Source: an optimization exercise on an open RTL-to-GDS flow (aim: small area, a short achievable clock period and few clock cycles per item). Production flows keep margins and buffers that such runs may drop.
The RTL was checked by simulation tests, not by an equivalence proof against the original design.
Not every run is shown, and edits may drop behaviour that the tests do not exercise.

### flow/run.sh
#!/bin/bash
# synth_recipe.tcl (not shown) runs the flow's synth.tcl, then flattens the netlist and writes it again
# the make line also repeats each setting of config.mk as NAME=value (left out here)
make -C /OpenROAD-flow-scripts/flow DESIGN_CONFIG=/design/flow/config.mk WORK_HOME=/design/flow/orfs CLKGATE_MAP_FILE= SYNTH_SCRIPT=/design/flow/synth_recipe.tcl finish
### flow/config.mk
export PLATFORM = sky130hd
export DESIGN_NAME = ldpc_encoder
export DESIGN_NICKNAME = ldpc_encoder
export VERILOG_FILES = /design/flow/design.v
export SDC_FILE = /design/flow/constraint.sdc
export NUM_CORES = 8
export LEC_CHECK = 0
export CAP_MARGIN = 30
export CORE_MARGIN = 2
export CORE_UTILIZATION = 40
export SLEW_MARGIN = 30
### flow/constraint.sdc
create_clock -name core_clock -period 12.0 [get_ports {clk}]
set_input_delay 2.4000 -clock core_clock [delete_from_list [all_inputs] [get_ports {clk}]]
set_output_delay 2.4000 -clock core_clock [all_outputs]
set_load 0.01 [all_outputs]
### flow/design.v
`timescale 1ns / 1ps
module rotate_left_vector #(
    parameter MAX_BLOCK_SIZE = 64,   
    localparam WIDTH = $clog2(MAX_BLOCK_SIZE)   
) (
    input wire [MAX_BLOCK_SIZE-1:0] in_vector,   
    input wire [WIDTH-1:0] shift_amount,   
    input wire [WIDTH-1:0] width,   
    output wire [MAX_BLOCK_SIZE-1:0] out_vector   
);
  reg [MAX_BLOCK_SIZE-1:0] effective_bits;
  wire [MAX_BLOCK_SIZE-1:0] only_effective_bits, rotated_bits;
  always @(width) begin
    effective_bits = ~((1 << (MAX_BLOCK_SIZE - width))-1);
  end
  assign only_effective_bits = (in_vector & effective_bits);
  assign rotated_bits = (only_effective_bits << shift_amount) | 
                        (only_effective_bits >> (width-shift_amount));
  assign out_vector = 
    (shift_amount == ((1 << WIDTH) - 1)) ? 0 : rotated_bits & effective_bits;
endmodule
`timescale 1ns / 1ps
module ldpc_encoder #(
    parameter MAX_BLOCK_SIZE = 64,   
    parameter MAX_ROWS = 12,   
    parameter MAX_COLS = 24,   
    localparam CODE_LEN = MAX_COLS * MAX_BLOCK_SIZE,
    localparam WIDTH_BLOCK = $clog2(MAX_BLOCK_SIZE),
    localparam WIDTH_COLS = $clog2(MAX_COLS + 1),
    localparam WIDTH_ROWS = $clog2(MAX_ROWS + 1),
    localparam MAX_ITERATIONS = 
      ((MAX_ROWS * MAX_COLS * WIDTH_BLOCK + MAX_BLOCK_SIZE - 1) 
                                              / MAX_BLOCK_SIZE),
    localparam WIDTH_ITERATIONS = $clog2(MAX_ITERATIONS + 1)
) (
    input wire clk,   
    input wire rst_n,   
    input wire start_input,   
    input wire start_conf_input,
    input wire [MAX_BLOCK_SIZE-1:0] data_in,
    output wire [MAX_BLOCK_SIZE-1:0] data_out,
    output wire done   
);
  reg [MAX_ROWS*MAX_COLS*WIDTH_BLOCK-1:0] g_matrix;
  reg [WIDTH_BLOCK-1:0] block_size;
  reg [WIDTH_ITERATIONS-1:0] iteration;
  reg [WIDTH_ROWS-1:0] row_index, read_index, rows;
  reg [WIDTH_COLS-1:0] col_index, cols, save_index;
  reg [CODE_LEN-1:0] codeword;
  reg [7:0] state, next_state;
  reg [MAX_BLOCK_SIZE-1:0] temp;
  wire [MAX_BLOCK_SIZE-1:0] block_in;
  wire [MAX_BLOCK_SIZE-1:0] block_out;
  wire [WIDTH_BLOCK-1:0] shift;
  wire last_row, last_col;
  localparam IDLE = 8'h1;
  localparam INPUT_METADATA = 8'h2;
  localparam INPUT_MATRIX = 8'h4;
  localparam INPUT_DATA = 8'h8;
  localparam CLC_1 = 8'h10;
  localparam SAVE = 8'h20;
  localparam CLC_2 = 8'h40;
  localparam RET = 8'h80;
  rotate_left_vector #(
      .MAX_BLOCK_SIZE(MAX_BLOCK_SIZE)
  ) rlv (
      .in_vector(block_in),
      .out_vector(block_out),
      .shift_amount(shift),
      .width(block_size)
  );
  always @* begin
    case (state)
      IDLE: begin
        if (start_conf_input) begin
          next_state = INPUT_METADATA;
        end else if (start_input) begin
          next_state = INPUT_DATA;
        end else begin
          next_state = IDLE;
        end
      end
      INPUT_METADATA: begin
        next_state = INPUT_MATRIX;
      end
      INPUT_MATRIX: begin
        if (start_conf_input) begin
          next_state = IDLE;
        end else begin
          next_state = INPUT_MATRIX;
        end
      end
      INPUT_DATA: begin
        if (last_col) begin
          next_state = CLC_1;
        end else begin
          next_state = INPUT_DATA;
        end
      end
      CLC_1: begin
        if (last_row & last_col) begin
          next_state = SAVE;
        end else begin
          next_state = CLC_1;
        end
      end
      SAVE: begin
        if (last_row) begin
          next_state = RET;
        end else begin
          next_state = CLC_2;
        end
      end
      CLC_2: begin
        if (last_col) begin
          next_state = SAVE;
        end else begin
          next_state = CLC_2;
        end
      end
      RET: begin
        if (last_col) begin
          next_state = IDLE;
        end else begin
          next_state = RET;
        end
      end
      default: begin
        next_state = IDLE;
      end
    endcase
  end
  always @(posedge clk or negedge rst_n) begin
    if (!rst_n) state <= IDLE;
    else state <= next_state;
  end
  always @(posedge clk) begin
    if (state == IDLE & start_conf_input) begin
      rows <= data_in[WIDTH_ROWS-1:0];
      cols <= data_in[WIDTH_COLS+7:8];
      block_size <= data_in[WIDTH_BLOCK+15:16];
    end else if (state == INPUT_MATRIX) begin
      g_matrix[iteration*MAX_BLOCK_SIZE+:MAX_BLOCK_SIZE] <= data_in;
    end
  end
  always @(posedge clk or negedge rst_n) begin
    if (!rst_n) begin
      row_index <= 0;
    end else if (state == INPUT_DATA) begin
      row_index <= rows - 1;
    end else if (state == CLC_1 & last_row & last_col) begin
      row_index <= rows - 1;
    end else if (state == CLC_1 & last_col) begin
      row_index <= row_index - 1;
    end else if (state == SAVE) begin
      row_index <= row_index - 1;
    end
  end
  always @(posedge clk or negedge rst_n) begin
    if (!rst_n) begin
      read_index <= 0;
    end else if (state == INPUT_DATA) begin
      read_index <= rows - 1;
    end else if (state == CLC_1 & last_row & last_col) begin
      read_index <= rows - 1;
    end else if (state == CLC_1 & last_col) begin
      read_index <= row_index - 1;
    end else if (state == SAVE) begin
      read_index <= row_index;
    end
  end
  always @(posedge clk) begin
    if (!rst_n) begin
      col_index <= 0;
    end else if (start_input) begin
      col_index <= rows;
    end else if (state == CLC_1 & last_col) begin
      col_index <= rows;
    end else if (state == SAVE) begin
      col_index <= 0;
    end else if (last_col) begin
      col_index <= 0;
    end else if (state == RET | state == INPUT_DATA | state == CLC_1 | state == CLC_2) begin
      col_index <= col_index + 1;
    end
  end
  always @(posedge clk or negedge rst_n) begin
    if (!rst_n) begin
      iteration <= 0;
    end else if (state == INPUT_METADATA) begin
      iteration <= 0;
    end else if (state == INPUT_MATRIX) begin
      iteration <= iteration + 1;
    end
  end
  always @(posedge clk or negedge rst_n) begin
    if (!rst_n) begin
      codeword <= 0;
    end else if (start_input) begin
      codeword <= 0;
    end else if (state == INPUT_DATA) begin
      codeword[col_index*MAX_BLOCK_SIZE+:MAX_BLOCK_SIZE] <= data_in;
    end else if (state == SAVE) begin
      codeword[save_index*MAX_BLOCK_SIZE+:MAX_BLOCK_SIZE] <= temp;
    end
  end
  always @(posedge clk) begin
    case (state)
      INPUT_DATA: begin
        temp <= 0;
      end
      SAVE: begin
        temp <= 0;
      end
      CLC_1: begin
        temp <= temp ^ block_out;
      end
      CLC_2: begin
        temp <= temp ^ block_out;
      end
      default: begin
      end
    endcase
  end
  always @(posedge clk) begin
    if (start_input) begin
      save_index <= rows - 1;
    end else if (state == SAVE) begin
      save_index <= save_index - 1;
    end
  end
  assign shift = g_matrix[(read_index*MAX_COLS+col_index)*WIDTH_BLOCK+:WIDTH_BLOCK];
  assign block_in = codeword[col_index*MAX_BLOCK_SIZE+:MAX_BLOCK_SIZE];
  assign done = (state == RET) ? 1'b1 : 1'b0;
  assign last_row = (row_index == 0) ? 1'b1 : 1'b0;
  assign last_col = (col_index == cols - 1) ? 1'b1 : 1'b0;
  assign data_out = codeword[col_index*MAX_BLOCK_SIZE+:MAX_BLOCK_SIZE];
endmodule
Fig. 1: run 1, metal 1
Supply wires on this layer in grey. Cells faint in the background.
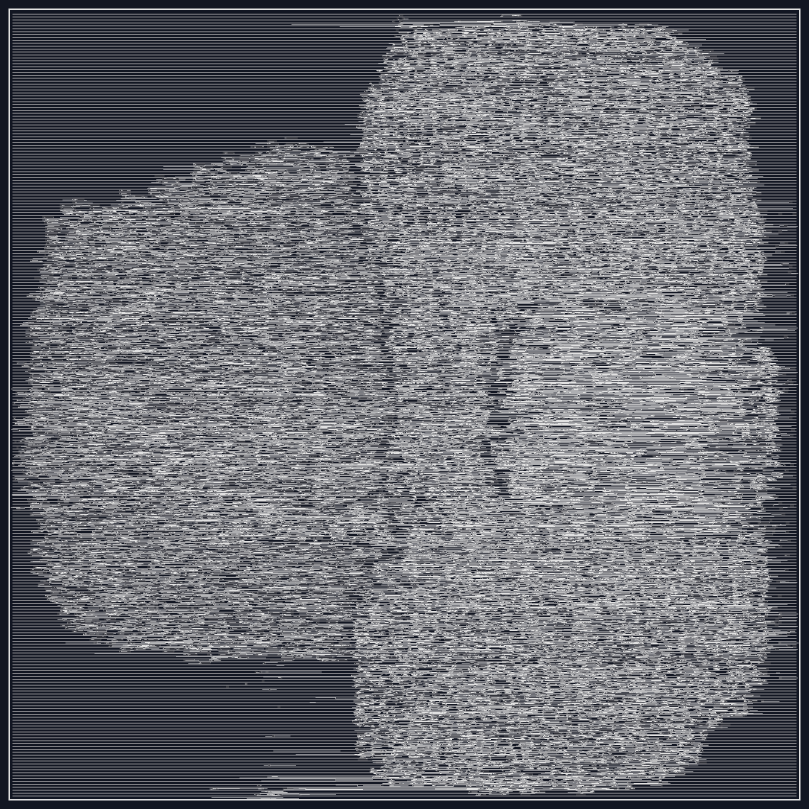
The layer holds 39% of the routed length. The longest straight run is 189 um. The layer carries 350 mm of wire. The wires run mostly horizontal. 18951 nets have wire on it.
via count: 182975
final wirelength: 898.8 mm
M1 GR Usage: 0.4323

Fig. 2: run 1, metal 2
Cells faint in the background.
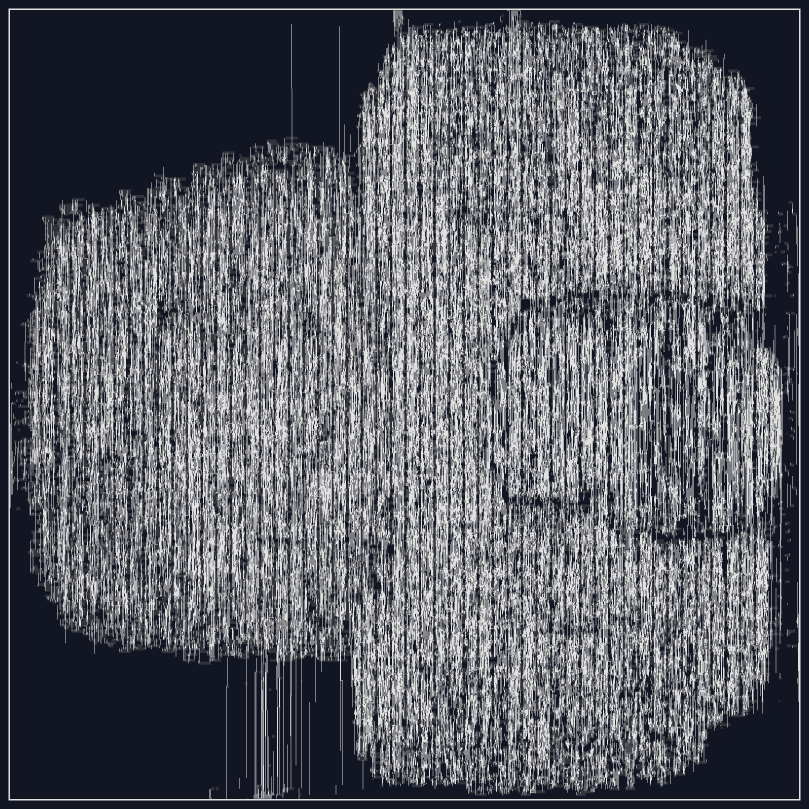
16128 nets have wire on it. The layer carries 392 mm of wire. The layer holds 44% of the routed length.
met2 Resource Use GR: 0.4796

Fig. 3: run 1, signal wires on met3
The bar under the picture is 200 um long.
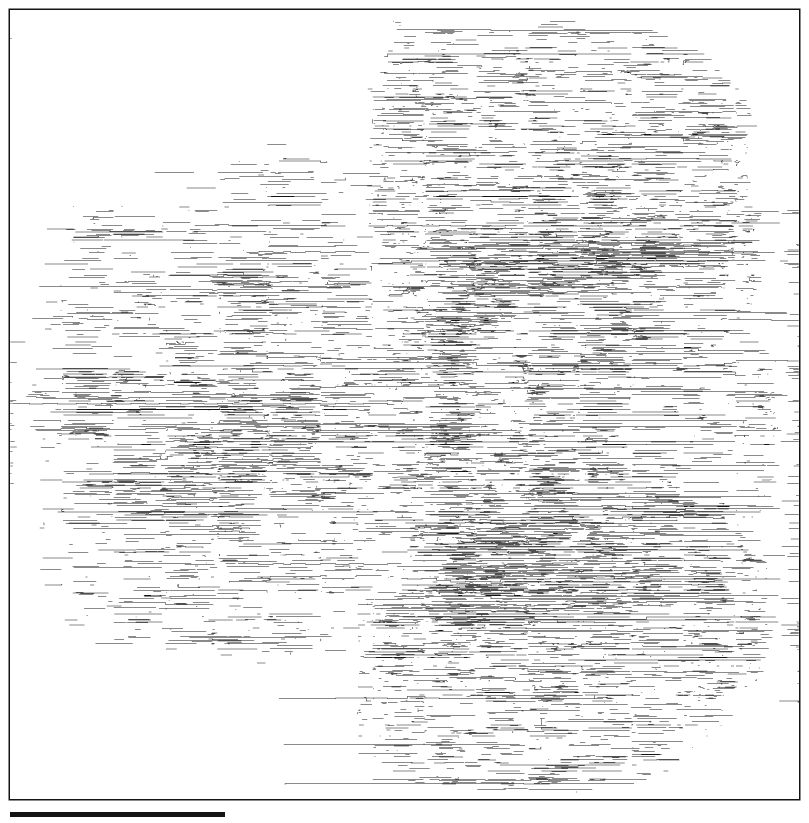
The longest straight run is 298 um. The wires run mostly horizontal. 1917 nets have wire on it. The layer holds 12% of the routed length.

[run 1: worst min path at each step]
stage / start / to / slack [ns] / cells after the start
5_1_grt: codeword[681] / codeword[681] / 0.53 / 2
3_5_place_dp: codeword[608] / codeword[608] / 0.49 / 2
2_1_floorplan: codeword[601] / codeword[601] / 0.46 / 2
3_3_place_gp: codeword[1010] / codeword[1010] / 0.48 / 2
6_report: codeword[608] / codeword[608] / 0.50 / 2
4_1_cts: codeword[608] / codeword[608] / 0.50 / 2
[run 1: area by class of cell]
| class | instances | area, sq um | area share |
|---|---|---|---|
| Clock inverter | 153 | 1789 | 0.007648 |
| Antenna cell | 64 | 160.2 | 0.0006846 |
| Clock buffer | 564 | 10880 | 0.04652 |
| Timing Repair Buffer | 738 | 6894 | 0.02947 |
| Tap cell | 7020 | 8783 | 0.03754 |
| Sequential cell | 3374 | 93490 | 0.3996 |
| Inverter | 91 | 357.8 | 0.001530 |
| Multi-Input combinational cell | 15175 | 111600 | 0.4770 |
[run 1: logic make-up after synthesis]
logic type	Yosys count
XOR/XNOR	74
buffers and inverters	2399
AO/OA/AOI/OAI	6545
adder cells (fa/ha/maj)	29
multiplexers	4266
AND/OR/NAND/NOR	4260
flip-flops	3374
other	1
==> flow_metrics.tcl, run 1 <==
set metrics [dict create \
    yosysUniqueCellTypes 113 \
    avgSynthCellArea_sq_um 10.22 \
    routabilityCongestion 1.017 \
    die_area_sq_um 541000 \
    post-route-period-util 0.7953 \
    synthFlopType "edfxtp_1" \
    synth_top_family_by_area "multiplexers" \
    r2r-start "read_index[0]" \
    hold_buffers 0 \
    tns_ns 0 \
    syn_area_sq_um 214100 \
    grt_pass1_vias 173159 \
    final_common_cell "o21ai_0" \
    worstSetupStartpointType "register" \
    fp.dieH_um 735.5 \
    critical_path_buf_inv_count 6 \
    setup_viol 0 \
    use_met3 0.08107 \
    rsz0062_at_grt "no" \
    hold_violations 0 \
    avgViaCountPerCell 6.732 \
    row_count 268 \
    synth_compound_area_frac 0.1676 \
    reg2regPathDepth 26 \
    timing.slew.headroom 0.2134 \
    grt_max_degree 228 \
    clockBufferDepth 4 \
    period_minus_slack_ns 9.544 \
    track_usage 0.3198 \
    cts_tree "yes" \
    crit_cells 26 \
    endpoint_kind "register" \
    gr-total-overflow 0 \
    finalNetCount 19868 \
    top_regs "g_matrix: 1728 flops, codeword: 1536 flops, temp: 64 flops" \
    io_buffers 132 \
    drt_iter0_drc 27200 \
    hold_path.class "register to register" \
    dpl_cell_area_sq_um 220600 \
    grt_pass1_wl_mm 1281 \
    dp_hpwl_mm 526.3 \
    synth-adder-area-share 0.001800 \
    path_class "register to register" \
    critical_path_required_ns 12.87 \
    dr.pass1.iters 9 \
    h-tree-depth 5 \
    synth-warning-count 2 \
    cts-buffers-inserted 391 \
    cp_slowest_cell "fa_4" \
    wl_met2_mm 391.8 \
    critPathMostFrequentCell "buf_4" \
    crit_family "simple AND/OR/NAND/NOR gates" \
    synth_nets 21045 \
    final_cell_mix "o21ai_0, mux2_2, nand2_1" \
    met3_length_mm 107.5 \
    synth_area_leader_cell "edfxtp_1" \
    synth-simple-area-share 0.08044 \
    highest_layer "met5" \
    clock_sinks 3374 \
    antenna_left 0 \
    dp_slack_ns 2.803 \
    fillers 49153 \
    largest_reg_flops 1728 \
    ys_ff_latch 3374 \
    cts_resized 0 \
    cts.clk_slew.worst_paths_ns 0.06 \
    synth.area.top_cells "edfxtp_1, dfrtp_1, mux2_2" \
    regMostFlops "g_matrix" \
    initial_utilization 0.4018 \
    die_w_um 735.5 \
    status "finished clean" \
    avgRoutedWirePerCell_um 33.07 \
    syn2layout_area_growth_pct 9.288 \
    cp_slowest_stage_delay_ns 1.10 \
]
Testbench counts for the RTL of run 1, summed over its fixed seeds: cycles 63,808, items 192.
==> run 2: a larger rewrite; changed files in full <==
==> flow/design.v <==
`timescale 1ns / 1ps
module rotate_left_vector (
    input  wire [124:0] d_vec,
    input  wire [5:0]   shift_amount,
    output wire [62:0]  out_vector
);
  wire [124:0] shifted = d_vec << shift_amount;
  assign out_vector = shifted[124:62];
endmodule
`timescale 1ns / 1ps
module ldpc_encoder (
    input  wire        clk,
    input  wire        rst_n,
    input  wire        start_input,
    input  wire        start_conf_input,
    input  wire [63:0] data_in,
    output wire [63:0] data_out,
    output wire        done
);
  localparam NR = 12;
  localparam NC = 24;
  localparam S_IDLE = 2'd0;
  localparam S_CONF = 2'd1;
  localparam S_ENC = 2'd2;
  reg [3:0] rows;
  reg [4:0] cols;
  reg [5:0] zsz;
  reg [NR*NC*6-1:0] g;
  reg [6:0] k_nmsg;       
  reg [6:0] k_t0;         
  reg [6:0] k_msgout;     
  reg [6:0] k_last;       
  reg [6:0] k_chain0;     
  reg [6:0] k_chain1;     
  reg [62:0] zmask;
  always @(posedge clk) begin
    k_nmsg   <= {2'b0, cols} - {3'b0, rows};
    k_t0     <= ({2'b0, cols} + {3'b0, rows} >= 7'd23) ? {2'b0, cols} + 7'd2 : 7'd25 - {3'b0, rows};
    k_chain0 <= {2'b0, cols} - {3'b0, rows} + 7'd3;
    k_chain1 <= {2'b0, cols} + 7'd1;
    zmask    <= ~({63{1'b1}} >> zsz);
  end
  always @(posedge clk) begin
    k_msgout <= k_t0 + {3'b0, rows} - 7'd1;
    k_last   <= k_t0 + {2'b0, cols} - 7'd1;
  end
  reg [1:0] state;
  reg [5:0] cyc;
  reg [1:0] nstate;
  always @* begin
    nstate = state;
    case (state)
      S_IDLE:
        if (start_conf_input) nstate = S_CONF;
        else if (start_input) nstate = S_ENC;
      S_CONF:
        if (cyc == 6'd28) nstate = S_IDLE;
      S_ENC:
        if ({1'b0, cyc} == k_last) nstate = S_IDLE;
      default: nstate = S_IDLE;
    endcase
  end
  wire [6:0] cn = (state == S_IDLE) ? 7'd1 : {1'b0, cyc} + 7'd1;
  wire n_enc = (nstate == S_ENC);
  wire n_conf = (nstate == S_CONF);
  reg f_gshift, f_srshift, f_s1msg, f_total, f_chain, f_par, f_msgout, f_clr;
  reg done_r;
  reg [4:0] gcol;    
  reg [3:0] pidx;    
  reg [3:0] rlim;    
  wire [6:0] c_next = {2'b0, cols} + 7'd2 - cn;       
  wire [6:0] k_par  = cn - k_t0 + 7'd2;
  wire f_chain_n = n_enc && cn >= k_chain0 && cn <= k_chain1;
  always @(posedge clk or negedge rst_n) begin
    if (!rst_n) begin
      state <= S_IDLE;
      cyc <= 6'd0;
      f_gshift <= 1'b0;
      f_srshift <= 1'b0;
      f_s1msg <= 1'b0;
      f_total <= 1'b0;
      f_chain <= 1'b0;
      f_par <= 1'b0;
      f_msgout <= 1'b0;
      f_clr <= 1'b0;
      done_r <= 1'b0;
    end else begin
      state <= nstate;
      cyc <= (nstate == S_IDLE) ? 6'd0 : cn[5:0];
      f_gshift <= n_conf && cn >= 7'd2;
      f_srshift <= n_enc && (cn <= 7'd23 || (cn >= k_msgout && cn < k_last));
      f_s1msg <= n_enc && cn >= 7'd2 && cn <= k_nmsg + 7'd1;
      f_total <= n_enc && cn == k_nmsg + 7'd2;
      f_chain <= f_chain_n;
      f_par <= n_enc && cn >= k_t0 && cn < k_msgout;
      f_msgout <= n_enc && cn >= k_msgout && cn < k_last;
      f_clr <= n_enc && cn == 7'd1;
      done_r <= n_enc && cn >= k_t0 && cn <= k_last;
    end
  end
  always @(posedge clk) begin
    if (cn <= k_nmsg + 7'd1) gcol <= rows + cn[4:0] - 5'd2;
    else gcol <= c_next[4:0];
    rlim <= c_next[3:0];
    if (cn < k_t0) pidx <= (c_next[3:0] >= rows) ? 4'd0 : c_next[3:0];
    else if (k_par[3:0] == rows) pidx <= 4'd0;
    else pidx <= k_par[3:0];
  end
  always @(posedge clk) begin
    if (state == S_IDLE && start_conf_input) begin
      rows <= data_in[3:0];
      cols <= data_in[12:8];
      zsz <= data_in[21:16];
    end
    if (f_gshift) g <= {data_in, g[NR*NC*6-1:64]};
  end
  reg [62:0] sr[0:22];
  integer i;
  always @(posedge clk) begin
    if (f_srshift) begin
      sr[0] <= data_in[63:1];
      for (i = 1; i < 23; i = i + 1) sr[i] <= sr[i-1];
    end
  end
  reg [62:0] p_reg;      
  reg [124:0] d_reg;
  reg [5:0] gc_reg[0:NR-1];
  reg [NR-1:0] act;
  wire [62:0] s1_x = f_s1msg ? (sr[0] & zmask) : p_reg;
  wire [124:0] s1_wide = {s1_x, 62'b0};
  wire [124:0] s1_dup = s1_wide | (s1_wide >> zsz);
  integer r;
  always @(posedge clk) begin
    d_reg <= s1_dup;
    for (r = 0; r < NR; r = r + 1) begin
      gc_reg[r] <= g[(r*NC+gcol)*6+:6];
      act[r] <= (g[(r*NC+gcol)*6+:6] != 6'h3f) &&
                ((f_s1msg && r < rows) || (f_chain && r >= 1 && r <= rlim));
    end
  end
  reg [62:0] acc[0:NR-1];
  wire [62:0] rot[0:NR-1];
  reg [62:0] acc_next[0:NR-1];
  reg [62:0] total;
  genvar gr;
  generate
    for (gr = 0; gr < NR; gr = gr + 1) begin : g_row
      rotate_left_vector u_rot (
          .d_vec(d_reg),
          .shift_amount(gc_reg[gr]),
          .out_vector(rot[gr])
      );
    end
  endgenerate
  always @* begin
    total = 63'b0;
    for (r = 0; r < NR; r = r + 1) begin
      acc_next[r] = (acc[r] & {63{~f_clr}}) ^ (rot[r] & {63{act[r]}});
      total = total ^ acc_next[r];
    end
  end
  always @(posedge clk) begin
    for (r = 1; r < NR; r = r + 1) acc[r] <= acc_next[r];
    acc[0] <= f_total ? total : acc_next[0];
  end
  reg [5:0] ds, dzs;
  reg dzero;
  wire [5:0] gdiag = g[(c_next[3:0]*NC+c_next[3:0])*6+:6];
  always @(posedge clk) begin
    ds <= gdiag;
    dzs <= zsz - gdiag;
    dzero <= (gdiag == 6'h3f) || !f_chain_n;
  end
  wire [62:0] fast = ((p_reg << ds) | (p_reg >> dzs)) & {63{~dzero}};
  wire [62:0] accsel = acc_next[pidx];
  always @(posedge clk) begin
    if (f_total) p_reg <= total & zmask;
    else if (f_chain || f_par) p_reg <= (accsel ^ fast) & zmask;
    else if (f_msgout) p_reg <= sr[22];
  end
  assign data_out = {p_reg, 1'b0};
  assign done = done_r;
endmodule
==> run 2 against run 1 <==
  * Count of clock-buffer cells in the layout is 14 higher
  * Setup slack better by 1.8 ns
  * The layout now fails its checks (antenna rules)
  * Critical path depth is 4 lower
  * Sequential share of layout area is 4.3 points lower
  * Utilization is 0.66 points higher
  * Maximum frequency is 23% higher
  * Critical endpoint is now dzs[5]
  * Critical path type unchanged
==> flow_metrics.tcl, run 2 <==
set metrics [dict create \
    status "finished with violations" \
    so.violations "antenna rules" \
    regMostFlops "g" \
    post-route-period-util 0.6461 \
    avgViaCountPerCell 7.492 \
    largest_reg_flops 1728 \
    io_buffers 131 \
    endpoint_kind "register" \
    cts_tree "yes" \
    antenna_left 1 \
    synth-warning-count 9 \
    crit_cells 22 \
    cp_slowest_cell "fa_4" \
    synth.area.top_cells "edfxtp_1, mux4_2, dfxtp_1" \
    hold_violations 0 \
    critical_path_required_ns 12.97 \
    hold_buffers 0 \
    routabilityCongestion 1.101 \
    ys_ff_latch 4365 \
    period_minus_slack_ns 7.754 \
    avgRoutedWirePerCell_um 54.29 \
    initial_utilization 0.4012 \
    final_cell_mix "mux4_2, edfxtp_1, nand2_1" \
    cts-buffers-inserted 471 \
    dp_hpwl_mm 1344 \
    min_path_cells 0 \
    yosysUniqueCellTypes 120 \
    yosysMostFrequentCell "mux4_2" \
    track_usage 0.4554 \
    synth_compound_area_frac 0.07603 \
    fp.dieH_um 876.6 \
    hold_path.class "register to register" \
    avgSynthCellArea_sq_um 13.21 \
    cp_slowest_stage_delay_ns 1.19 \
    synth_area_leader_cell "edfxtp_1" \
    synth_top_family_by_area "multiplexers" \
    grt_pass1_vias 227788 \
    skew_ns 0.1885 \
    clock_sinks 4365 \
    synthFlopType "edfxtp_1" \
    critical_path_buf_inv_count 4 \
    path_max_fanout 25 \
    finalNetCount 22448 \
    row_count 320 \
    tns_ns 0 \
    gr-total-overflow 0 \
    reg2regPathDepth 22 \
    dp_slack_ns 4.274 \
    synth-simple-area-share 0.06410 \
    final_common_cell "mux4_2" \
    rsz0062_at_grt "no" \
    die_w_um 876.6 \
    synth_nets 23233 \
    die_area_sq_um 768400 \
    grt_pass1_wl_mm 2334 \
    path_class "register to register" \
    crit_family "adder cells" \
    syn2layout_area_growth_pct 11.09 \
    h-tree-depth 5 \
    timing.slew.headroom 0.1146 \
    drt_iter0_drc 48264 \
    cts.clk_slew.worst_paths_ns 0.06 \
    dpl_cell_area_sq_um 320800 \
    setup_viol 0 \
    dr.pass1.iters 10 \
    synth-adder-area-share 0.004979 \
    antenna_found_initial 331 \
    syn_area_sq_um 304600 \
    worstSetupStartpointType "register" \
    cts_resized 0 \
]
Testbench counts for the RTL of run 2, summed over its fixed seeds: cycles 10,528, items 192.
-- run 2: cell types whose count changed in the layout (fill, tap and decap cells not counted), sizes merged, moves of 683 or more --
cell and delta:
a21oi -1231, buf +683, dfrtp -1539, dfxtp +1088, edfxtp +1443, mux2 -1343, mux4 +2932, nor2 -814
o21ai -3192, xnor2 +1132
-- run 2: per-layer routing --
layer	GRT usage	part of all wire	vias to the layer above
li1	-	-	90625
met1	0.5548	0.35	129407
met2	0.6248	0.40	23687
met3	0.2031	0.14	5637
met4	0.3601	0.10	84
met5	0.002338	0.00045	-
-- run 2: worst paths after layout --
check	from	end	slack, ns
worst max-delay path	cyc[0]	dzs[5]	4.25
worst min-delay path	sr[11][31]	sr[12][31]	0.36
worst max register to register	cyc[0]	dzs[5]	4.25
worst min register to register	sr[11][31]	sr[12][31]	0.36
max in group asynchronous	rst_n	f_total	10.29
min in group asynchronous	rst_n	cyc[4]	1.28
-- run 2: area by class of cell --
type,instances,area (sq um)
diodes,484,1211
clock buffers,578,12530
clock inverters,298,3222
fillers,68294,420800
inverters,357,1379
multi-input cells,15584,173800
flip-flops and latches,4365,120700
well taps,10143,12690
repair buffers,1486,12760
Fig. 4: run 2, metal 2
Cells faint in the background.
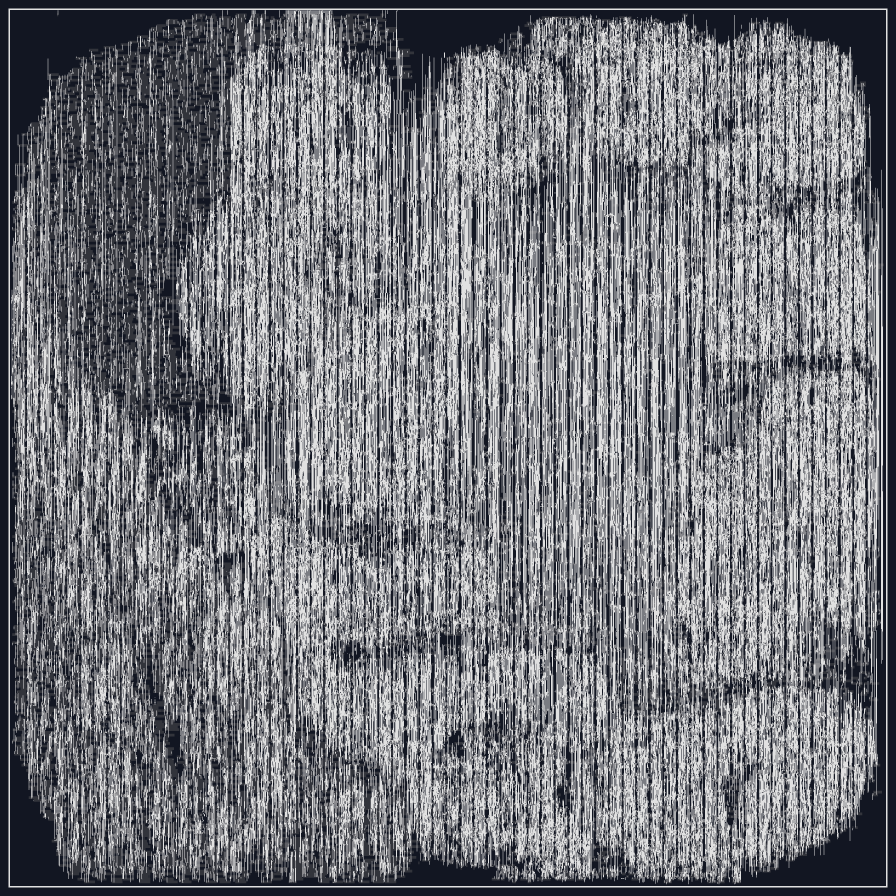
The wires run mostly vertical. 19423 nets have wire on it.
met2 Resource Use GR: 0.6248
final wirelength: 1808 mm
via count: 249440

Fig. 5: run 2, M4 wires
Supply wires on this layer in grey.
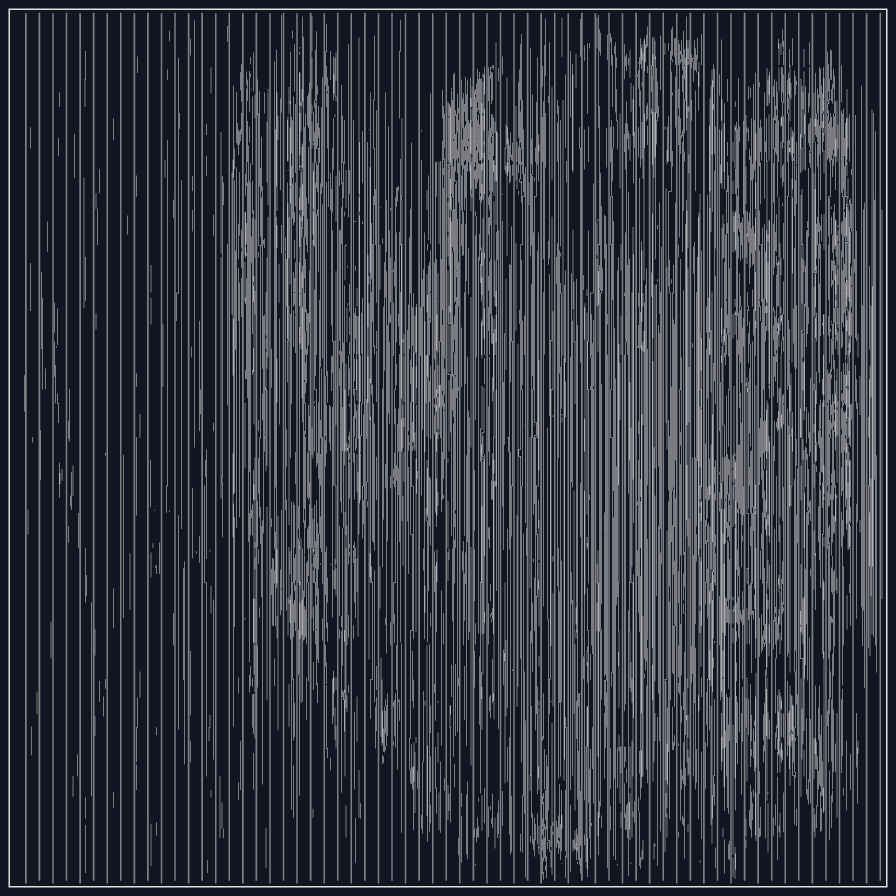
1612 nets have wire on it. The longest straight run is 552 um. The layer holds 10% of the routed length. The wires run mostly vertical.

--- run 3 (changed files replaced; the others as in run 2) ---
removed: flow/run.sh
==> flow/design.v <==
`timescale 1ns / 1ps
module rotate_left_vector #(
    parameter N = 125
) (
    input  wire [N-1:0] d_vec,
    input  wire [3:0]   h,
    input  wire [3:0]   m,
    input  wire [3:0]   l,
    output wire [62:0]  out_vector
);
  wire [N+2:0] d = {d_vec, 3'b0};
  reg [77:0] a;
  reg [65:0] b;
  reg [62:0] o;
  integer i;
  always @* begin
    for (i = 0; i < 78; i = i + 1)
      a[77-i] = (h[0] & d[N+2-i]) | (h[1] & d[N+2-i-16]) | (h[2] & d[N+2-i-32]) |
                (h[3] & d[N+2-i-48]);
    for (i = 0; i < 66; i = i + 1)
      b[65-i] = (m[0] & a[77-i]) | (m[1] & a[73-i]) | (m[2] & a[69-i]) | (m[3] & a[65-i]);
    for (i = 0; i < 63; i = i + 1)
      o[62-i] = (l[0] & b[65-i]) | (l[1] & b[64-i]) | (l[2] & b[63-i]) | (l[3] & b[62-i]);
  end
  assign out_vector = o;
endmodule
`timescale 1ns / 1ps
module ldpc_encoder (
    input  wire        clk,
    input  wire        rst_n,
    input  wire        start_input,
    input  wire        start_conf_input,
    input  wire [63:0] data_in,
    output wire [63:0] data_out,
    output wire        done
);
  localparam NR = 12;
  localparam NC = 24;
  localparam S_IDLE = 2'd0;
  localparam S_CONF = 2'd1;
  localparam S_ENC = 2'd2;
  reg [3:0] rows;
  reg [4:0] cols;
  reg [5:0] zsz;
  reg [NR*NC*6-1:0] g;
  always @(posedge clk) begin
    if (state == S_IDLE && start_conf_input) begin
      rows <= data_in[3:0];
      cols <= data_in[12:8];
      zsz <= data_in[21:16];
    end
    if (f_gshift) g <= {data_in, g[NR*NC*6-1:64]};
  end
  reg [6:0] k_nmsg;     
  reg [6:0] k_t0;       
  reg [6:0] k_msgout;   
  reg [6:0] k_last;     
  reg [6:0] k_chain0;   
  reg [6:0] k_chain1;   
  reg [5:0] k_nz;       
  reg [62:0] zmask;
  wire [6:0] r7 = {3'b0, rows};
  wire [6:0] c7 = {2'b0, cols};
  always @(posedge clk) begin
    k_nmsg <= c7 - r7;
    if (rows == 4'd1) k_t0 <= (c7 >= 7'd22) ? c7 + 7'd3 : 7'd24;
    else k_t0 <= (c7 + r7 >= 7'd23) ? c7 + 7'd2 : 7'd25 - r7;
    k_chain0 <= c7 - r7 + 7'd3;
    k_chain1 <= (rows == 4'd1) ? c7 + 7'd2 : c7 + 7'd1;
    k_nz <= 6'd63 - zsz;
    zmask <= ~({63{1'b1}} >> zsz);
    k_msgout <= k_t0 + r7 - 7'd1;
    k_last <= k_t0 + c7 - 7'd1;
  end
  reg [1:0] state;
  reg [5:0] cyc;
  reg [1:0] nstate;
  always @* begin
    nstate = state;
    case (state)
      S_IDLE:
        if (start_conf_input) nstate = S_CONF;
        else if (start_input) nstate = S_ENC;
      S_CONF:
        if (cyc == 6'd28) nstate = S_IDLE;
      S_ENC:
        if ({1'b0, cyc} == k_last) nstate = S_IDLE;
      default: nstate = S_IDLE;
    endcase
  end
  wire [6:0] cn = (state == S_IDLE) ? 7'd1 : {1'b0, cyc} + 7'd1;
  wire n_enc = (nstate == S_ENC);
  wire n_conf = (nstate == S_CONF);
  wire [6:0] c_next = c7 + 7'd2 - cn;         
  wire [6:0] m_next = r7 + cn - 7'd2;         
  wire [6:0] k_par = cn - k_t0 + 7'd2;        
  wire n_s1msg = n_enc && cn >= 7'd2 && cn <= k_nmsg + 7'd1;
  wire n_chain = n_enc && cn >= k_chain0 && cn <= k_chain1;
  wire n_par = n_enc && cn >= k_t0 && cn < k_msgout;
  reg f_gshift, f_srshift, f_s1msg, f_first, f_chain, f_par, f_msgout, f_clr;
  reg done_r;
  always @(posedge clk or negedge rst_n) begin
    if (!rst_n) begin
      state <= S_IDLE;
      cyc <= 6'd0;
      f_gshift <= 1'b0;
      f_srshift <= 1'b0;
      f_s1msg <= 1'b0;
      f_first <= 1'b0;
      f_chain <= 1'b0;
      f_par <= 1'b0;
      f_msgout <= 1'b0;
      f_clr <= 1'b0;
      done_r <= 1'b0;
    end else begin
      state <= nstate;
      cyc <= (nstate == S_IDLE) ? 6'd0 : cn[5:0];
      f_gshift <= n_conf && cn >= 7'd2;
      f_srshift <= n_enc && (cn <= 7'd23 || (cn >= k_msgout && cn < k_last));
      f_s1msg <= n_s1msg;
      f_first <= n_enc && cn == k_chain0;
      f_chain <= n_chain;
      f_par <= n_par;
      f_msgout <= n_enc && cn >= k_msgout && cn < k_last;
      f_clr <= n_enc && cn == 7'd1;
      done_r <= n_enc && cn >= k_t0 && cn <= k_last;
    end
  end
  reg [NC-1:0] gsel;    
  reg [NR-1:0] rmask;   
  reg [NR-1:0] psel;    
  integer r;
  always @(posedge clk) begin
    for (r = 0; r < NC; r = r + 1)
      gsel[r] <= n_s1msg ? (m_next == r) : (c_next == r);
    for (r = 0; r < NR; r = r + 1) begin
      rmask[r] <= n_s1msg ? (r < rows) : (n_chain && r >= 1 && c_next >= r);
      psel[r] <= n_par ? ((k_par == r) || (r == 0 && k_par == r7)) : (r >= 1 && c_next == r);
    end
  end
  reg [62:0] sr[0:22];
  integer i;
  always @(posedge clk) begin
    if (f_srshift) begin
      sr[0] <= data_in[63:1];
      for (i = 1; i < 23; i = i + 1) sr[i] <= sr[i-1];
    end
  end
  reg [62:0] acc[0:NR-1];
  reg [62:0] acc_next[0:NR-1];
  reg [62:0] total;
  wire [62:0] rot[0:NR-1];
  always @* begin
    total = 63'b0;
    for (r = 0; r < NR; r = r + 1) begin
      acc_next[r] = (acc[r] & {63{~f_clr}}) ^ rot[r];
      total = total ^ acc[r];
    end
  end
  wire [62:0] total_m = total & zmask;
  reg [62:0] p_reg;      
  reg [124:0] d_reg;
  reg [3:0] sh[0:NR-1], sm[0:NR-1], sl[0:NR-1];
  wire [62:0] s1_x = f_s1msg ? (sr[0] & zmask) : f_first ? total_m : p_reg;
  wire [124:0] s1_dup = {s1_x, 62'b0} | ({s1_x, 62'b0} >> zsz);
  reg [5:0] gcv;
  integer c;
  always @(posedge clk) begin
    d_reg <= s1_dup;
    for (r = 0; r < NR; r = r + 1) begin
      gcv = 6'd0;
      for (c = 0; c < NC; c = c + 1)
        gcv = gcv | ({6{gsel[c]}} & g[(r*NC+c)*6+:6]);
      sh[r] <= 4'b1 << gcv[5:4];
      sm[r] <= 4'b1 << gcv[3:2];
      sl[r] <= {4{rmask[r] && gcv != 6'h3f}} & (4'b1 << gcv[1:0]);
    end
  end
  genvar gr;
  generate
    for (gr = 0; gr < NR; gr = gr + 1) begin : g_row
      rotate_left_vector #(.N(125)) u_rot (
          .d_vec(d_reg),
          .h(sh[gr]),
          .m(sm[gr]),
          .l(sl[gr]),
          .out_vector(rot[gr])
      );
    end
  endgenerate
  always @(posedge clk) begin
    for (r = 1; r < NR; r = r + 1) acc[r] <= acc_next[r];
    acc[0] <= f_first ? total : acc_next[0];
  end
  reg [3:0] dc;    
  always @(posedge clk) dc <= cols[3:0] - cyc[3:0];
  reg [5:0] gdiag;
  integer q;
  always @* begin
    gdiag = 6'd0;    
    for (q = 1; q < NR; q = q + 1)
      if (dc == q) gdiag = g[(q*NC+q)*6+:6];
  end
  wire [5:0] gdu = gdiag + k_nz;    
  wire dlive = (gdiag != 6'h3f) && n_chain;
  reg [3:0] fh, fm, fl, uh, um, ul;
  always @(posedge clk) begin
    fh <= 4'b1 << gdiag[5:4];
    fm <= 4'b1 << gdiag[3:2];
    fl <= {4{dlive}} & (4'b1 << gdiag[1:0]);
    uh <= 4'b1 << gdu[5:4];
    um <= 4'b1 << gdu[3:2];
    ul <= {4{dlive}} & (4'b1 << gdu[1:0]);
  end
  wire [62:0] fx = f_first ? total_m : p_reg;
  wire [62:0] f_left, f_right;
  rotate_left_vector #(.N(125)) u_fl (
      .d_vec({fx, 62'b0}),
      .h(fh),
      .m(fm),
      .l(fl),
      .out_vector(f_left)
  );
  rotate_left_vector #(.N(126)) u_fr (
      .d_vec({63'b0, fx}),
      .h(uh),
      .m(um),
      .l(ul),
      .out_vector(f_right)
  );
  reg [62:0] accsel;
  always @* begin
    accsel = 63'b0;
    for (r = 0; r < NR; r = r + 1) accsel = accsel | ({63{psel[r]}} & acc_next[r]);
  end
  wire [62:0] p_new = (accsel ^ f_left ^ f_right) & zmask;
  reg [62:0] out_reg;
  always @(posedge clk) begin
    if (f_chain || f_par) begin
      p_reg <= p_new;
      out_reg <= p_new;
    end else if (f_msgout) begin
      out_reg <= sr[22];
    end
  end
  assign data_out = {out_reg, 1'b0};
  assign done = done_r;
endmodule
==> flow/flow/run.sh <==
#!/bin/bash
# The standard layout (standard.sh), with two repair settings changed:
#  - repair_timing aims for 7.4 ns of setup slack instead of 0, so the layout is
#    optimised for speed (the clock period and constraints are unchanged);
#  - more antenna-repair passes after detailed routing.
# make's full output goes to flow.log in the work folder; ORFS keeps each
# step's log under orfs/logs.
set -euo pipefail
sed 's/CLKGATE_MAP_FILE= /CLKGATE_MAP_FILE= SETUP_SLACK_MARGIN=7.4 MAX_REPAIR_ANTENNAS_ITER_DRT=15 /' \
  standard.sh > standard_tuned.sh
bash standard_tuned.sh > flow.log 2>&1
==> flow/standard.sh <==
#!/bin/bash
# synth_recipe.tcl (not shown) runs the flow's synth.tcl, then flattens the netlist and writes it again
# the make line also repeats each setting of config.mk as NAME=value (left out here)
make -C /OpenROAD-flow-scripts/flow DESIGN_CONFIG=/design/flow/config.mk WORK_HOME=/design/flow/orfs CLKGATE_MAP_FILE= SYNTH_SCRIPT=/design/flow/synth_recipe.tcl "${@:-finish}"
==> flow/config.mk <==
export PLATFORM = sky130hd
export DESIGN_NAME = ldpc_encoder
export DESIGN_NICKNAME = ldpc_encoder
export VERILOG_FILES = /design/flow/design.v
export SDC_FILE = /design/flow/constraint.sdc
export NUM_CORES = 8
export LEC_CHECK = 0
export CAP_MARGIN = 30
export CORE_MARGIN = 2
export CORE_UTILIZATION = 55
export SLEW_MARGIN = 30
==> run 3 against run 2 <==
  * The flow now stops in global routing
  * Synthesized area shrank 19%
  * Synthesized cell count shrank 1.6%
==> flow_metrics.tcl, run 3 <==
set metrics [dict create \
    stop_error "[ERROR GRT-0116] Global routing finished with congestion. Check the congestion regions in the DRC Viewer." \
    dp_hpwl_mm 1151 \
    track_usage 0.7527 \
    die_w_um 675.6 \
    io_pins 133 \
    yosysUniqueCellTypes 104 \
    io_buffers 131 \
    clockRootBuffer "clkbuf_16" \
    synth_nets 22870 \
    avgSynthCellArea_sq_um 10.94 \
    clock_sinks 4544 \
    synth.area.top_cells "edfxtp_1, dfxtp_1, a22o_1" \
    status "aborted with a tool error" \
    gr-total-overflow 379 \
    fp.dieH_um 675.6 \
    clockBufferDepth 4 \
    ys_seq_area_frac 0.5009 \
    yosysMostFrequentCell "edfxtp_1" \
    h-tree-depth 5 \
    initial_utilization 0.5524 \
    synthFlopType "edfxtp_1" \
    synthCells 22682 \
    synth-warning-count 15 \
    async_flop_share 0.003741 \
    ys_ff_latch 4544 \
    synth_area_leader_cell "edfxtp_1" \
    synth_edf_count 3318 \
    grt_max_degree 217 \
    routabilityCongestion 1.228 \
    placedCellCount 27705 \
    synth_top_cell_area_share 0.4016 \
    netlist_top_cells_count "edfxtp_1, o21ai_0, a22o_1, clkbuf_1, xnor2_1" \
    haltStage "global routing" \
    syn_area_sq_um 248100 \
    cts-buffers-inserted 438 \
    grt_pass1_wl_mm 2350 \
    row_count 246 \
    grt_pass1_vias 254807 \
]
Testbench counts for the RTL of run 3, summed over its fixed seeds: cycles 10,528, items 192.
run 3: metal layers:
metal,track usage,overflow
met1,0.7571,9
met2,0.8976,193
met3,0.6090,5
met4,0.7352,170
met5,0.4332,2
run 3: through the flow:
stage	setup slack, ns	cell area [sq um]	utilization
after detailed placement	5.718	259400	0.5776
after floorplan	-0.3722	248100	-
after CTS	7.132	287400	0.6400
after global placement	5.167	257600	0.5737
run 3: kinds of logic after synthesis:
kind of cell,count (synthesis),synth area share
fa+ha+maj,120,0.006355
compound gates,10264,0.3013
buf+inv,2431,0.04262
simple gates,3555,0.07618
xor+xnor,1513,0.06003
other cells,1,0.00001512
mux,254,0.01257
flops,4544,0.5009
run 3: what timing repair did:
item,CTS
buffers inserted,412
cloned,31
pin swaps,403
gates resized for setup,2328
setup endpoints to repair,316
hold buffers,0
==> run 3 -> run 4 <==
==> flow/run.sh (new file) <==
#!/bin/bash
# synth_recipe.tcl (not shown) runs the flow's synth.tcl, then flattens the netlist and writes it again
# the make line also repeats each setting of config.mk as NAME=value (left out here)
make -C /OpenROAD-flow-scripts/flow DESIGN_CONFIG=/design/flow/config.mk WORK_HOME=/design/flow/orfs CLKGATE_MAP_FILE= SYNTH_SCRIPT=/design/flow/synth_recipe.tcl finish
--- a/flow/config.mk
+++ b/flow/config.mk
@@ -8,4 +8,4 @@
 export CAP_MARGIN = 30
 export CORE_MARGIN = 2
-export CORE_UTILIZATION = 55
+export CORE_UTILIZATION = 40
 export SLEW_MARGIN = 30
removed: flow/flow/run.sh
removed: flow/standard.sh
==> run 4 against run 3 <==
  * The run now finishes clean
  * Synthesized area stayed put
  * Synthesized cell count stayed put
==> flow_metrics.tcl, run 4 <==
set metrics [dict create \
    status "finished clean" \
    placedCellCount 30237 \
    syn2layout_area_growth_pct 14.40 \
    synth_compound_area_frac 0.3013 \
    highest_layer "met5" \
    reg2regPathDepth 13 \
    synth_mux_area_frac 0.01257 \
    fp.dieH_um 791.5 \
    cts_resized 0 \
    synth.area.top_cells "edfxtp_1, dfxtp_1, a22o_1" \
    cts.clk_slew.worst_paths_ns 0.06 \
    critical_path_buf_inv_count 2 \
    antenna_left 0 \
    wl_met1_mm 547.9 \
    grt_pass1_wl_mm 2090 \
    synth_top_family_by_area "compound AO/OA/AOI/OAI gates" \
    period_minus_slack_ns 7.036 \
    hold_buffers 0 \
    avgSynthCellArea_sq_um 10.94 \
    crit_cells 13 \
    post-route-period-util 0.5864 \
    synth_nets 22870 \
    yosysUniqueCellTypes 104 \
    die_area_sq_um 626500 \
    timing.slew.headroom 0.1404 \
    cts_setup_buffers 0 \
    netlist_top_cells_count "edfxtp_1, o21ai_0, a22o_1, clkbuf_1, xnor2_1" \
    clockBufferDepth 4 \
    hold_violations 0 \
    synth_top_cell_area_share 0.4016 \
    drt_iter0_drc 51938 \
    worstSetupStartpointType "register" \
    io_buffers 131 \
    routabilityCongestion 1.192 \
    synth_xor_area_frac 0.06003 \
    skew_ns 0.1510 \
    cts_tree "yes" \
    min_path_cells 0 \
    dp_hpwl_mm 1182 \
    synth-warning-count 15 \
]
run 4: cell counts after synthesis:
No cell type changed its count.
run 4: path summary, 6_finish.rpt:
check / start / endpoint / slack (ns)
max: d_reg[64] / out_reg[57] / 4.96
min: sr[5][46] / sr[6][46] / 0.34
max reg2reg: d_reg[64] / out_reg[57] / 4.96
min reg2reg: sr[5][46] / sr[6][46] / 0.34
max in group asynchronous: rst_n / f_first / 10.04
min in group asynchronous: rst_n / cyc[2] / 1.57
run 4: metrics by stage:
stage,area (sq um),setup WS [ns],TNS [ns],hold slack (ns)
floorplan,248100,-0.3722,-643.08,0.4003
global placement,262800,4.559,0,0.4003
detailed placement,265200,5.646,0,0.4045
CTS,281700,5.631,0,0.3316
global route,283000,5.328,0,0.3309
finish,283800,4.964,0,0.3440
run 4: cell type report:
type / instances / area (sq um)
fillers: 56997 / 334900
flip-flops and latches: 4544 / 124800
multi-input cells: 15707 / 117400
clock buffers: 615 / 12960
repair buffers: 1480 / 12740
well taps: 8293 / 10380
clock inverters: 294 / 3452
diodes: 461 / 1154
inverters: 251 / 949.7
Fig. 6: run 4, M4 wires
Supply wires on this layer in grey.
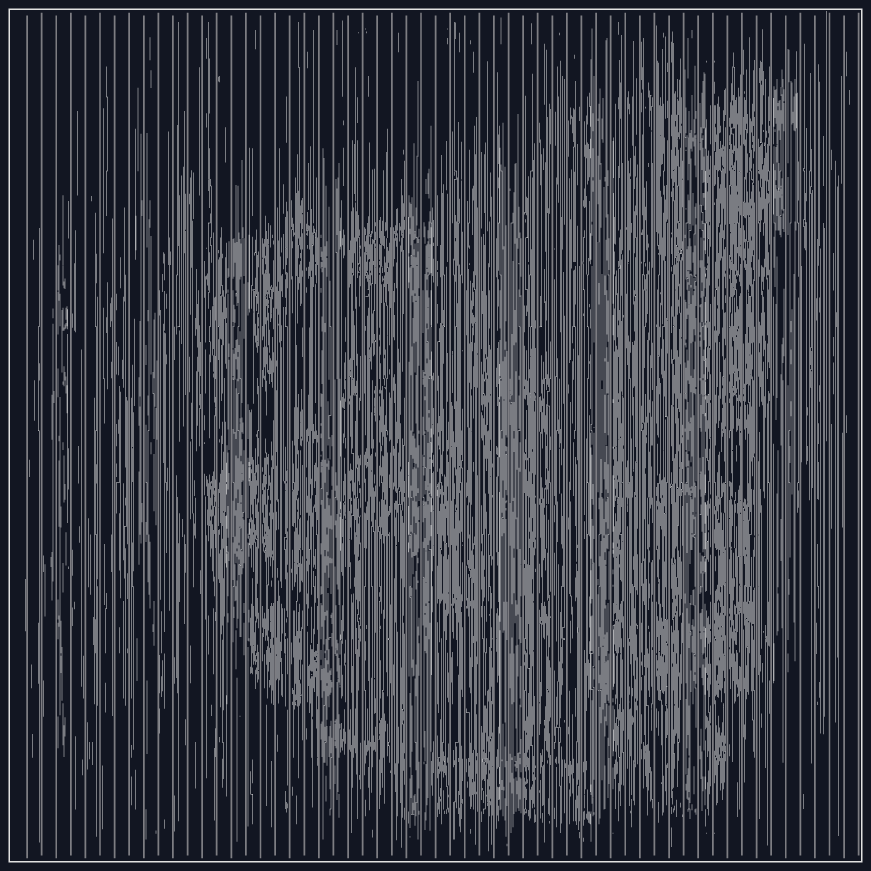
The longest straight run is 643 um. 1896 nets have wire on it.
final wirelength: 1634 mm
via count: 246683

Fig. 7: run 4, metal 2
Cells faint in the background.
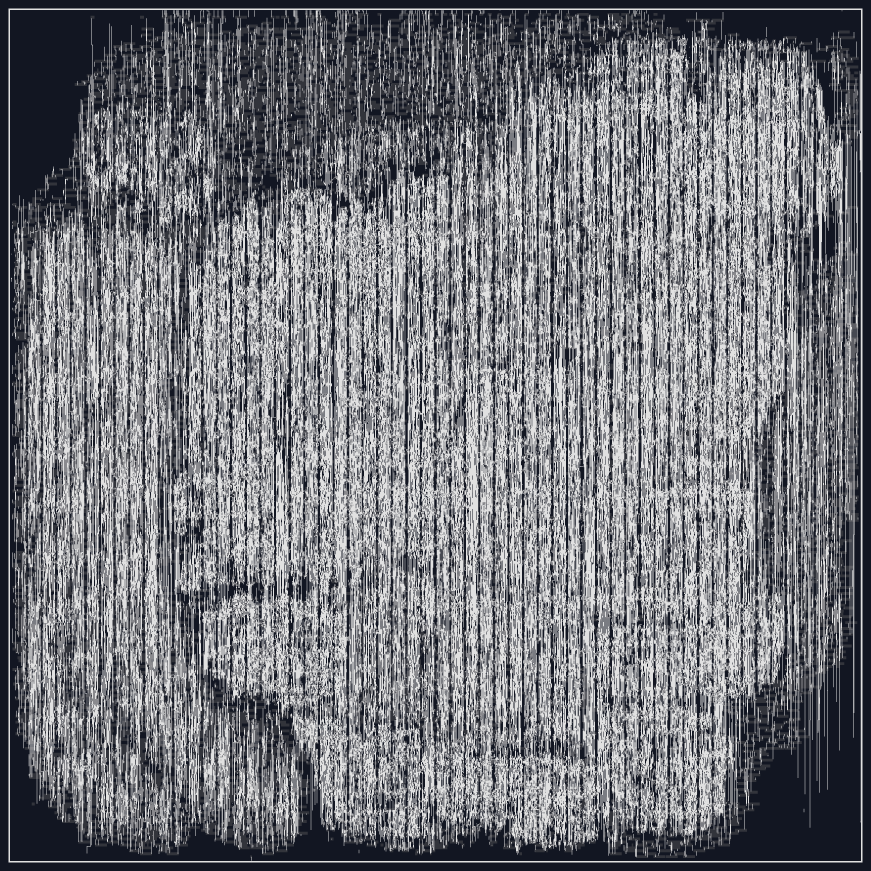
The layer carries 606 mm of wire. The layer holds 37% of the routed length. The wires run mostly vertical.
met2 Resource Use GR: 0.6420

==> run 5: a larger rewrite; changed files in full <==
removed: flow/run.sh
==> flow/design.v <==
`timescale 1ns / 1ps
module rotate_left_vector #(
    parameter N = 125
) (
    input  wire [N-1:0] d_vec,
    input  wire [3:0]   h,
    input  wire [3:0]   m,
    input  wire [3:0]   l,
    output wire [62:0]  out_vector
);
  wire [N+2:0] d = {d_vec, 3'b0};
  reg [77:0] a;
  reg [65:0] b;
  reg [62:0] o;
  integer i;
  always @* begin
    for (i = 0; i < 78; i = i + 1)
      a[77-i] = (h[0] & d[N+2-i]) | (h[1] & d[N+2-i-16]) | (h[2] & d[N+2-i-32]) |
                (h[3] & d[N+2-i-48]);
    for (i = 0; i < 66; i = i + 1)
      b[65-i] = (m[0] & a[77-i]) | (m[1] & a[73-i]) | (m[2] & a[69-i]) | (m[3] & a[65-i]);
    for (i = 0; i < 63; i = i + 1)
      o[62-i] = (l[0] & b[65-i]) | (l[1] & b[64-i]) | (l[2] & b[63-i]) | (l[3] & b[62-i]);
  end
  assign out_vector = o;
endmodule
module double_block (
    input  wire [62:0]  x,
    input  wire [3:0]   h,
    input  wire [3:0]   m,
    input  wire [3:0]   l,
    output wire [124:0] out_vector
);
  reg [124:0] s1, s2, s3;
  reg [124:0] wide;
  integer k;
  always @* begin
    wide = {x, 62'b0};
    for (k = 0; k < 125; k = k + 1) begin
      s1[124-k] = (h[0] & wide[124-k]) |
                  (h[1] & (k >= 16 ? wide[124-k+16] : 1'b0)) |
                  (h[2] & (k >= 32 ? wide[124-k+32] : 1'b0)) |
                  (h[3] & (k >= 48 ? wide[124-k+48] : 1'b0));
    end
    for (k = 0; k < 125; k = k + 1) begin
      s2[124-k] = (m[0] & s1[124-k]) |
                  (m[1] & (k >= 4 ? s1[124-k+4] : 1'b0)) |
                  (m[2] & (k >= 8 ? s1[124-k+8] : 1'b0)) |
                  (m[3] & (k >= 12 ? s1[124-k+12] : 1'b0));
    end
    for (k = 0; k < 125; k = k + 1) begin
      s3[124-k] = (l[0] & s2[124-k]) |
                  (l[1] & (k >= 1 ? s2[124-k+1] : 1'b0)) |
                  (l[2] & (k >= 2 ? s2[124-k+2] : 1'b0)) |
                  (l[3] & (k >= 3 ? s2[124-k+3] : 1'b0));
    end
  end
  assign out_vector = wide | s3;
endmodule
`timescale 1ns / 1ps
module ldpc_encoder (
    input  wire        clk,
    input  wire        rst_n,
    input  wire        start_input,
    input  wire        start_conf_input,
    input  wire [63:0] data_in,
    output wire [63:0] data_out,
    output wire        done
);
  localparam NR = 12;
  localparam NC = 24;
  localparam S_IDLE = 2'd0;
  localparam S_CONF = 2'd1;
  localparam S_ENC = 2'd2;
  reg [1:0] state;
  reg [5:0] cyc;
  reg f_gshift, f_srshift, f_s1msg, f_first, f_chain, f_par, f_msgout, f_clr;
  reg done_r;
  reg [3:0] rows;
  reg [4:0] cols;
  reg [5:0] zsz;
  reg [NR*NC*6-1:0] g;
  always @(posedge clk) begin
    if (state == S_IDLE && start_conf_input) begin
      rows <= data_in[3:0];
      cols <= data_in[12:8];
      zsz <= data_in[21:16];
    end
    if (f_gshift) g <= {data_in, g[NR*NC*6-1:64]};
  end
  reg [6:0] k_t0;       
  reg [6:0] e_nm;       
  reg [6:0] e_dld;      
  reg [6:0] e_f;        
  reg [6:0] e_ch1;      
  reg [6:0] e_t0;       
  reg [6:0] e_mo;       
  reg [6:0] e_last;     
  reg [6:0] k_last;     
  reg [62:0] zmask;
  reg [5:0] k_nz;       
  reg [3:0] zh, zm, zl;    
  reg [NC-1:0] oh_r;    
  reg [NC-1:0] oh_r1;   
  reg [NR-1:0] th_r;    
  reg [NR-1:0] p_st;    
  wire [6:0] r7 = {3'b0, rows};
  wire [6:0] c7 = {2'b0, cols};
  integer r;
  always @(posedge clk) begin
    if (rows == 4'd1) k_t0 <= (c7 >= 7'd22) ? c7 + 7'd2 : 7'd24;
    else k_t0 <= (c7 + r7 >= 7'd24) ? c7 + 7'd1 : 7'd25 - r7;
    e_nm <= c7 - r7 - 7'd1;
    e_dld <= c7 - r7;
    e_f <= c7 - r7 + 7'd1;
    e_ch1 <= (rows == 4'd1) ? c7 : c7 - 7'd1;
    e_t0 <= k_t0 - 7'd1;
    e_mo <= k_t0 + r7 - 7'd2;
    e_last <= k_t0 + c7 - 7'd2;
    k_last <= k_t0 + c7 - 7'd1;
    zmask <= ~({63{1'b1}} >> zsz);
    k_nz <= 6'd63 - zsz;
    zh <= 4'b1 << zsz[5:4];
    zm <= 4'b1 << zsz[3:2];
    zl <= 4'b1 << zsz[1:0];
    for (r = 0; r < NC; r = r + 1) begin
      oh_r[r] <= (rows == r);
      oh_r1[r] <= (rows == r + 1);
    end
    for (r = 0; r < NR; r = r + 1) begin
      th_r[r] <= (r < rows);
      p_st[r] <= (rows >= 4'd3) ? (r == 2) : (rows == 4'd2 && r == 0);
    end
  end
  wire [6:0] c6 = {1'b0, cyc};
  wire n_enc = (state == S_IDLE) ? (start_input && !start_conf_input) :
               (state == S_ENC) && (c6 != k_last);
  wire n_conf = (state == S_IDLE) ? start_conf_input : (state == S_CONF) && (cyc != 6'd28);
  wire n_s1msg = n_enc && c6 <= e_nm;
  wire n_first = n_enc && c6 == e_f;
  wire n_chain = n_enc && c6 >= e_f && c6 <= e_ch1;
  wire n_par = n_enc && c6 >= e_t0 && c6 < e_mo;
  wire n_msgout = n_enc && c6 >= e_mo && c6 <= e_last;
  always @(posedge clk or negedge rst_n) begin
    if (!rst_n) begin
      state <= S_IDLE;
      cyc <= 6'd0;
      f_gshift <= 1'b0;
      f_srshift <= 1'b0;
      f_s1msg <= 1'b0;
      f_first <= 1'b0;
      f_chain <= 1'b0;
      f_par <= 1'b0;
      f_msgout <= 1'b0;
      f_clr <= 1'b0;
      done_r <= 1'b0;
    end else begin
      state <= n_conf ? S_CONF : n_enc ? S_ENC : S_IDLE;
      cyc <= (n_conf || n_enc) ? cyc + 6'd1 : 6'd0;
      f_gshift <= n_conf && cyc != 6'd0;
      f_srshift <= n_enc && (c6 <= 7'd22 || n_msgout);
      f_s1msg <= n_s1msg;
      f_first <= n_first;
      f_chain <= n_chain;
      f_par <= n_par;
      f_msgout <= n_msgout;
      f_clr <= n_enc && cyc == 6'd0;
      done_r <= n_enc && c6 >= e_t0;
    end
  end
  reg [NC-1:0] gsel;    
  reg [NR-1:0] rmask;   
  reg [NR-1:0] psel;    
  reg [NR-1:0] dsel;    
  always @(posedge clk) begin
    if (state == S_IDLE || !n_enc) gsel <= oh_r;
    else if (n_s1msg) gsel <= gsel << 1;
    else if (n_first) gsel <= oh_r1;
    else gsel <= gsel >> 1;
    if (n_s1msg) rmask <= th_r;
    else if (n_first) rmask <= th_r & ~12'b1;
    else if (n_chain) rmask <= rmask & (rmask >> 1);
    else rmask <= 12'b0;
    if (n_first) psel <= oh_r1[NR-1:0] & ~12'b1;
    else if (n_chain) psel <= psel >> 1;
    else if (n_enc && c6 == e_t0) psel <= p_st;
    else if (!n_par) psel <= 12'b0;
    else if (n_par) psel <= (psel & oh_r1[NR-1:0]) != 12'b0 ? 12'b1 : psel << 1;
    if (n_enc && c6 == e_dld) dsel <= oh_r1[NR-1:0];
    else dsel <= dsel >> 1;
  end
  reg [62:0] sr[0:22];
  integer i;
  always @(posedge clk) begin
    if (f_srshift) begin
      sr[0] <= data_in[63:1];
      for (i = 1; i < 23; i = i + 1) sr[i] <= sr[i-1];
    end
  end
  reg [62:0] acc[0:NR-1];
  reg [62:0] acc_next[0:NR-1];
  reg [62:0] total;
  wire [62:0] rot[0:NR-1];
  always @* begin
    total = 63'b0;
    for (r = 0; r < NR; r = r + 1) begin
      acc_next[r] = (acc[r] & {63{~f_clr}}) ^ rot[r];
      total = total ^ acc[r];
    end
  end
  reg [62:0] p_reg;      
  reg [124:0] d_reg;
  reg [3:0] sh[0:NR-1], sm[0:NR-1], sl[0:NR-1];
  reg [62:0] zm_msg, zm_first;
  always @(posedge clk) begin
    zm_msg <= zmask & {63{n_s1msg}};
    zm_first <= zmask & {63{n_first}};
  end
  wire [62:0] total_f = total & zm_first;
  wire [62:0] s1_x = (data_in[63:1] & zm_msg) | total_f | p_reg;
  wire [124:0] s1_dup;
  double_block u_dbl (
      .x(s1_x),
      .h(zh),
      .m(zm),
      .l(zl),
      .out_vector(s1_dup)
  );
  reg [5:0] gcv;
  integer c;
  always @(posedge clk) begin
    d_reg <= s1_dup;
    for (r = 0; r < NR; r = r + 1) begin
      gcv = 6'd0;
      for (c = 0; c < NC; c = c + 1)
        gcv = gcv | ({6{gsel[c]}} & g[(r*NC+c)*6+:6]);
      sh[r] <= 4'b1 << gcv[5:4];
      sm[r] <= 4'b1 << gcv[3:2];
      sl[r] <= {4{rmask[r] && gcv != 6'h3f}} & (4'b1 << gcv[1:0]);
    end
  end
  genvar gr;
  generate
    for (gr = 0; gr < NR; gr = gr + 1) begin : g_row
      rotate_left_vector #(.N(125)) u_rot (
          .d_vec(d_reg),
          .h(sh[gr]),
          .m(sm[gr]),
          .l(sl[gr]),
          .out_vector(rot[gr])
      );
    end
  endgenerate
  always @(posedge clk) begin
    for (r = 1; r < NR; r = r + 1) acc[r] <= acc_next[r];
    acc[0] <= f_first ? total : acc_next[0];
  end
  wire n_gap = n_enc && c6 > e_ch1 && c6 < e_t0;
  reg [5:0] gdiag, gsub;
  integer q;
  always @* begin
    gdiag = 6'd0;    
    gsub = 6'h3f;
    for (q = 1; q < NR; q = q + 1) begin
      gdiag = gdiag | ({6{dsel[q] & ~n_gap}} & g[(q*NC+q)*6+:6]);
      if (q >= 2) gsub = gsub & ({6{~dsel[q]}} | g[((q-1)*NC+q)*6+:6]);
    end
  end
  wire [5:0] gdu = gdiag + k_nz;    
  wire [5:0] gsu = gsub + k_nz;
  wire dlive = (gdiag != 6'h3f) && (n_chain || n_gap);
  wire slive = (gsub != 6'h3f) && n_chain;
  reg [3:0] fh, fm, fl, uh, um, ul;
  reg [3:0] bh, bm, bl, vh, vm, vl;
  always @(posedge clk) begin
    fh <= 4'b1 << gdiag[5:4];
    fm <= 4'b1 << gdiag[3:2];
    fl <= {4{dlive}} & (4'b1 << gdiag[1:0]);
    uh <= 4'b1 << gdu[5:4];
    um <= 4'b1 << gdu[3:2];
    ul <= {4{dlive}} & (4'b1 << gdu[1:0]);
    bh <= 4'b1 << gsub[5:4];
    bm <= 4'b1 << gsub[3:2];
    bl <= {4{slive}} & (4'b1 << gsub[1:0]);
    vh <= 4'b1 << gsu[5:4];
    vm <= 4'b1 << gsu[3:2];
    vl <= {4{slive}} & (4'b1 << gsu[1:0]);
  end
  wire [62:0] fx = total_f | p_reg;
  wire [62:0] f_left, f_right;
  rotate_left_vector #(.N(125)) u_fl (
      .d_vec({fx, 62'b0}),
      .h(fh),
      .m(fm),
      .l(fl),
      .out_vector(f_left)
  );
  rotate_left_vector #(.N(126)) u_fr (
      .d_vec({63'b0, fx}),
      .h(uh),
      .m(um),
      .l(ul),
      .out_vector(f_right)
  );
  wire [62:0] s_left, s_right;
  rotate_left_vector #(.N(125)) u_sl (
      .d_vec({fx, 62'b0}),
      .h(bh),
      .m(bm),
      .l(bl),
      .out_vector(s_left)
  );
  rotate_left_vector #(.N(126)) u_sr (
      .d_vec({63'b0, fx}),
      .h(vh),
      .m(vm),
      .l(vl),
      .out_vector(s_right)
  );
  reg [62:0] pend;
  always @(posedge clk) pend <= s_left ^ s_right;
  reg [62:0] accsel;
  always @* begin
    accsel = 63'b0;
    for (r = 0; r < NR; r = r + 1) accsel = accsel | ({63{psel[r]}} & acc[r]);
  end
  wire [62:0] p_new = (accsel ^ pend ^ f_left ^ f_right) & zmask;
  reg [62:0] out_reg;
  always @(posedge clk) begin
    p_reg <= p_new;
    out_reg <= p_new | (sr[22] & {63{f_msgout}});
  end
  assign data_out = {out_reg, 1'b0};
  assign done = done_r;
endmodule
==> flow/flow/run.sh <==
#!/bin/bash
# The standard layout (standard.sh), with two repair settings changed:
#  - repair_timing aims for 7.4 ns of setup slack instead of 0, so the layout is
#    optimised for speed (the clock period and constraints are unchanged);
#  - more antenna-repair passes after detailed routing.
# make's full output goes to flow.log in the work folder; ORFS keeps each
# step's log under orfs/logs.
set -euo pipefail
sed 's/CLKGATE_MAP_FILE= /CLKGATE_MAP_FILE= SETUP_SLACK_MARGIN=7.4 MAX_REPAIR_ANTENNAS_ITER_DRT=15 /' \
  standard.sh > standard_tuned.sh
bash standard_tuned.sh > flow.log 2>&1
==> flow/standard.sh <==
#!/bin/bash
# synth_recipe.tcl (not shown) runs the flow's synth.tcl, then flattens the netlist and writes it again
# the make line also repeats each setting of config.mk as NAME=value (left out here)
make -C /OpenROAD-flow-scripts/flow DESIGN_CONFIG=/design/flow/config.mk WORK_HOME=/design/flow/orfs CLKGATE_MAP_FILE= SYNTH_SCRIPT=/design/flow/synth_recipe.tcl "${@:-finish}"
==> flow/config.mk <==
export PLATFORM = sky130hd
export DESIGN_NAME = ldpc_encoder
export DESIGN_NICKNAME = ldpc_encoder
export VERILOG_FILES = /design/flow/design.v
export SDC_FILE = /design/flow/constraint.sdc
export NUM_CORES = 8
export LEC_CHECK = 0
export CAP_MARGIN = 30
export CORE_MARGIN = 2
export CORE_UTILIZATION = 40
export CTS_CLUSTER_DIAMETER = 60
export CTS_CLUSTER_SIZE = 30
export SLEW_MARGIN = 30
==> run 5 against run 4 <==
  * Still clean
  * Non-clock buffer count decreased by 419
  * Worst hold slack better by 0.041 ns
  * Utilization is 1.3 points lower
  * Highest routed layer unchanged
==> flow_metrics.tcl, run 5 <==
set metrics [dict create \
    status "finished clean" \
    die_area_sq_um 623800 \
    avgSynthCellArea_sq_um 10.83 \
    synth-adder-area-share 0.004944 \
    grt_pass1_wl_mm 1758 \
    skew_ns 0.1480 \
    clockRootBuffer "clkbuf_16" \
    synth-simple-area-share 0.08447 \
    highest_layer "met5" \
    met2_usage 0.5479 \
    worstSetupStartpointType "register" \
    post-route-period-util 0.4029 \
    cts.clk_slew.worst_paths_ns 0.10 \
    regMostFlops "g" \
    synth_mux_area_frac 0.0006687 \
    antenna_found_initial 157 \
    min_path_cells 0 \
    track_usage 0.4034 \
    grt_most_used_layer "met2" \
    top_regs "g: 1728 flops, sr: 1449 flops, acc: 756 flops" \
    timing.slew.headroom 0.1630 \
    critPathMostFrequentCell "buf_4" \
    grt_pass1_vias 204626 \
    setup_viol 0 \
    synthCells 22814 \
    hold_path.class "register to register" \
    critical_path_buf_inv_count 4 \
    avgViaCountPerCell 7.320 \
    synth_top_family_by_area "compound AO/OA/AOI/OAI gates" \
    largest_reg_flops 1728 \
    synthFlopType "edfxtp_1" \
    synth.area.top_cells "edfxtp_1, a22oi_1, dfxtp_1" \
    synth_top_cell_area_share 0.3881 \
    r2r_slack_ns 7.17 \
    clockBufferDepth 4 \
    grt_max_degree 194 \
    rr_endpoint "out_reg[29]" \
    cts_setup_buffers 13 \
    endpoint_kind "register" \
    h-tree-depth 5 \
    clock_sinks 4822 \
    die_w_um 789.8 \
    critical_path_required_ns 13.04 \
    finalNetCount 21979 \
    met3_length_mm 210.9 \
    row_count 288 \
    fp.dieH_um 789.8 \
    dr.pass1.iters 13 \
    period_minus_slack_ns 4.835 \
    cts-buffers-inserted 399 \
    cts_resized 67 \
    cp_slowest_stage_delay_ns 0.65 \
    final_cell_mix "a22oi_1, edfxtp_1, nand2_1" \
    rsz0062_at_grt "yes" \
    synth_area_leader_cell "edfxtp_1" \
    cts_tree "yes" \
    reg2regPathDepth 11 \
    gr-total-overflow 0 \
    antenna_left 0 \
    dp_hpwl_mm 940.6 \
    final_common_cell "a22oi_1" \
    io_buffers 131 \
    synth-warning-count 16 \
    syn2layout_area_growth_pct 10.96 \
    ys_ff_latch 4822 \
    io_pins 133 \
    crit_family "buffers and inverters" \
    drive_gt1_frac 0.1011 \
    yosysUniqueCellTypes 92 \
    crit_end "out_reg[29]" \
    drv_cap 0 \
    hold_violations 0 \
    syn_area_sq_um 247000 \
    path_max_fanout 28 \
    avgRoutedWirePerCell_um 43.28 \
    drt_iter0_drc 44299 \
    synth_xor_area_frac 0.06514 \
    synth_compound_area_frac 0.2825 \
    crit_cells 11 \
    wl_met1_mm 473.7 \
    synth_edf_count 3192 \
    initial_utilization 0.4016 \
    hold_buffers 0 \
    crit_start "um[2]" \
    r2r-start "um[2]" \
]
Testbench counts for the RTL of run 5, summed over its fixed seeds: cycles 10,336, items 192.
==> run 5: cell types whose count changed in the layout (fill, tap and decap cells not counted), sizes merged, moves of 182 or more <==
cell	delta
buf	-424
diode	-213
a22o	-1024
dfxtp	+407
a2111oi	-368
clkbuf	-182
a41oi	-1208
nand2	+1639
a22oi	+3457
o21ai	-3042
nand4	-685
a221oi	+659
==> run 5: per-stage QoR <==
step	worst slack [ns]	setup TNS (ns)	cells	cell area, sq um	util
after floorplan	-0.3722	-643.08	22814	247000	-
after global placement	5.271	0	29428	256600	0.4172
after detailed placement	5.397	0	29477	257200	0.4181
after CTS	7.401	0	30242	272500	0.4430
after global routing	7.334	0	30425	273800	0.4451
final	7.165	0	30534	274100	0.4455
==> run 5: layout make-up <==
type,count,area (sq um),share of cell area
Sequential cell,4822,129100,0.4712
Multi-Input combinational cell,15251,109300,0.3988
Clock buffer,432,10390,0.03791
Tap cell,8120,10160,0.03707
Timing Repair Buffer,1061,8781,0.03204
Clock inverter,318,4614,0.01684
Inverter,282,1066,0.003890
Antenna cell,248,620.6,0.002264
Fig. 8: run 5, M4 wires
Supply wires on this layer in grey.
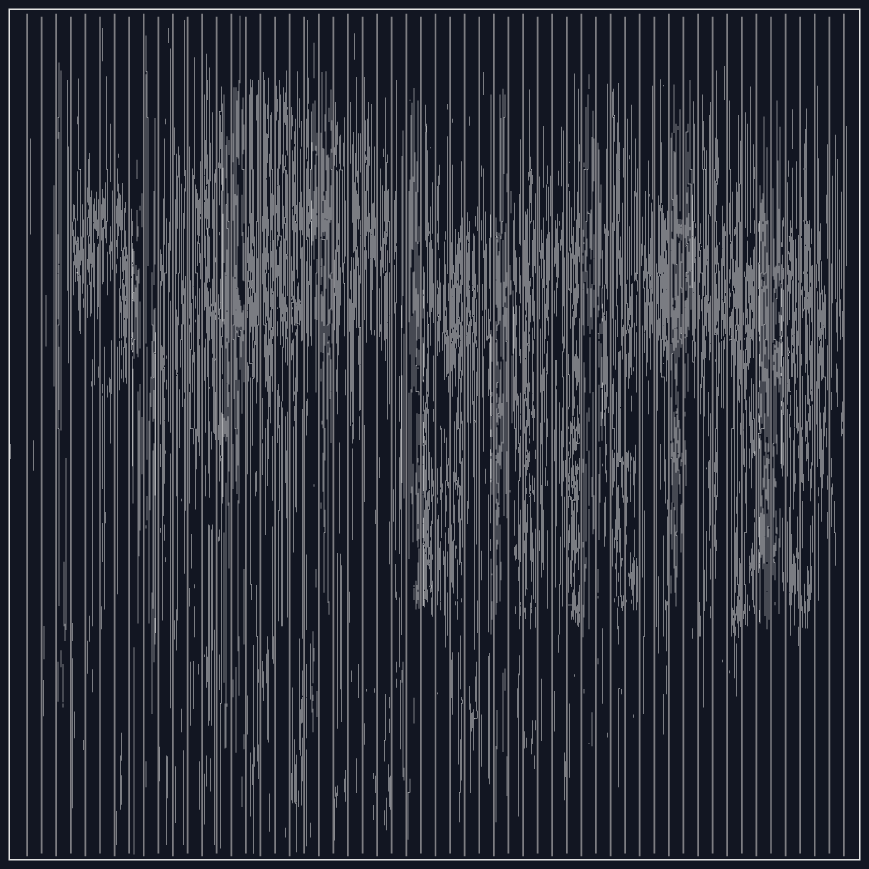
The wires run mostly vertical. The layer holds 9.0% of the routed length. 1370 nets have wire on it. The layer carries 118 mm of wire.

Fig. 9: run 5, metal 1
Supply wires on this layer in grey. Cells faint in the background.
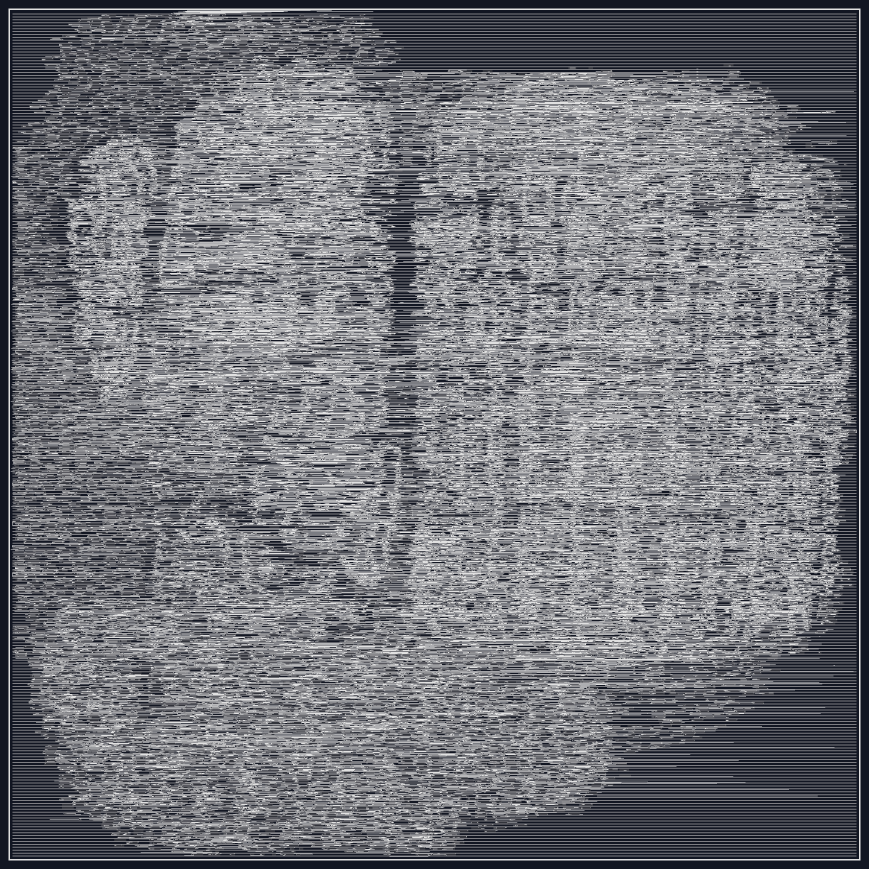
The longest straight run is 231 um. 20929 nets have wire on it. The wires run mostly horizontal. The layer carries 474 mm of wire.
M1 GR Usage: 0.4955
via count: 223506
final wirelength: 1322 mm

==> run 6: a larger rewrite; changed files in full <==
==> flow/design.v <==
`timescale 1ns / 1ps
module rotate_left_vector #(
    parameter N = 125
) (
    input  wire [N-1:0] d_vec,
    input  wire [3:0]   h,
    input  wire [3:0]   m,
    input  wire [3:0]   l,
    output wire [62:0]  out_vector
);
  wire [N+2:0] d = {d_vec, 3'b0};
  reg [77:0] a;
  reg [65:0] b;
  reg [62:0] o;
  integer i;
  always @* begin
    for (i = 0; i < 78; i = i + 1)
      a[77-i] = (h[0] & d[N+2-i]) | (h[1] & d[N+2-i-16]) | (h[2] & d[N+2-i-32]) |
                (h[3] & d[N+2-i-48]);
    for (i = 0; i < 66; i = i + 1)
      b[65-i] = (m[0] & a[77-i]) | (m[1] & a[73-i]) | (m[2] & a[69-i]) | (m[3] & a[65-i]);
    for (i = 0; i < 63; i = i + 1)
      o[62-i] = (l[0] & b[65-i]) | (l[1] & b[64-i]) | (l[2] & b[63-i]) | (l[3] & b[62-i]);
  end
  assign out_vector = o;
endmodule
module double_block (
    input  wire [62:0]  x,
    input  wire [3:0]   h,
    input  wire [3:0]   m,
    input  wire [3:0]   l,
    output wire [124:0] out_vector
);
  reg [124:0] s1, s2, s3;
  reg [124:0] wide;
  integer k;
  always @* begin
    wide = {x, 62'b0};
    for (k = 0; k < 125; k = k + 1) begin
      s1[124-k] = (h[0] & wide[124-k]) |
                  (h[1] & (k >= 16 ? wide[124-k+16] : 1'b0)) |
                  (h[2] & (k >= 32 ? wide[124-k+32] : 1'b0)) |
                  (h[3] & (k >= 48 ? wide[124-k+48] : 1'b0));
    end
    for (k = 0; k < 125; k = k + 1) begin
      s2[124-k] = (m[0] & s1[124-k]) |
                  (m[1] & (k >= 4 ? s1[124-k+4] : 1'b0)) |
                  (m[2] & (k >= 8 ? s1[124-k+8] : 1'b0)) |
                  (m[3] & (k >= 12 ? s1[124-k+12] : 1'b0));
    end
    for (k = 0; k < 125; k = k + 1) begin
      s3[124-k] = (l[0] & s2[124-k]) |
                  (l[1] & (k >= 1 ? s2[124-k+1] : 1'b0)) |
                  (l[2] & (k >= 2 ? s2[124-k+2] : 1'b0)) |
                  (l[3] & (k >= 3 ? s2[124-k+3] : 1'b0));
    end
  end
  assign out_vector = wide | s3;
endmodule
`timescale 1ns / 1ps
module ldpc_encoder (
    input  wire        clk,
    input  wire        rst_n,
    input  wire        start_input,
    input  wire        start_conf_input,
    input  wire [63:0] data_in,
    output wire [63:0] data_out,
    output wire        done
);
  localparam NR = 12;
  localparam NC = 24;
  localparam S_IDLE = 2'd0;
  localparam S_CONF = 2'd1;
  localparam S_ENC = 2'd2;
  reg [1:0] state;
  reg [6:0] cyc;
  reg f_gshift, f_s1msg, f_tot, f_keep, f_first, f_msgout, f_clr;
  reg done_r;
  reg [3:0] rows;
  reg [4:0] cols;
  reg [5:0] zsz;
  reg [NR*NC*6-1:0] g;
  always @(posedge clk) begin
    if (state == S_IDLE && start_conf_input) begin
      rows <= data_in[3:0];
      cols <= data_in[12:8];
      zsz <= data_in[21:16];
    end
    if (f_gshift) g <= {data_in, g[NR*NC*6-1:64]};
  end
  reg fm_ok, fmode;
  integer fc, fj;
  always @* begin
    fm_ok = (rows >= 4'd3);
    for (fc = 1; fc <= NR - 2; fc = fc + 1)
      for (fj = fc; fj <= NR - 2; fj = fj + 1)
        if (fj + 2 <= rows)
          fm_ok = fm_ok && ((fj == fc) ? (g[(fc*NC+fj)*6+:6] == 6'd0) :
                                         (g[(fc*NC+fj)*6+:6] == 6'h3f));
  end
  always @(posedge clk) fmode <= fm_ok;
  reg [6:0] k_t0;       
  reg [6:0] e_nm;       
  reg [6:0] e_f;        
  reg [6:0] e_ch;       
  reg [6:0] e_ld;       
  reg [6:0] e_kp;       
  reg [6:0] e_mo;       
  reg [6:0] e_last;     
  reg [6:0] k_last;     
  reg [62:0] zmask;
  reg [3:0] zh, zm, zl;   
  reg [NC-1:0] oh_r;    
  reg [NC-1:0] oh_r1;   
  reg [NR-1:0] th_r;    
  reg [NR-1:0] p_st;    
  reg [NR-1:0] p_lst;   
  wire [6:0] r7 = {3'b0, rows};
  wire [6:0] c7 = {2'b0, cols};
  integer r;
  always @(posedge clk) begin
    if (fmode || rows == 4'd1 || c7 + r7 + r7 <= 7'd28) k_t0 <= 7'd29 - r7;
    else k_t0 <= 7'd56 - r7;
    e_nm <= c7 - r7 - 7'd1;
    e_f <= c7 - r7 + 7'd1;
    e_ch <= fmode ? 7'd0 : c7 + r7 - 7'd3;
    e_ld <= k_t0 - 7'd2;
    e_kp <= k_t0 + r7 - 7'd4;
    e_mo <= k_t0 + r7 - 7'd2;
    e_last <= k_t0 + c7 - 7'd2;
    k_last <= k_t0 + c7 - 7'd1;
    zmask <= ~({63{1'b1}} >> zsz);
    zh <= 4'b1 << zsz[5:4];
    zm <= 4'b1 << zsz[3:2];
    zl <= 4'b1 << zsz[1:0];
    for (r = 0; r < NC; r = r + 1) begin
      oh_r[r] <= (rows == r);
      oh_r1[r] <= (rows == r + 1);
    end
    for (r = 0; r < NR; r = r + 1) begin
      th_r[r] <= (r < rows);
      p_st[r] <= (fmode || rows == 4'd1) ? (r == 0) : (r == 1);
      p_lst[r] <= fmode ? (rows == r + 2) : (rows == r + 1);
    end
  end
  wire [6:0] c6 = cyc;
  wire n_enc = (state == S_IDLE) ? (start_input && !start_conf_input) :
               (state == S_ENC) && (c6 != k_last);
  wire n_conf = (state == S_IDLE) ? start_conf_input : (state == S_CONF) && (cyc != 7'd28);
  wire n_s1msg = n_enc && c6 <= e_nm;
  wire n_first = n_enc && c6 == e_f;
  wire [6:0] d_f = c6 - e_f;
  wire n_lch = n_enc && !fmode && c6 > e_f && c6 <= e_ch && !d_f[0];
  wire n_lch0 = n_lch && d_f == 7'd2;
  wire n_load = n_enc && c6 >= e_ld && c6 < e_mo;
  wire n_tot = n_first || (n_enc && fmode && c6 == e_ld);
  wire n_keep = n_enc && fmode && c6 > e_ld && c6 <= e_kp;
  wire n_msgout = n_enc && c6 >= e_mo && c6 <= e_last;
  always @(posedge clk or negedge rst_n) begin
    if (!rst_n) begin
      state <= S_IDLE;
      cyc <= 7'd0;
      f_gshift <= 1'b0;
      f_s1msg <= 1'b0;
      f_tot <= 1'b0;
      f_keep <= 1'b0;
      f_first <= 1'b0;
      f_msgout <= 1'b0;
      f_clr <= 1'b0;
      done_r <= 1'b0;
    end else begin
      state <= n_conf ? S_CONF : n_enc ? S_ENC : S_IDLE;
      cyc <= (n_conf || n_enc) ? cyc + 7'd1 : 7'd0;
      f_gshift <= n_conf && cyc != 7'd0;
      f_s1msg <= n_s1msg;
      f_tot <= n_tot;
      f_keep <= n_keep;
      f_first <= n_first;
      f_msgout <= n_msgout;
      f_clr <= n_enc && cyc == 7'd0;
      done_r <= n_enc && c6 > e_ld;
    end
  end
  reg [NC-1:0] gsel;    
  reg [NR-1:0] rth;     
  reg [NR-1:0] rmask;   
  reg [NR-1:0] psel;    
  always @(posedge clk) begin
    if (state == S_IDLE || !n_enc) gsel <= oh_r;
    else if (n_s1msg) gsel <= gsel << 1;
    else if (n_first) gsel <= oh_r1;
    else if (n_lch) gsel <= gsel >> 1;
    if (n_first) rth <= th_r & ~12'b1;
    else if (n_lch) rth <= rth & (rth >> 1);
    if (n_s1msg) rmask <= th_r;
    else if (n_first) rmask <= th_r & ~12'b1;
    else if (n_lch) rmask <= rth & (rth >> 1);
    else rmask <= 12'b0;
    if (n_lch0) psel <= oh_r1[NR-1:0];
    else if (n_lch) psel <= psel >> 1;
    else if (n_enc && c6 == e_ld) psel <= p_st;
    else if (n_load) psel <= (psel & p_lst) != 12'b0 ? 12'b1 : psel << 1;
    else if (!(n_enc && !fmode && c6 > e_f && c6 <= e_ch)) psel <= 12'b0;
  end
  reg [62:0] sr[0:26];
  integer i;
  always @(posedge clk) begin
    sr[0] <= f_s1msg ? data_in[63:1] : sr[26];
    for (i = 1; i < 27; i = i + 1) sr[i] <= sr[i-1];
  end
  reg [62:0] acc[0:NR-1];
  reg [62:0] acc_next[0:NR-1];
  reg [62:0] total;
  reg [62:0] accsel;
  wire [62:0] rot[0:NR-1];
  always @* begin
    total = 63'b0;
    accsel = 63'b0;
    for (r = 0; r < NR; r = r + 1) begin
      acc_next[r] = (acc[r] & {63{~f_clr}}) ^ rot[r];
      total = total ^ acc[r];
      accsel = accsel | ({63{psel[r]}} & acc[r]);
    end
  end
  wire [62:0] total_g = total & zmask & {63{f_tot}};
  reg [124:0] d_reg;
  reg [3:0] sh[0:NR-1], sm[0:NR-1], sl[0:NR-1];
  wire [62:0] s1_x = (data_in[63:1] & zmask & {63{f_s1msg}}) | total_g | (accsel & zmask);
  wire [124:0] s1_dup;
  double_block u_dbl (
      .x(s1_x),
      .h(zh),
      .m(zm),
      .l(zl),
      .out_vector(s1_dup)
  );
  reg [5:0] gcv;
  integer c;
  always @(posedge clk) begin
    d_reg <= s1_dup;
    for (r = 0; r < NR; r = r + 1) begin
      gcv = 6'd0;
      for (c = 0; c < NC; c = c + 1)
        gcv = gcv | ({6{gsel[c]}} & g[(r*NC+c)*6+:6]);
      sh[r] <= 4'b1 << gcv[5:4];
      sm[r] <= 4'b1 << gcv[3:2];
      sl[r] <= {4{rmask[r] && gcv != 6'h3f}} & (4'b1 << gcv[1:0]);
    end
  end
  genvar gr;
  generate
    for (gr = 0; gr < NR; gr = gr + 1) begin : g_row
      rotate_left_vector #(.N(125)) u_rot (
          .d_vec(d_reg),
          .h(sh[gr]),
          .m(sm[gr]),
          .l(sl[gr]),
          .out_vector(rot[gr])
      );
    end
  endgenerate
  always @(posedge clk) begin
    for (r = 1; r < NR; r = r + 1) acc[r] <= acc_next[r];
    acc[0] <= f_first ? total : acc_next[0];
  end
  reg [62:0] p_reg;
  wire [62:0] p_new = (accsel & zmask) ^ total_g ^ (p_reg & {63{f_keep}});
  reg [62:0] out_reg;
  always @(posedge clk) begin
    p_reg <= p_new;
    out_reg <= p_new | (sr[26] & {63{f_msgout}});
  end
  assign data_out = {out_reg, 1'b0};
  assign done = done_r;
endmodule
==> run 6 against run 5 <==
  * Still clean
  * Global-route usage is 0.61 points lower
  * Die area is 12% lower
  * Via count is 14% lower
  * Utilization is 0.097 points lower
  * First-iteration DRC count is 15% lower
  * Maximum frequency is 3.0% higher
  * Final cell count is 11% lower
  * Critical path depth is 1 higher
  * Cell area is 12% lower
==> flow_metrics.tcl, run 6 <==
set metrics [dict create \
    row_count 271 \
    cp_slowest_cell "edfxtp_1" \
    synth-warning-count 15 \
    grt_pass1_wl_mm 1525 \
    reg2regPathDepth 12 \
    r2r_slack_ns 7.31 \
    r2r-start "psel[2]" \
    cp_slowest_stage_delay_ns 0.51 \
    finalNonFillerCells 27235 \
    top_regs "g: 1728 flops, sr: 1701 flops, acc: 756 flops" \
    yosysUniqueCellTypes 104 \
    h-tree-depth 5 \
    path_max_fanout 29 \
    crit_family "compound AO/OA/AOI/OAI gates" \
    status "finished clean" \
    drt_iter0_drc 37568 \
    cts_setup_buffers 10 \
    synth_top_cell_area_share 0.2800 \
    avgSynthCellArea_sq_um 10.63 \
    die_area_sq_um 551200 \
    yosysMostFrequentCell "a22oi_1" \
    wl_met2_mm 449.8 \
    setup_viol 0 \
    io_pins 133 \
    wl_met1_mm 413.0 \
    avgRoutedWirePerCell_um 41.97 \
    path_class "register to register" \
    met2_usage 0.5461 \
    hold_violations 0 \
    synth_area_leader_cell "dfxtp_1" \
    syn2layout_area_growth_pct 10.86 \
    syn_area_sq_um 218100 \
    crit_cells 12 \
    period_minus_slack_ns 4.693 \
    worstSetupStartpointType "register" \
    routabilityCongestion 1.089 \
    dp_slack_ns 5.229 \
    synth_nets 20673 \
    cts.clk_slew.worst_paths_ns 0.09 \
    crit_end "d_reg[104]" \
    synthCells 20513 \
    final_cell_mix "a22oi_1, dfxtp_1, nand2_1" \
    dr.pass1.iters 11 \
    largest_reg_flops 1728 \
    cts-buffers-inserted 390 \
    die_w_um 742.4 \
    crit_start "psel[2]" \
    dpl_cell_area_sq_um 225900 \
    timing.slew.headroom 0.2284 \
    hold_path.startpoint "sr[22][30]" \
    avgViaCountPerCell 7.040 \
    grt.met1_usage 0.4901 \
]
Testbench counts for the RTL of run 6, summed over its fixed seeds: cycles 9,664, items 192.
==> run 6: logic make-up (layout without fill, tap and decap cells) <==
group                    after synthesis  after routing  synth area share
AO/OA/AOI/OAI                       7388           7388            0.2638
flip-flops                          4850           4850            0.5273
AND/OR/NAND/NOR                     4227           4227           0.08953
buffers and inverters               2264           1671           0.04080
XOR/XNOR                            1565           1565           0.06670
multiplexers                         125            125          0.006310
adder cells (fa/ha/maj)               93             93          0.005495
other                                  1             82        0.00001719
==> run 6: worst min path at each step <==
stage	end	slack [ns]	cells past startpoint
finish	sr[23][30]	0.31	0
global route	sr[23][6]	0.31	0
CTS	sr[17][1]	0.28	0
detailed placement	sr[15][11]	0.31	0
global placement	sr[9][24]	0.31	0
floorplan	sr[10][0]	0.31	0
==> run 6: area by class of cell <==
cell class	count	area (sq um)	area share
flip-flops and latches	4850	115500	0.4778
clock buffers	430	10170	0.04204
clock inverters	287	4247	0.01756
diodes	81	202.7	0.0008383
well taps	7234	9051	0.03743
inverters	184	696.9	0.002882
multi-input cells	13399	95330	0.3942
repair buffers	770	6570	0.02717
Fig. 10: run 6, signal wires on met3
The bar under the picture is 200 um long.
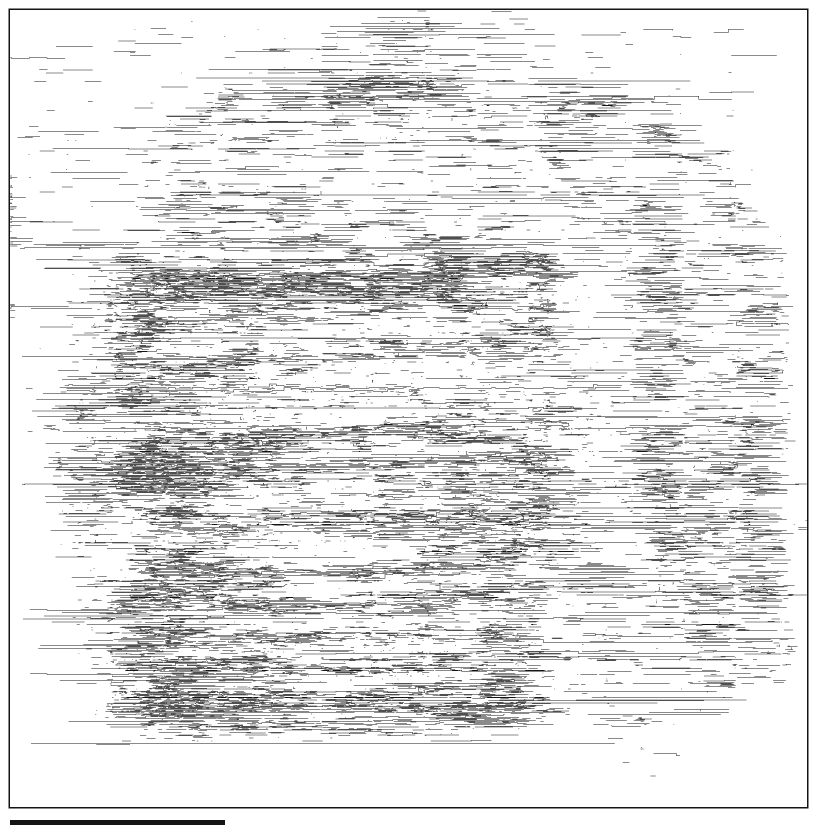
The longest straight run is 544 um. The layer carries 143 mm of wire. The layer holds 12% of the routed length. 3378 nets have wire on it.
via count: 191740
met3 Use GR: 0.1299
final wirelength: 1143 mm

Fig. 11: run 6, clock nets
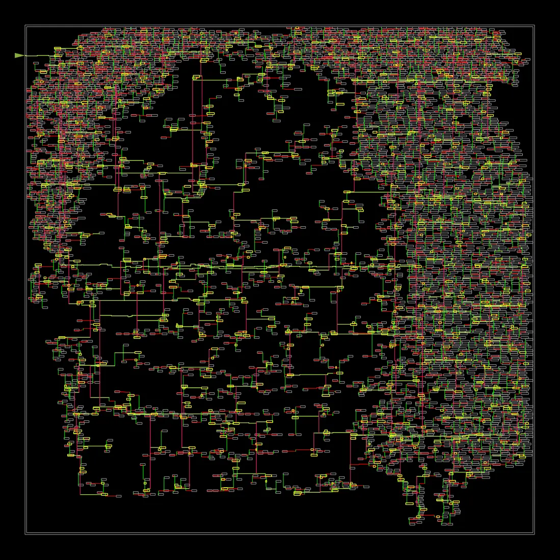
Max Clock Skew: 0.08448 ns
clock sinks: 4850
worst skew pair latency: 1.10 ns
seq_cells: 4850

==> run 6 -> run 7 <==
--- a/flow/design.v
+++ b/flow/design.v
@@ -109,5 +109,5 @@
   reg [6:0] e_last;     
   reg [6:0] k_last;     
-  reg [62:0] zmask;
+  wire [62:0] zmask = ~({63{1'b1}} >> zsz);
   reg [3:0] zh, zm, zl;   
   reg [NC-1:0] oh_r;    
@@ -130,5 +130,4 @@
     e_last <= k_t0 + c7 - 7'd2;
     k_last <= k_t0 + c7 - 7'd1;
-    zmask <= ~({63{1'b1}} >> zsz);
     zh <= 4'b1 << zsz[5:4];
     zm <= 4'b1 << zsz[3:2];
@@ -264,11 +263,7 @@
     acc[0] <= f_first ? total : acc_next[0];
   end
-  reg [62:0] p_reg;
-  wire [62:0] p_new = (accsel & zmask) ^ total_g ^ (p_reg & {63{f_keep}});
   reg [62:0] out_reg;
-  always @(posedge clk) begin
-    p_reg <= p_new;
-    out_reg <= p_new | (sr[26] & {63{f_msgout}});
-  end
+  wire [62:0] p_new = (accsel & zmask) ^ total_g ^ (out_reg & {63{f_keep}});
+  always @(posedge clk) out_reg <= p_new | (sr[26] & {63{f_msgout}});
   assign data_out = {out_reg, 1'b0};
   assign done = done_r;
==> flow/flow/run.sh (replaced) <==
#!/bin/bash
# The standard layout (standard.sh), with these settings changed:
#  - repair_timing aims for 8.0 ns of setup slack instead of 0, so the layout
#    is optimised for speed (the clock period and constraints are unchanged);
#  - the port buffers are sky130_fd_sc_hd__buf_4 rather than the cell the
#    resizer picks by default (a delay cell);
#  - more antenna-repair passes after detailed routing.
# make's full output goes to flow.log in the work folder; ORFS keeps each
# step's log under orfs/logs.
set -euo pipefail
sed "s/CLKGATE_MAP_FILE= /CLKGATE_MAP_FILE= SETUP_SLACK_MARGIN=8.0 MAX_REPAIR_ANTENNAS_ITER_DRT=15 'BUFFER_PORTS_ARGS=-buffer_cell sky130_fd_sc_hd__buf_4' /" \
  standard.sh > standard_tuned.sh
bash standard_tuned.sh > flow.log 2>&1
==> run 7 against run 6 <==
  * Still clean on timing, DRC and antenna
  * Synthesized cell count fell by 0.94%
  * Wire length shrank 1.5%
  * Critical path depth down 1
  * Register-to-register slack better by 0.43 ns
  * Via count rose by 1.9%
  * Count of clock-buffer cells in the layout shrank 23
  * Cell area shrank 0.61%
  * Clock skew is 0.037 ns higher
  * Final cell count about the same
  * Worst hold slack lost 0.011 ns
  * Largest cell class unchanged
==> flow_metrics.tcl, run 7 <==
set metrics [dict create \
    path_class "register to register" \
    setup_slack_ns 7.740 \
    h-tree-depth 5 \
    largest_reg_flops 1728 \
    crit_cells 11 \
    clockRootBuffer "clkbuf_16" \
    path_max_fanout 23 \
    drt_iter0_drc 39002 \
    wl_met1_mm 400.3 \
    ys_seq_area_frac 0.5244 \
    row_count 268 \
    wl_met2_mm 436.3 \
    synth_top_cell_area_share 0.2730 \
    status "finished clean" \
    placedCellCount 26224 \
    cp_slowest_cell "dfxtp_2" \
    critical_path_required_ns 12.94 \
    fillers 49626 \
    dp_slack_ns 6.296 \
    final-seq-area_sq_um 113100 \
    grt_max_degree 201 \
    dp_hpwl_mm 787.0 \
    drive_gt1_frac 0.1177 \
    hold_violations 0 \
    syn2layout_area_growth_pct 12.02 \
    gr-total-overflow 0 \
    avgRoutedWirePerCell_um 41.36 \
    initial_utilization 0.4021 \
    fp.dieH_um 736.3 \
    clk-insertion-delay-late_ns 1.17 \
    synth.area.top_cells "dfxtp_1, edfxtp_1, a22oi_1" \
    synth_nets 20481 \
    multi_input_area_sq_um 95300 \
    hold_path.class "register to register" \
    dominant-cell-class "sequential cells" \
    reg2regPathDepth 11 \
    final_core_util 0.4505 \
    cp_slowest_stage_delay_ns 1.01 \
    io_buffers 131 \
    syn_area_sq_um 214500 \
    cts-buffers-inserted 371 \
    setup_viol 0 \
    yosysUniqueCellTypes 94 \
    clockBufferCount 407 \
    seq_cell_count 4724 \
    multi_input_area_share 0.3966 \
    antenna_left 0 \
    synthFlopType "dfxtp_1" \
    worstSetupStartpointType "register" \
    period_minus_slack_ns 4.260 \
    post-route-period-util 0.3550 \
    final_cell_mix "a22oi_1, dfxtp_1, nand2_1" \
    buffer_area_frac 0.03597 \
]
Testbench counts for the RTL of run 7, summed over its fixed seeds: cycles 9,664, items 192.
[run 7: cells by family (layout without fill, tap and decap cells)]
family | Yosys count | count (layout) | share of synthesized area
AOI/OAI and AO/OA | 7315 | 7315 | 0.2663
DFF | 4724 | 4724 | 0.5244
and+or+nand+nor | 4299 | 4299 | 0.09214
buffers and inverters | 2256 | 1828 | 0.04072
xor gates and xnor gates | 1578 | 1578 | 0.06815
adders and majority gates | 92 | 92 | 0.005541
muxes | 56 | 56 | 0.002805
other | 1 | 171 | 0.00001748
[run 7: final timing paths]
| path | startpoint | to | slack, ns |
|---|---|---|---|
| hold / removal | sr[2][19] | sr[3][19] | 0.30 |
| hold reg to reg | sr[2][19] | sr[3][19] | 0.30 |
| setup / recovery | d_reg[67] | acc[0][7] | 7.74 |
| min in group asynchronous | rst_n | f_msgout | 1.18 |
| setup reg to reg | d_reg[67] | acc[0][7] | 7.74 |
| max in group asynchronous | rst_n | f_s1msg | 10.50 |
[run 7: per-stage QoR]
stage	setup TNS, ns	cell area [sq um]
6_report	0	240300
4_1_cts	0	237900
5_1_grt	0	239900
3_5_place_dp	0	223100
2_1_floorplan	-643.08	214500
3_3_place_gp	0	222600
Fig. 12: run 7, signal wires on met3
The bar under the picture is 200 um long.
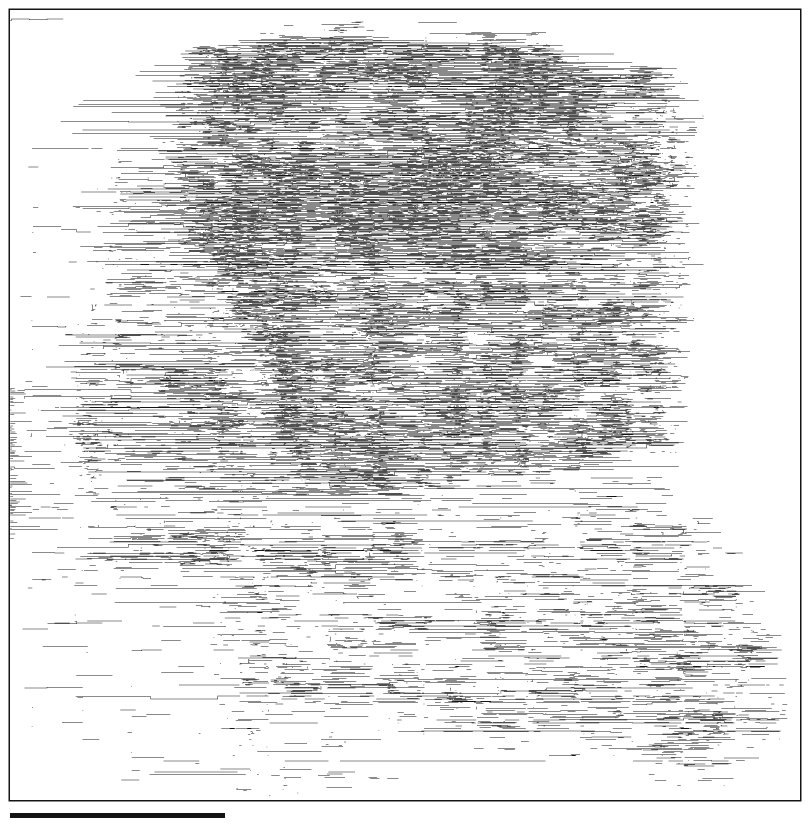
The wires run mostly horizontal. The layer holds 17% of the routed length. The layer carries 186 mm of wire.
met3 Use GR: 0.2186
via count: 195407
final wirelength: 1126 mm

Fig. 13: run 7, M4 wires
Supply wires on this layer in grey.
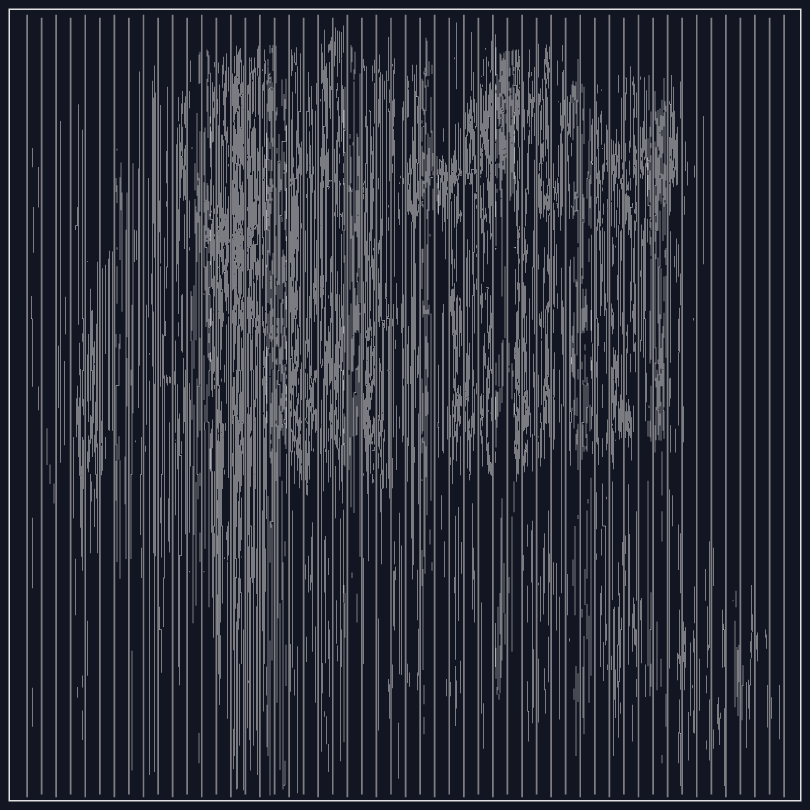
1111 nets have wire on it. The layer holds 8.6% of the routed length. The wires run mostly vertical.

==> run 7 -> run 8 <==
--- a/flow/config.mk
+++ b/flow/config.mk
@@ -8,5 +8,5 @@
 export CAP_MARGIN = 30
 export CORE_MARGIN = 2
-export CORE_UTILIZATION = 40
+export CORE_UTILIZATION = 55
 export CTS_CLUSTER_DIAMETER = 60
 export CTS_CLUSTER_SIZE = 30
==> run 8 against run 7 <==
  * Via count increased by 0.45%
  * Cell area down 1.7%
  * Worst hold slack worse by 0.0077 ns
  * Utilization is 16 points higher
  * Count of clock-buffer cells in the layout down 19
  * Synthesized area is the same
  * Synthesized cell count is the same
  * Maximum frequency increased by 1.5%
  * Global-route usage grew 12 points
  * Critical path type unchanged
  * Largest cell class unchanged
  * Highest routed layer unchanged
==> flow_metrics.tcl, run 8 <==
set metrics [dict create \
    path_class "register to register" \
    comb.multi_input.count 13341 \
    track_usage 0.5146 \
    gr-total-overflow 0 \
    io_buffers 131 \
    clockBufferDepth 4 \
    dp_hpwl_mm 737.2 \
    fillers 31739 \
    n_all_inverters 175 \
    setup_viol 0 \
    r2r-start "d_reg[60]" \
    avgViaCountPerCell 7.807 \
    final_cell_mix "a22oi_1, dfxtp_1, nand2_1" \
    dp_slack_ns 6.349 \
    rsz0062_at_grt "yes" \
    setup_slack_ns 7.803 \
    synth_xor_area_frac 0.06815 \
    multi_input_area_sq_um 94740 \
    antenna_found_initial 99 \
    path_max_fanout 19 \
    rr_endpoint "acc[5][43]" \
    finalNetCount 19658 \
    syn_area_sq_um 214500 \
    yosysMostFrequentCell "a22oi_1" \
    hold_violations 0 \
    netlist_top_cells_count "a22oi_1, dfxtp_1, nand2_1, edfxtp_1, clkbuf_1" \
    seq_cell_count 4724 \
    synth_nets 20481 \
    skew_ns 0.07846 \
    post-route-period-util 0.3497 \
    hold_buffers 0 \
    row_count 229 \
    synth_mux_area_frac 0.002805 \
    top_regs "g: 1728 flops, sr: 1701 flops, acc: 756 flops" \
    antenna_cells 171 \
    avgRoutedWirePerCell_um 42.87 \
    initial_utilization 0.5518 \
    grt_pass1_vias 177374 \
    yosysUniqueCellTypes 94 \
    grt_most_used_layer "met2" \
    crit_end "acc[5][43]" \
    h-tree-depth 5 \
    clkCellAreaFrac 0.05452 \
    synth-simple-area-share 0.09214 \
    final_common_cell "a22oi_1" \
    wl_met1_mm 372.2 \
    grt_pass1_wl_mm 1431 \
    drv_cap 0 \
    cp_slowest_cell "dfxtp_2" \
    clockRootBuffer "clkbuf_16" \
    use_met3 0.3117 \
    cts_tree "yes" \
    synth.area.top_cells "dfxtp_1, edfxtp_1, a22oi_1" \
    status "finished clean" \
    nWellTaps 5197 \
    placedCellCount 24184 \
    met2_usage 0.6801 \
    antenna_left 0 \
    tns_ns 0 \
    multi_input_area_share 0.4010 \
    seq_share 0.4785 \
    timing.slew.headroom 0.1704 \
    highest_layer "met5" \
    buffers 903 \
    ys_seq_area_frac 0.5244 \
    routabilityCongestion 1.111 \
    wl_met2_mm 408.4 \
    synthCells 20321 \
    grt_max_degree 201 \
    largest_reg_flops 1728 \
    regMostFlops "g" \
    critPathMostFrequentCell "buf_4" \
    die_area_sq_um 395100 \
    worstSetupStartpointType "register" \
    synth_top_family_by_area "compound AO/OA/AOI/OAI gates" \
    dr.pass1.iters 17 \
    synth-warning-count 15 \
    synthFlopType "dfxtp_1" \
    io_pins 133 \
    synth-adder-area-share 0.005541 \
    final_core_util 0.6077 \
]
-- run 8: repair_timing --
| action | CTS | global route |
|---|---|---|
| setup endpoints to repair | 206 | 144 |
| gates resized for setup | 252 | 154 |
| cloned | 0 | 15 |
| hold endpoints to repair | 0 | 0 |
| setup buffers | 33 | 82 |
| pin swaps | 28 | 70 |
-- run 8: worst min-delay path by stage --
stage	slack, ns	from	endpoint	depth (start not counted)
2_1_floorplan	0.31	sr[9][0]	sr[10][0]	0
3_3_place_gp	0.31	sr[20][9]	sr[21][9]	0
3_5_place_dp	0.31	sr[9][51]	sr[10][51]	0
4_1_cts	0.30	sr[16][16]	sr[17][16]	0
5_1_grt	0.30	sr[16][16]	sr[17][16]	0
6_report	0.29	sr[16][16]	sr[17][16]	0
-- run 8: critical path, delay by kind of cell (launching register included) --
kind | cells | cell delay (ns)
buf+inv | 3 | 1.57
flops | 1 | 0.94
simple gates | 2 | 0.65
compound gates | 4 | 0.55
xor+xnor | 1 | 0.17
Fig. 14: run 8, M4 wires
Supply wires on this layer in grey.
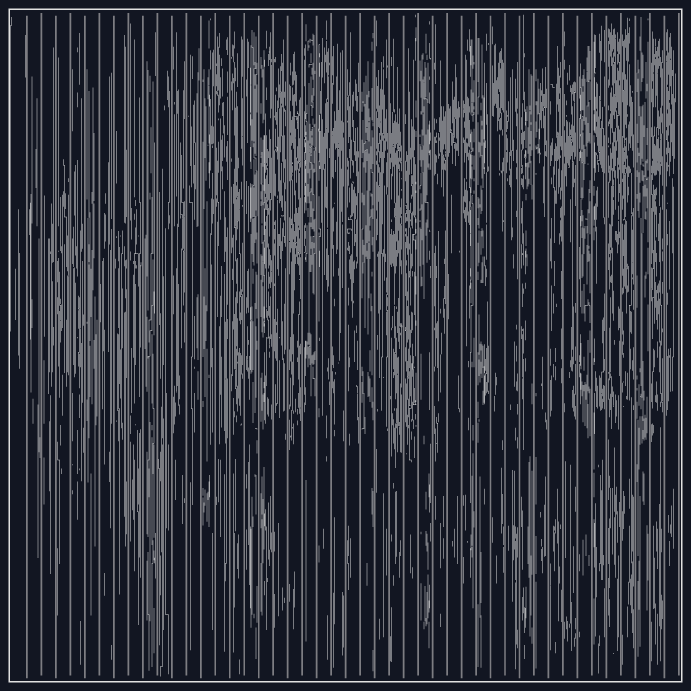
The layer carries 86.9 mm of wire. The wires run mostly vertical. The layer holds 8.1% of the routed length. 1230 nets have wire on it.
final wirelength: 1078 mm
via count: 196295

Fig. 15: run 8, clock nets
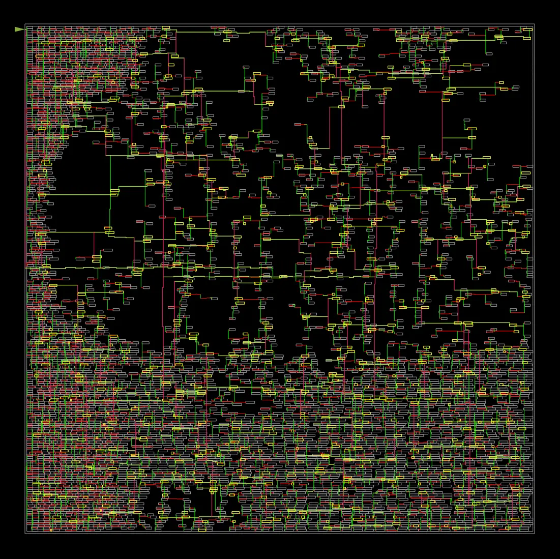
Num CTS Buffers: 353
worst skew pair latency: 1.07 ns
CLK BUF: 388
clock sinks: 4724

==> run 8 -> run 9 <==
--- a/flow/config.mk
+++ b/flow/config.mk
@@ -8,5 +8,5 @@
 export CAP_MARGIN = 30
 export CORE_MARGIN = 2
-export CORE_UTILIZATION = 55
+export CORE_UTILIZATION = 45
 export CTS_CLUSTER_DIAMETER = 60
 export CTS_CLUSTER_SIZE = 30
==> run 9 against run 8 <==
  * Synthesized cell count is the same
  * Highest routed layer unchanged
  * Setup slack lost 0.013 ns
  * Wire length grew 1.4%
  * Sequential share of layout area shrank 0.49 points
  * Critical path depth grew 2
==> flow_metrics.tcl, run 9 <==
set metrics [dict create \
    fp.dieH_um 694.5 \
    antenna_found_initial 102 \
    path_max_fanout 63 \
    cts_tree "yes" \
    buffer_area_frac 0.03226 \
    wl_met2_mm 429.1 \
    synth_nets 20481 \
    r2r_slack_ns 7.79 \
    buffers 904 \
    drc_errors 0 \
    initial_utilization 0.4518 \
    crit_family "compound AO/OA/AOI/OAI gates" \
    nWellTaps 6247 \
    finalInstanceArea_sq_um 238800 \
    critical_path_buf_inv_count 2 \
    drive_gt1_frac 0.1141 \
    ys_ff_latch 4724 \
    synth_edf_count 1782 \
    syn_area_sq_um 214500 \
    hold_path.class "register to register" \
    top_regs "g: 1728 flops, sr: 1701 flops, acc: 756 flops" \
    h-tree-depth 5 \
    finalNonFillerCells 26223 \
    clock_sinks 4724 \
    hold_violations 0 \
    track_usage 0.4291 \
    finalNetCount 19692 \
    dr.pass1.iters 13 \
    die_w_um 694.5 \
    use_met3 0.2351 \
    synth.area.top_cells "dfxtp_1, edfxtp_1, a22oi_1" \
    grt_pass1_vias 175745 \
    synth-simple-area-share 0.09214 \
    clk-insertion-delay-late_ns 1.07 \
    fillers 42854 \
    crit_start "psel[2]" \
    grt_pass1_wl_mm 1454 \
    seq_share 0.4736 \
    die_area_sq_um 482300 \
    yosysMostFrequentCell "a22oi_1" \
    critPathMostFrequentCell "a22o_1" \
    hold_path.startpoint "sr[11][36]" \
    antenna_left 0 \
    syn2layout_area_growth_pct 11.30 \
    async_flop_share 0.003599 \
    largest_reg_flops 1728 \
    synth_top_family_by_area "compound AO/OA/AOI/OAI gates" \
    cts-buffers-inserted 385 \
    synthCells 20321 \
    final_common_cell "a22oi_1" \
    tightestPinTransition_ns 1.360 \
    timing.slew.headroom 0.09359 \
    final_cell_mix "a22oi_1, dfxtp_1, nand2_1" \
    antenna_cells 128 \
    synthFlopType "dfxtp_1" \
    dpl_cell_area_sq_um 221600 \
    critical_path_required_ns 12.92 \
    status "finished clean" \
    setup_viol 0 \
    n_all_inverters 175 \
    met3_length_mm 186.4 \
    io_pins 133 \
    drt_iter0_drc 35614 \
    grt_most_used_layer "met2" \
    multi_input_area_share 0.3980 \
    worstSetupStartpointType "register" \
    met2_usage 0.5854 \
    path_class "register to register" \
    rsz0062_at_grt "yes" \
    synth_area_leader_cell "dfxtp_1" \
    hold_ws_ns 0.3099 \
    gr-total-overflow 0 \
    synth_compound_area_frac 0.2663 \
    r2r-start "psel[2]" \
    hold_buffers 0 \
    grt_max_degree 192 \
    clockRootBuffer "clkbuf_16" \
    cp_slowest_stage_delay_ns 0.47 \
    clkCellAreaFrac 0.05926 \
    synth_xor_area_frac 0.06815 \
    endpoint_kind "register" \
    routabilityCongestion 1.099 \
    drv_cap 0 \
    dp_hpwl_mm 768.6 \
    synth_top_cell_area_share 0.2730 \
    avgSynthCellArea_sq_um 10.56 \
    synth-warning-count 15 \
    avgViaCountPerCell 7.321 \
    dominant-cell-class "sequential cells" \
    ys_seq_area_frac 0.5244 \
    io_buffers 131 \
    highest_layer "met5" \
    cts.clk_slew.worst_paths_ns 0.10 \
    cp_slowest_cell "edfxtp_1" \
    post-route-period-util 0.3508 \
    multi_input_area_sq_um 95030 \
]
## run 9: cell counts after synthesis
No cell type changed its count.
## run 9: logic make-up after synthesis
logic type | after synthesis
muxes | 56
xor gates and xnor gates | 1578
buffers and inverters | 2256
other | 1
adders and majority gates | 92
and+or+nand+nor | 4299
AOI/OAI and AO/OA | 7315
DFF | 4724
## run 9: stage by stage
step / TNS, ns / worst slack (ns)
floorplan: -643.08 / -0.3722
global placement: 0 / 5.704
detailed placement: 0 / 6.213
CTS: 0 / 7.885
global route: 0 / 7.881
finish: 0 / 7.790
## run 9: worst paths after layout
kind / end / cells past startpoint
min reg2reg: sr[12][36] / 0
max: d_reg[43] / 12
max in group asynchronous: f_tot / 1
min: sr[12][36] / 0
min in group asynchronous: cyc[6] / 1
max reg2reg: d_reg[43] / 12
## run 9: timing repair
| item | CTS | global route |
|---|---|---|
| resized for setup | 242 | 157 |
| endpoints found under the setup margin | 261 | 288 |
| setup buffers | 29 | 56 |
| pin swaps | 27 | 87 |
| gates cloned | 0 | 9 |
Fig. 16: run 9, metal 1
Supply wires on this layer in grey. Cells faint in the background.
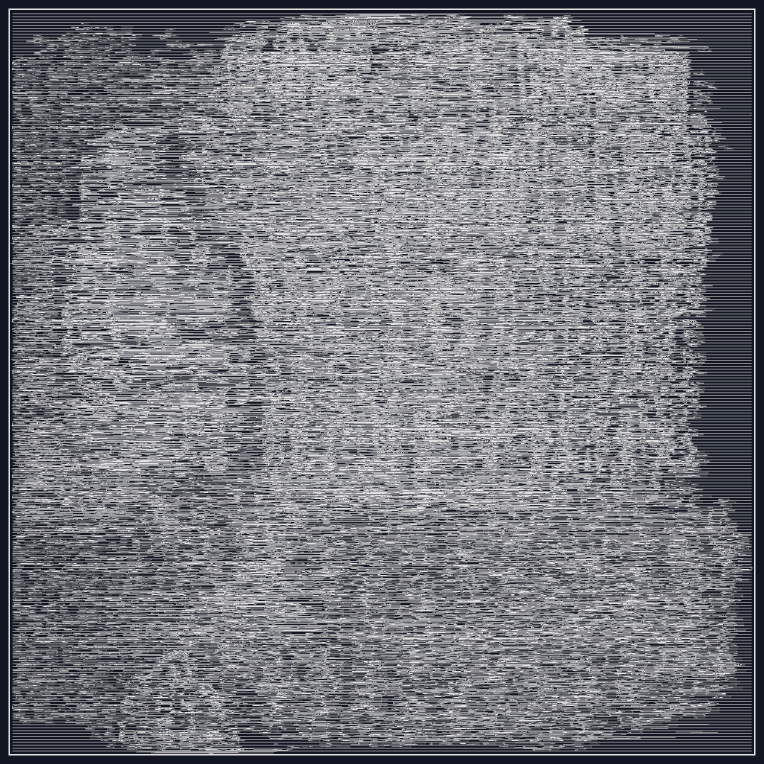
The layer holds 36% of the routed length. 18770 nets have wire on it. The layer carries 396 mm of wire.
M1 GR Usage: 0.5296
via count: 191976
final wirelength: 1093 mm

Fig. 17: run 9, M4 wires
Supply wires on this layer in grey.
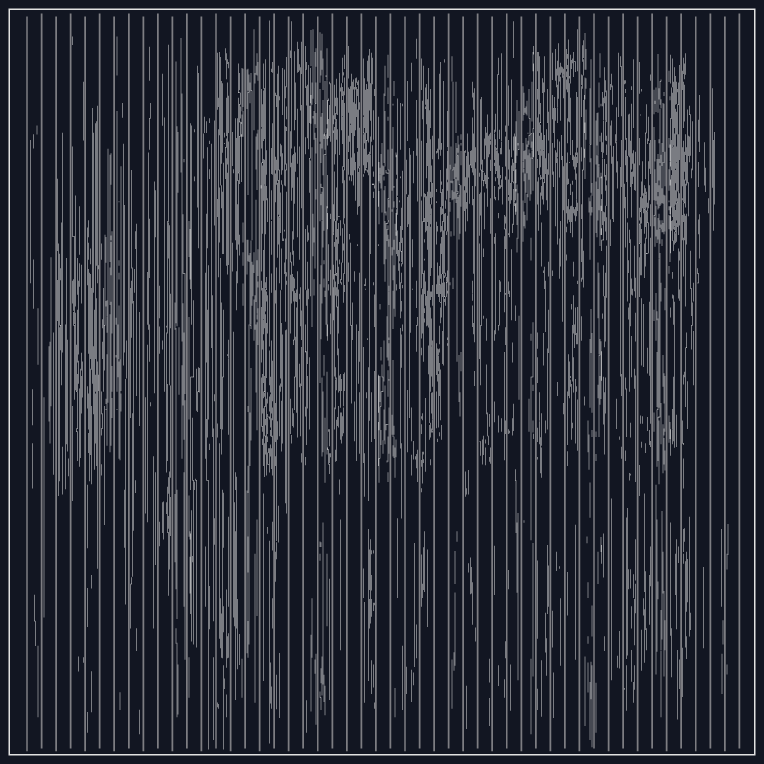
1019 nets have wire on it. The longest straight run is 304 um. The layer carries 76.4 mm of wire.


==> gallery <==
Metal 1.
Supply wires on this layer in grey. Cells faint in the background.
Plate I
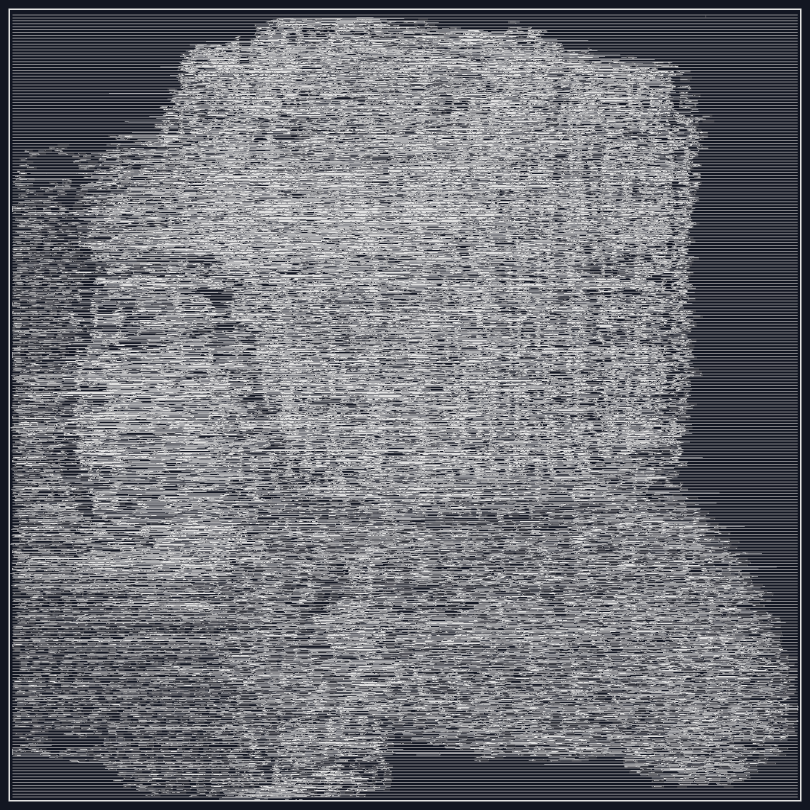
Plate II
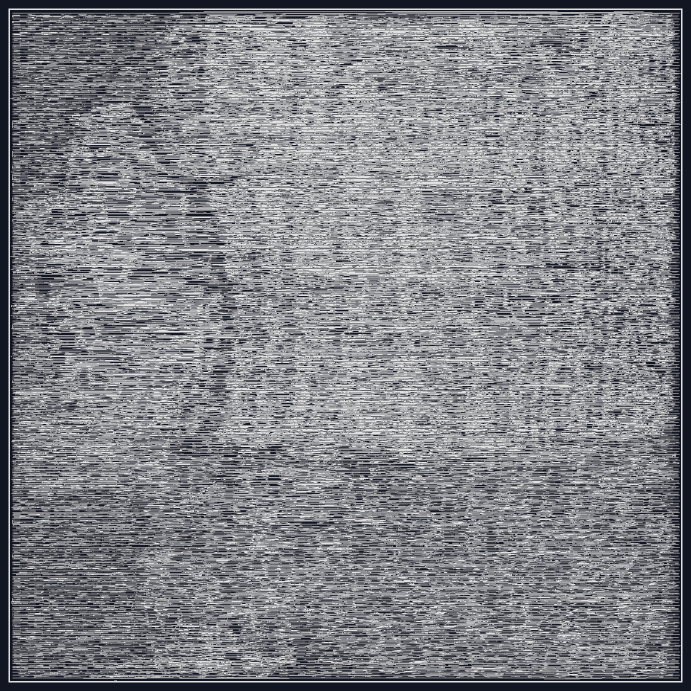
Plate III
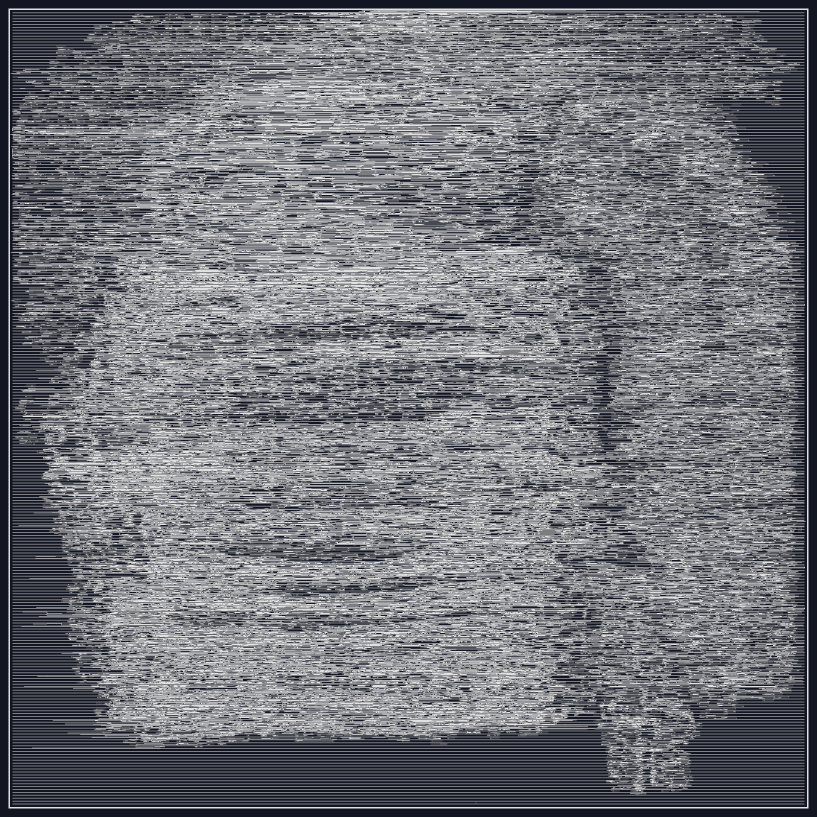
Plate IV
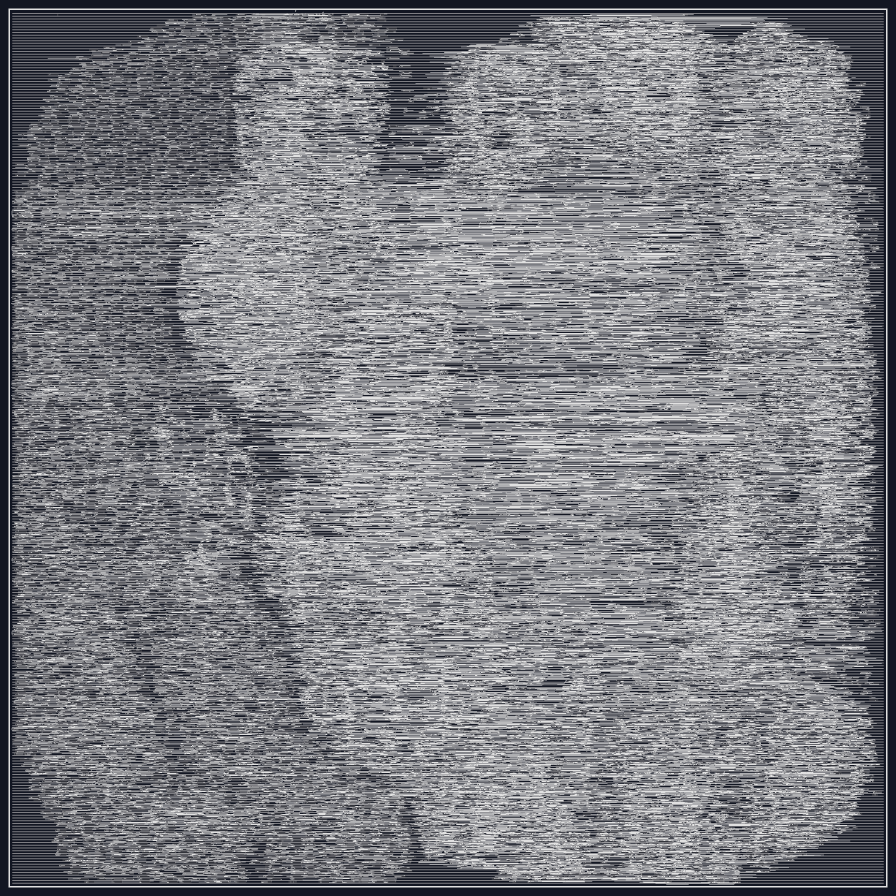
Plate V
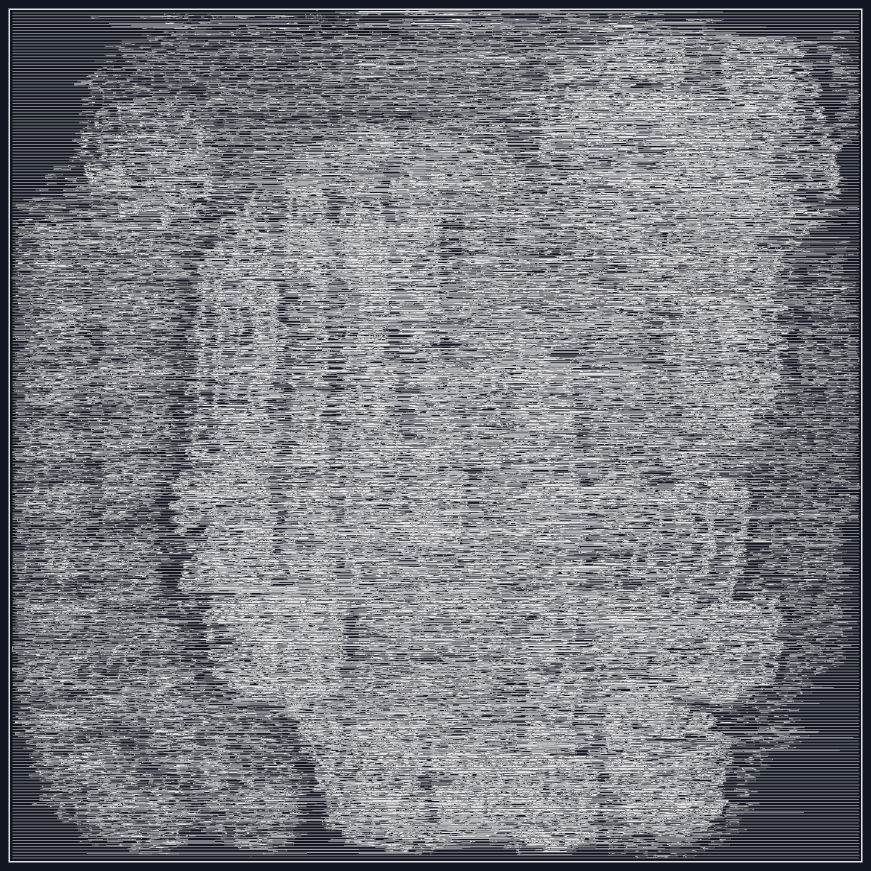
Run 2 is Plate IV.
Run 4 is Plate V.
Run 7 is Plate I.
Run 8 is Plate II.
Run 6 is Plate III.


==> gallery <==
Clock nets.
image #1
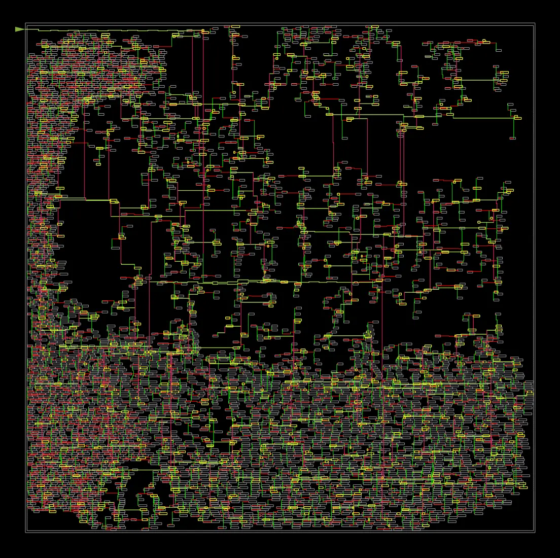
image #2
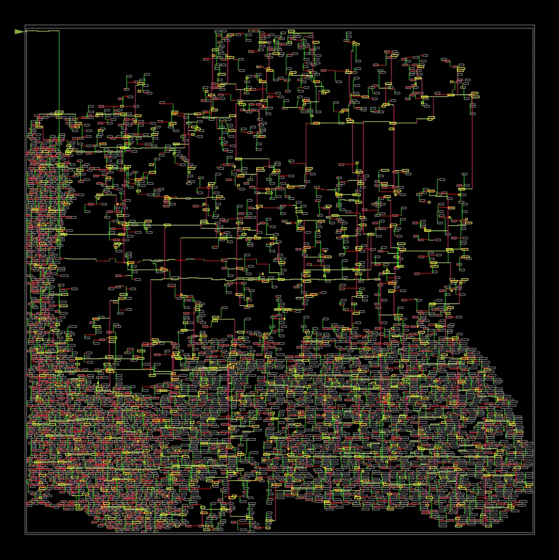
| from | picture |
|---|---|
| run 7 | image #2 |
| run 9 | image #1 |

[re-timing with driven ports]
The flow's constraints put no driver on any port. The routed layouts listed below were extracted and timed again, unchanged, in two steps. Step 1 sets driving cells, clkbuf_16 on the clock port and buf_2 on the other inputs (assumed; they add their load-dependent delay and slew). Step 2, shift: input delay + t, output delay - t, t = (earliest + latest rising clock arrival at the registers) / 2. This alone moves slack from input paths to output paths. Three values: ideal ports, drivers, drivers and shift; two values: the first two.
run	shift t [ns]	slack for setup (ns)	latest minus earliest clock arrival (ns)
run 1	1.149	2.456 / 2.456 / 2.456	0.113 / 0.113
run 2	1.284	4.246 / 4.246 / 4.246	0.188 / 0.188
run 4	1.313	4.964 / 4.964 / 4.964	0.154 / 0.155
run 5	1.244	7.165 / 7.165 / 6.237	0.154 / 0.153
run 6	1.196	7.307 / 7.257 / 6.295	0.093 / 0.093
run 7	1.211	7.740 / 7.740 / 6.842	0.126 / 0.126
run 8	1.167	7.803 / 7.803 / 6.974	0.079 / 0.079
run 9	1.165	7.790 / 7.790 / 6.900	0.100 / 0.100
The setup slack of run 6, which loses most, moves by -0.050 ns with the drivers and by -1.012 ns with both steps.
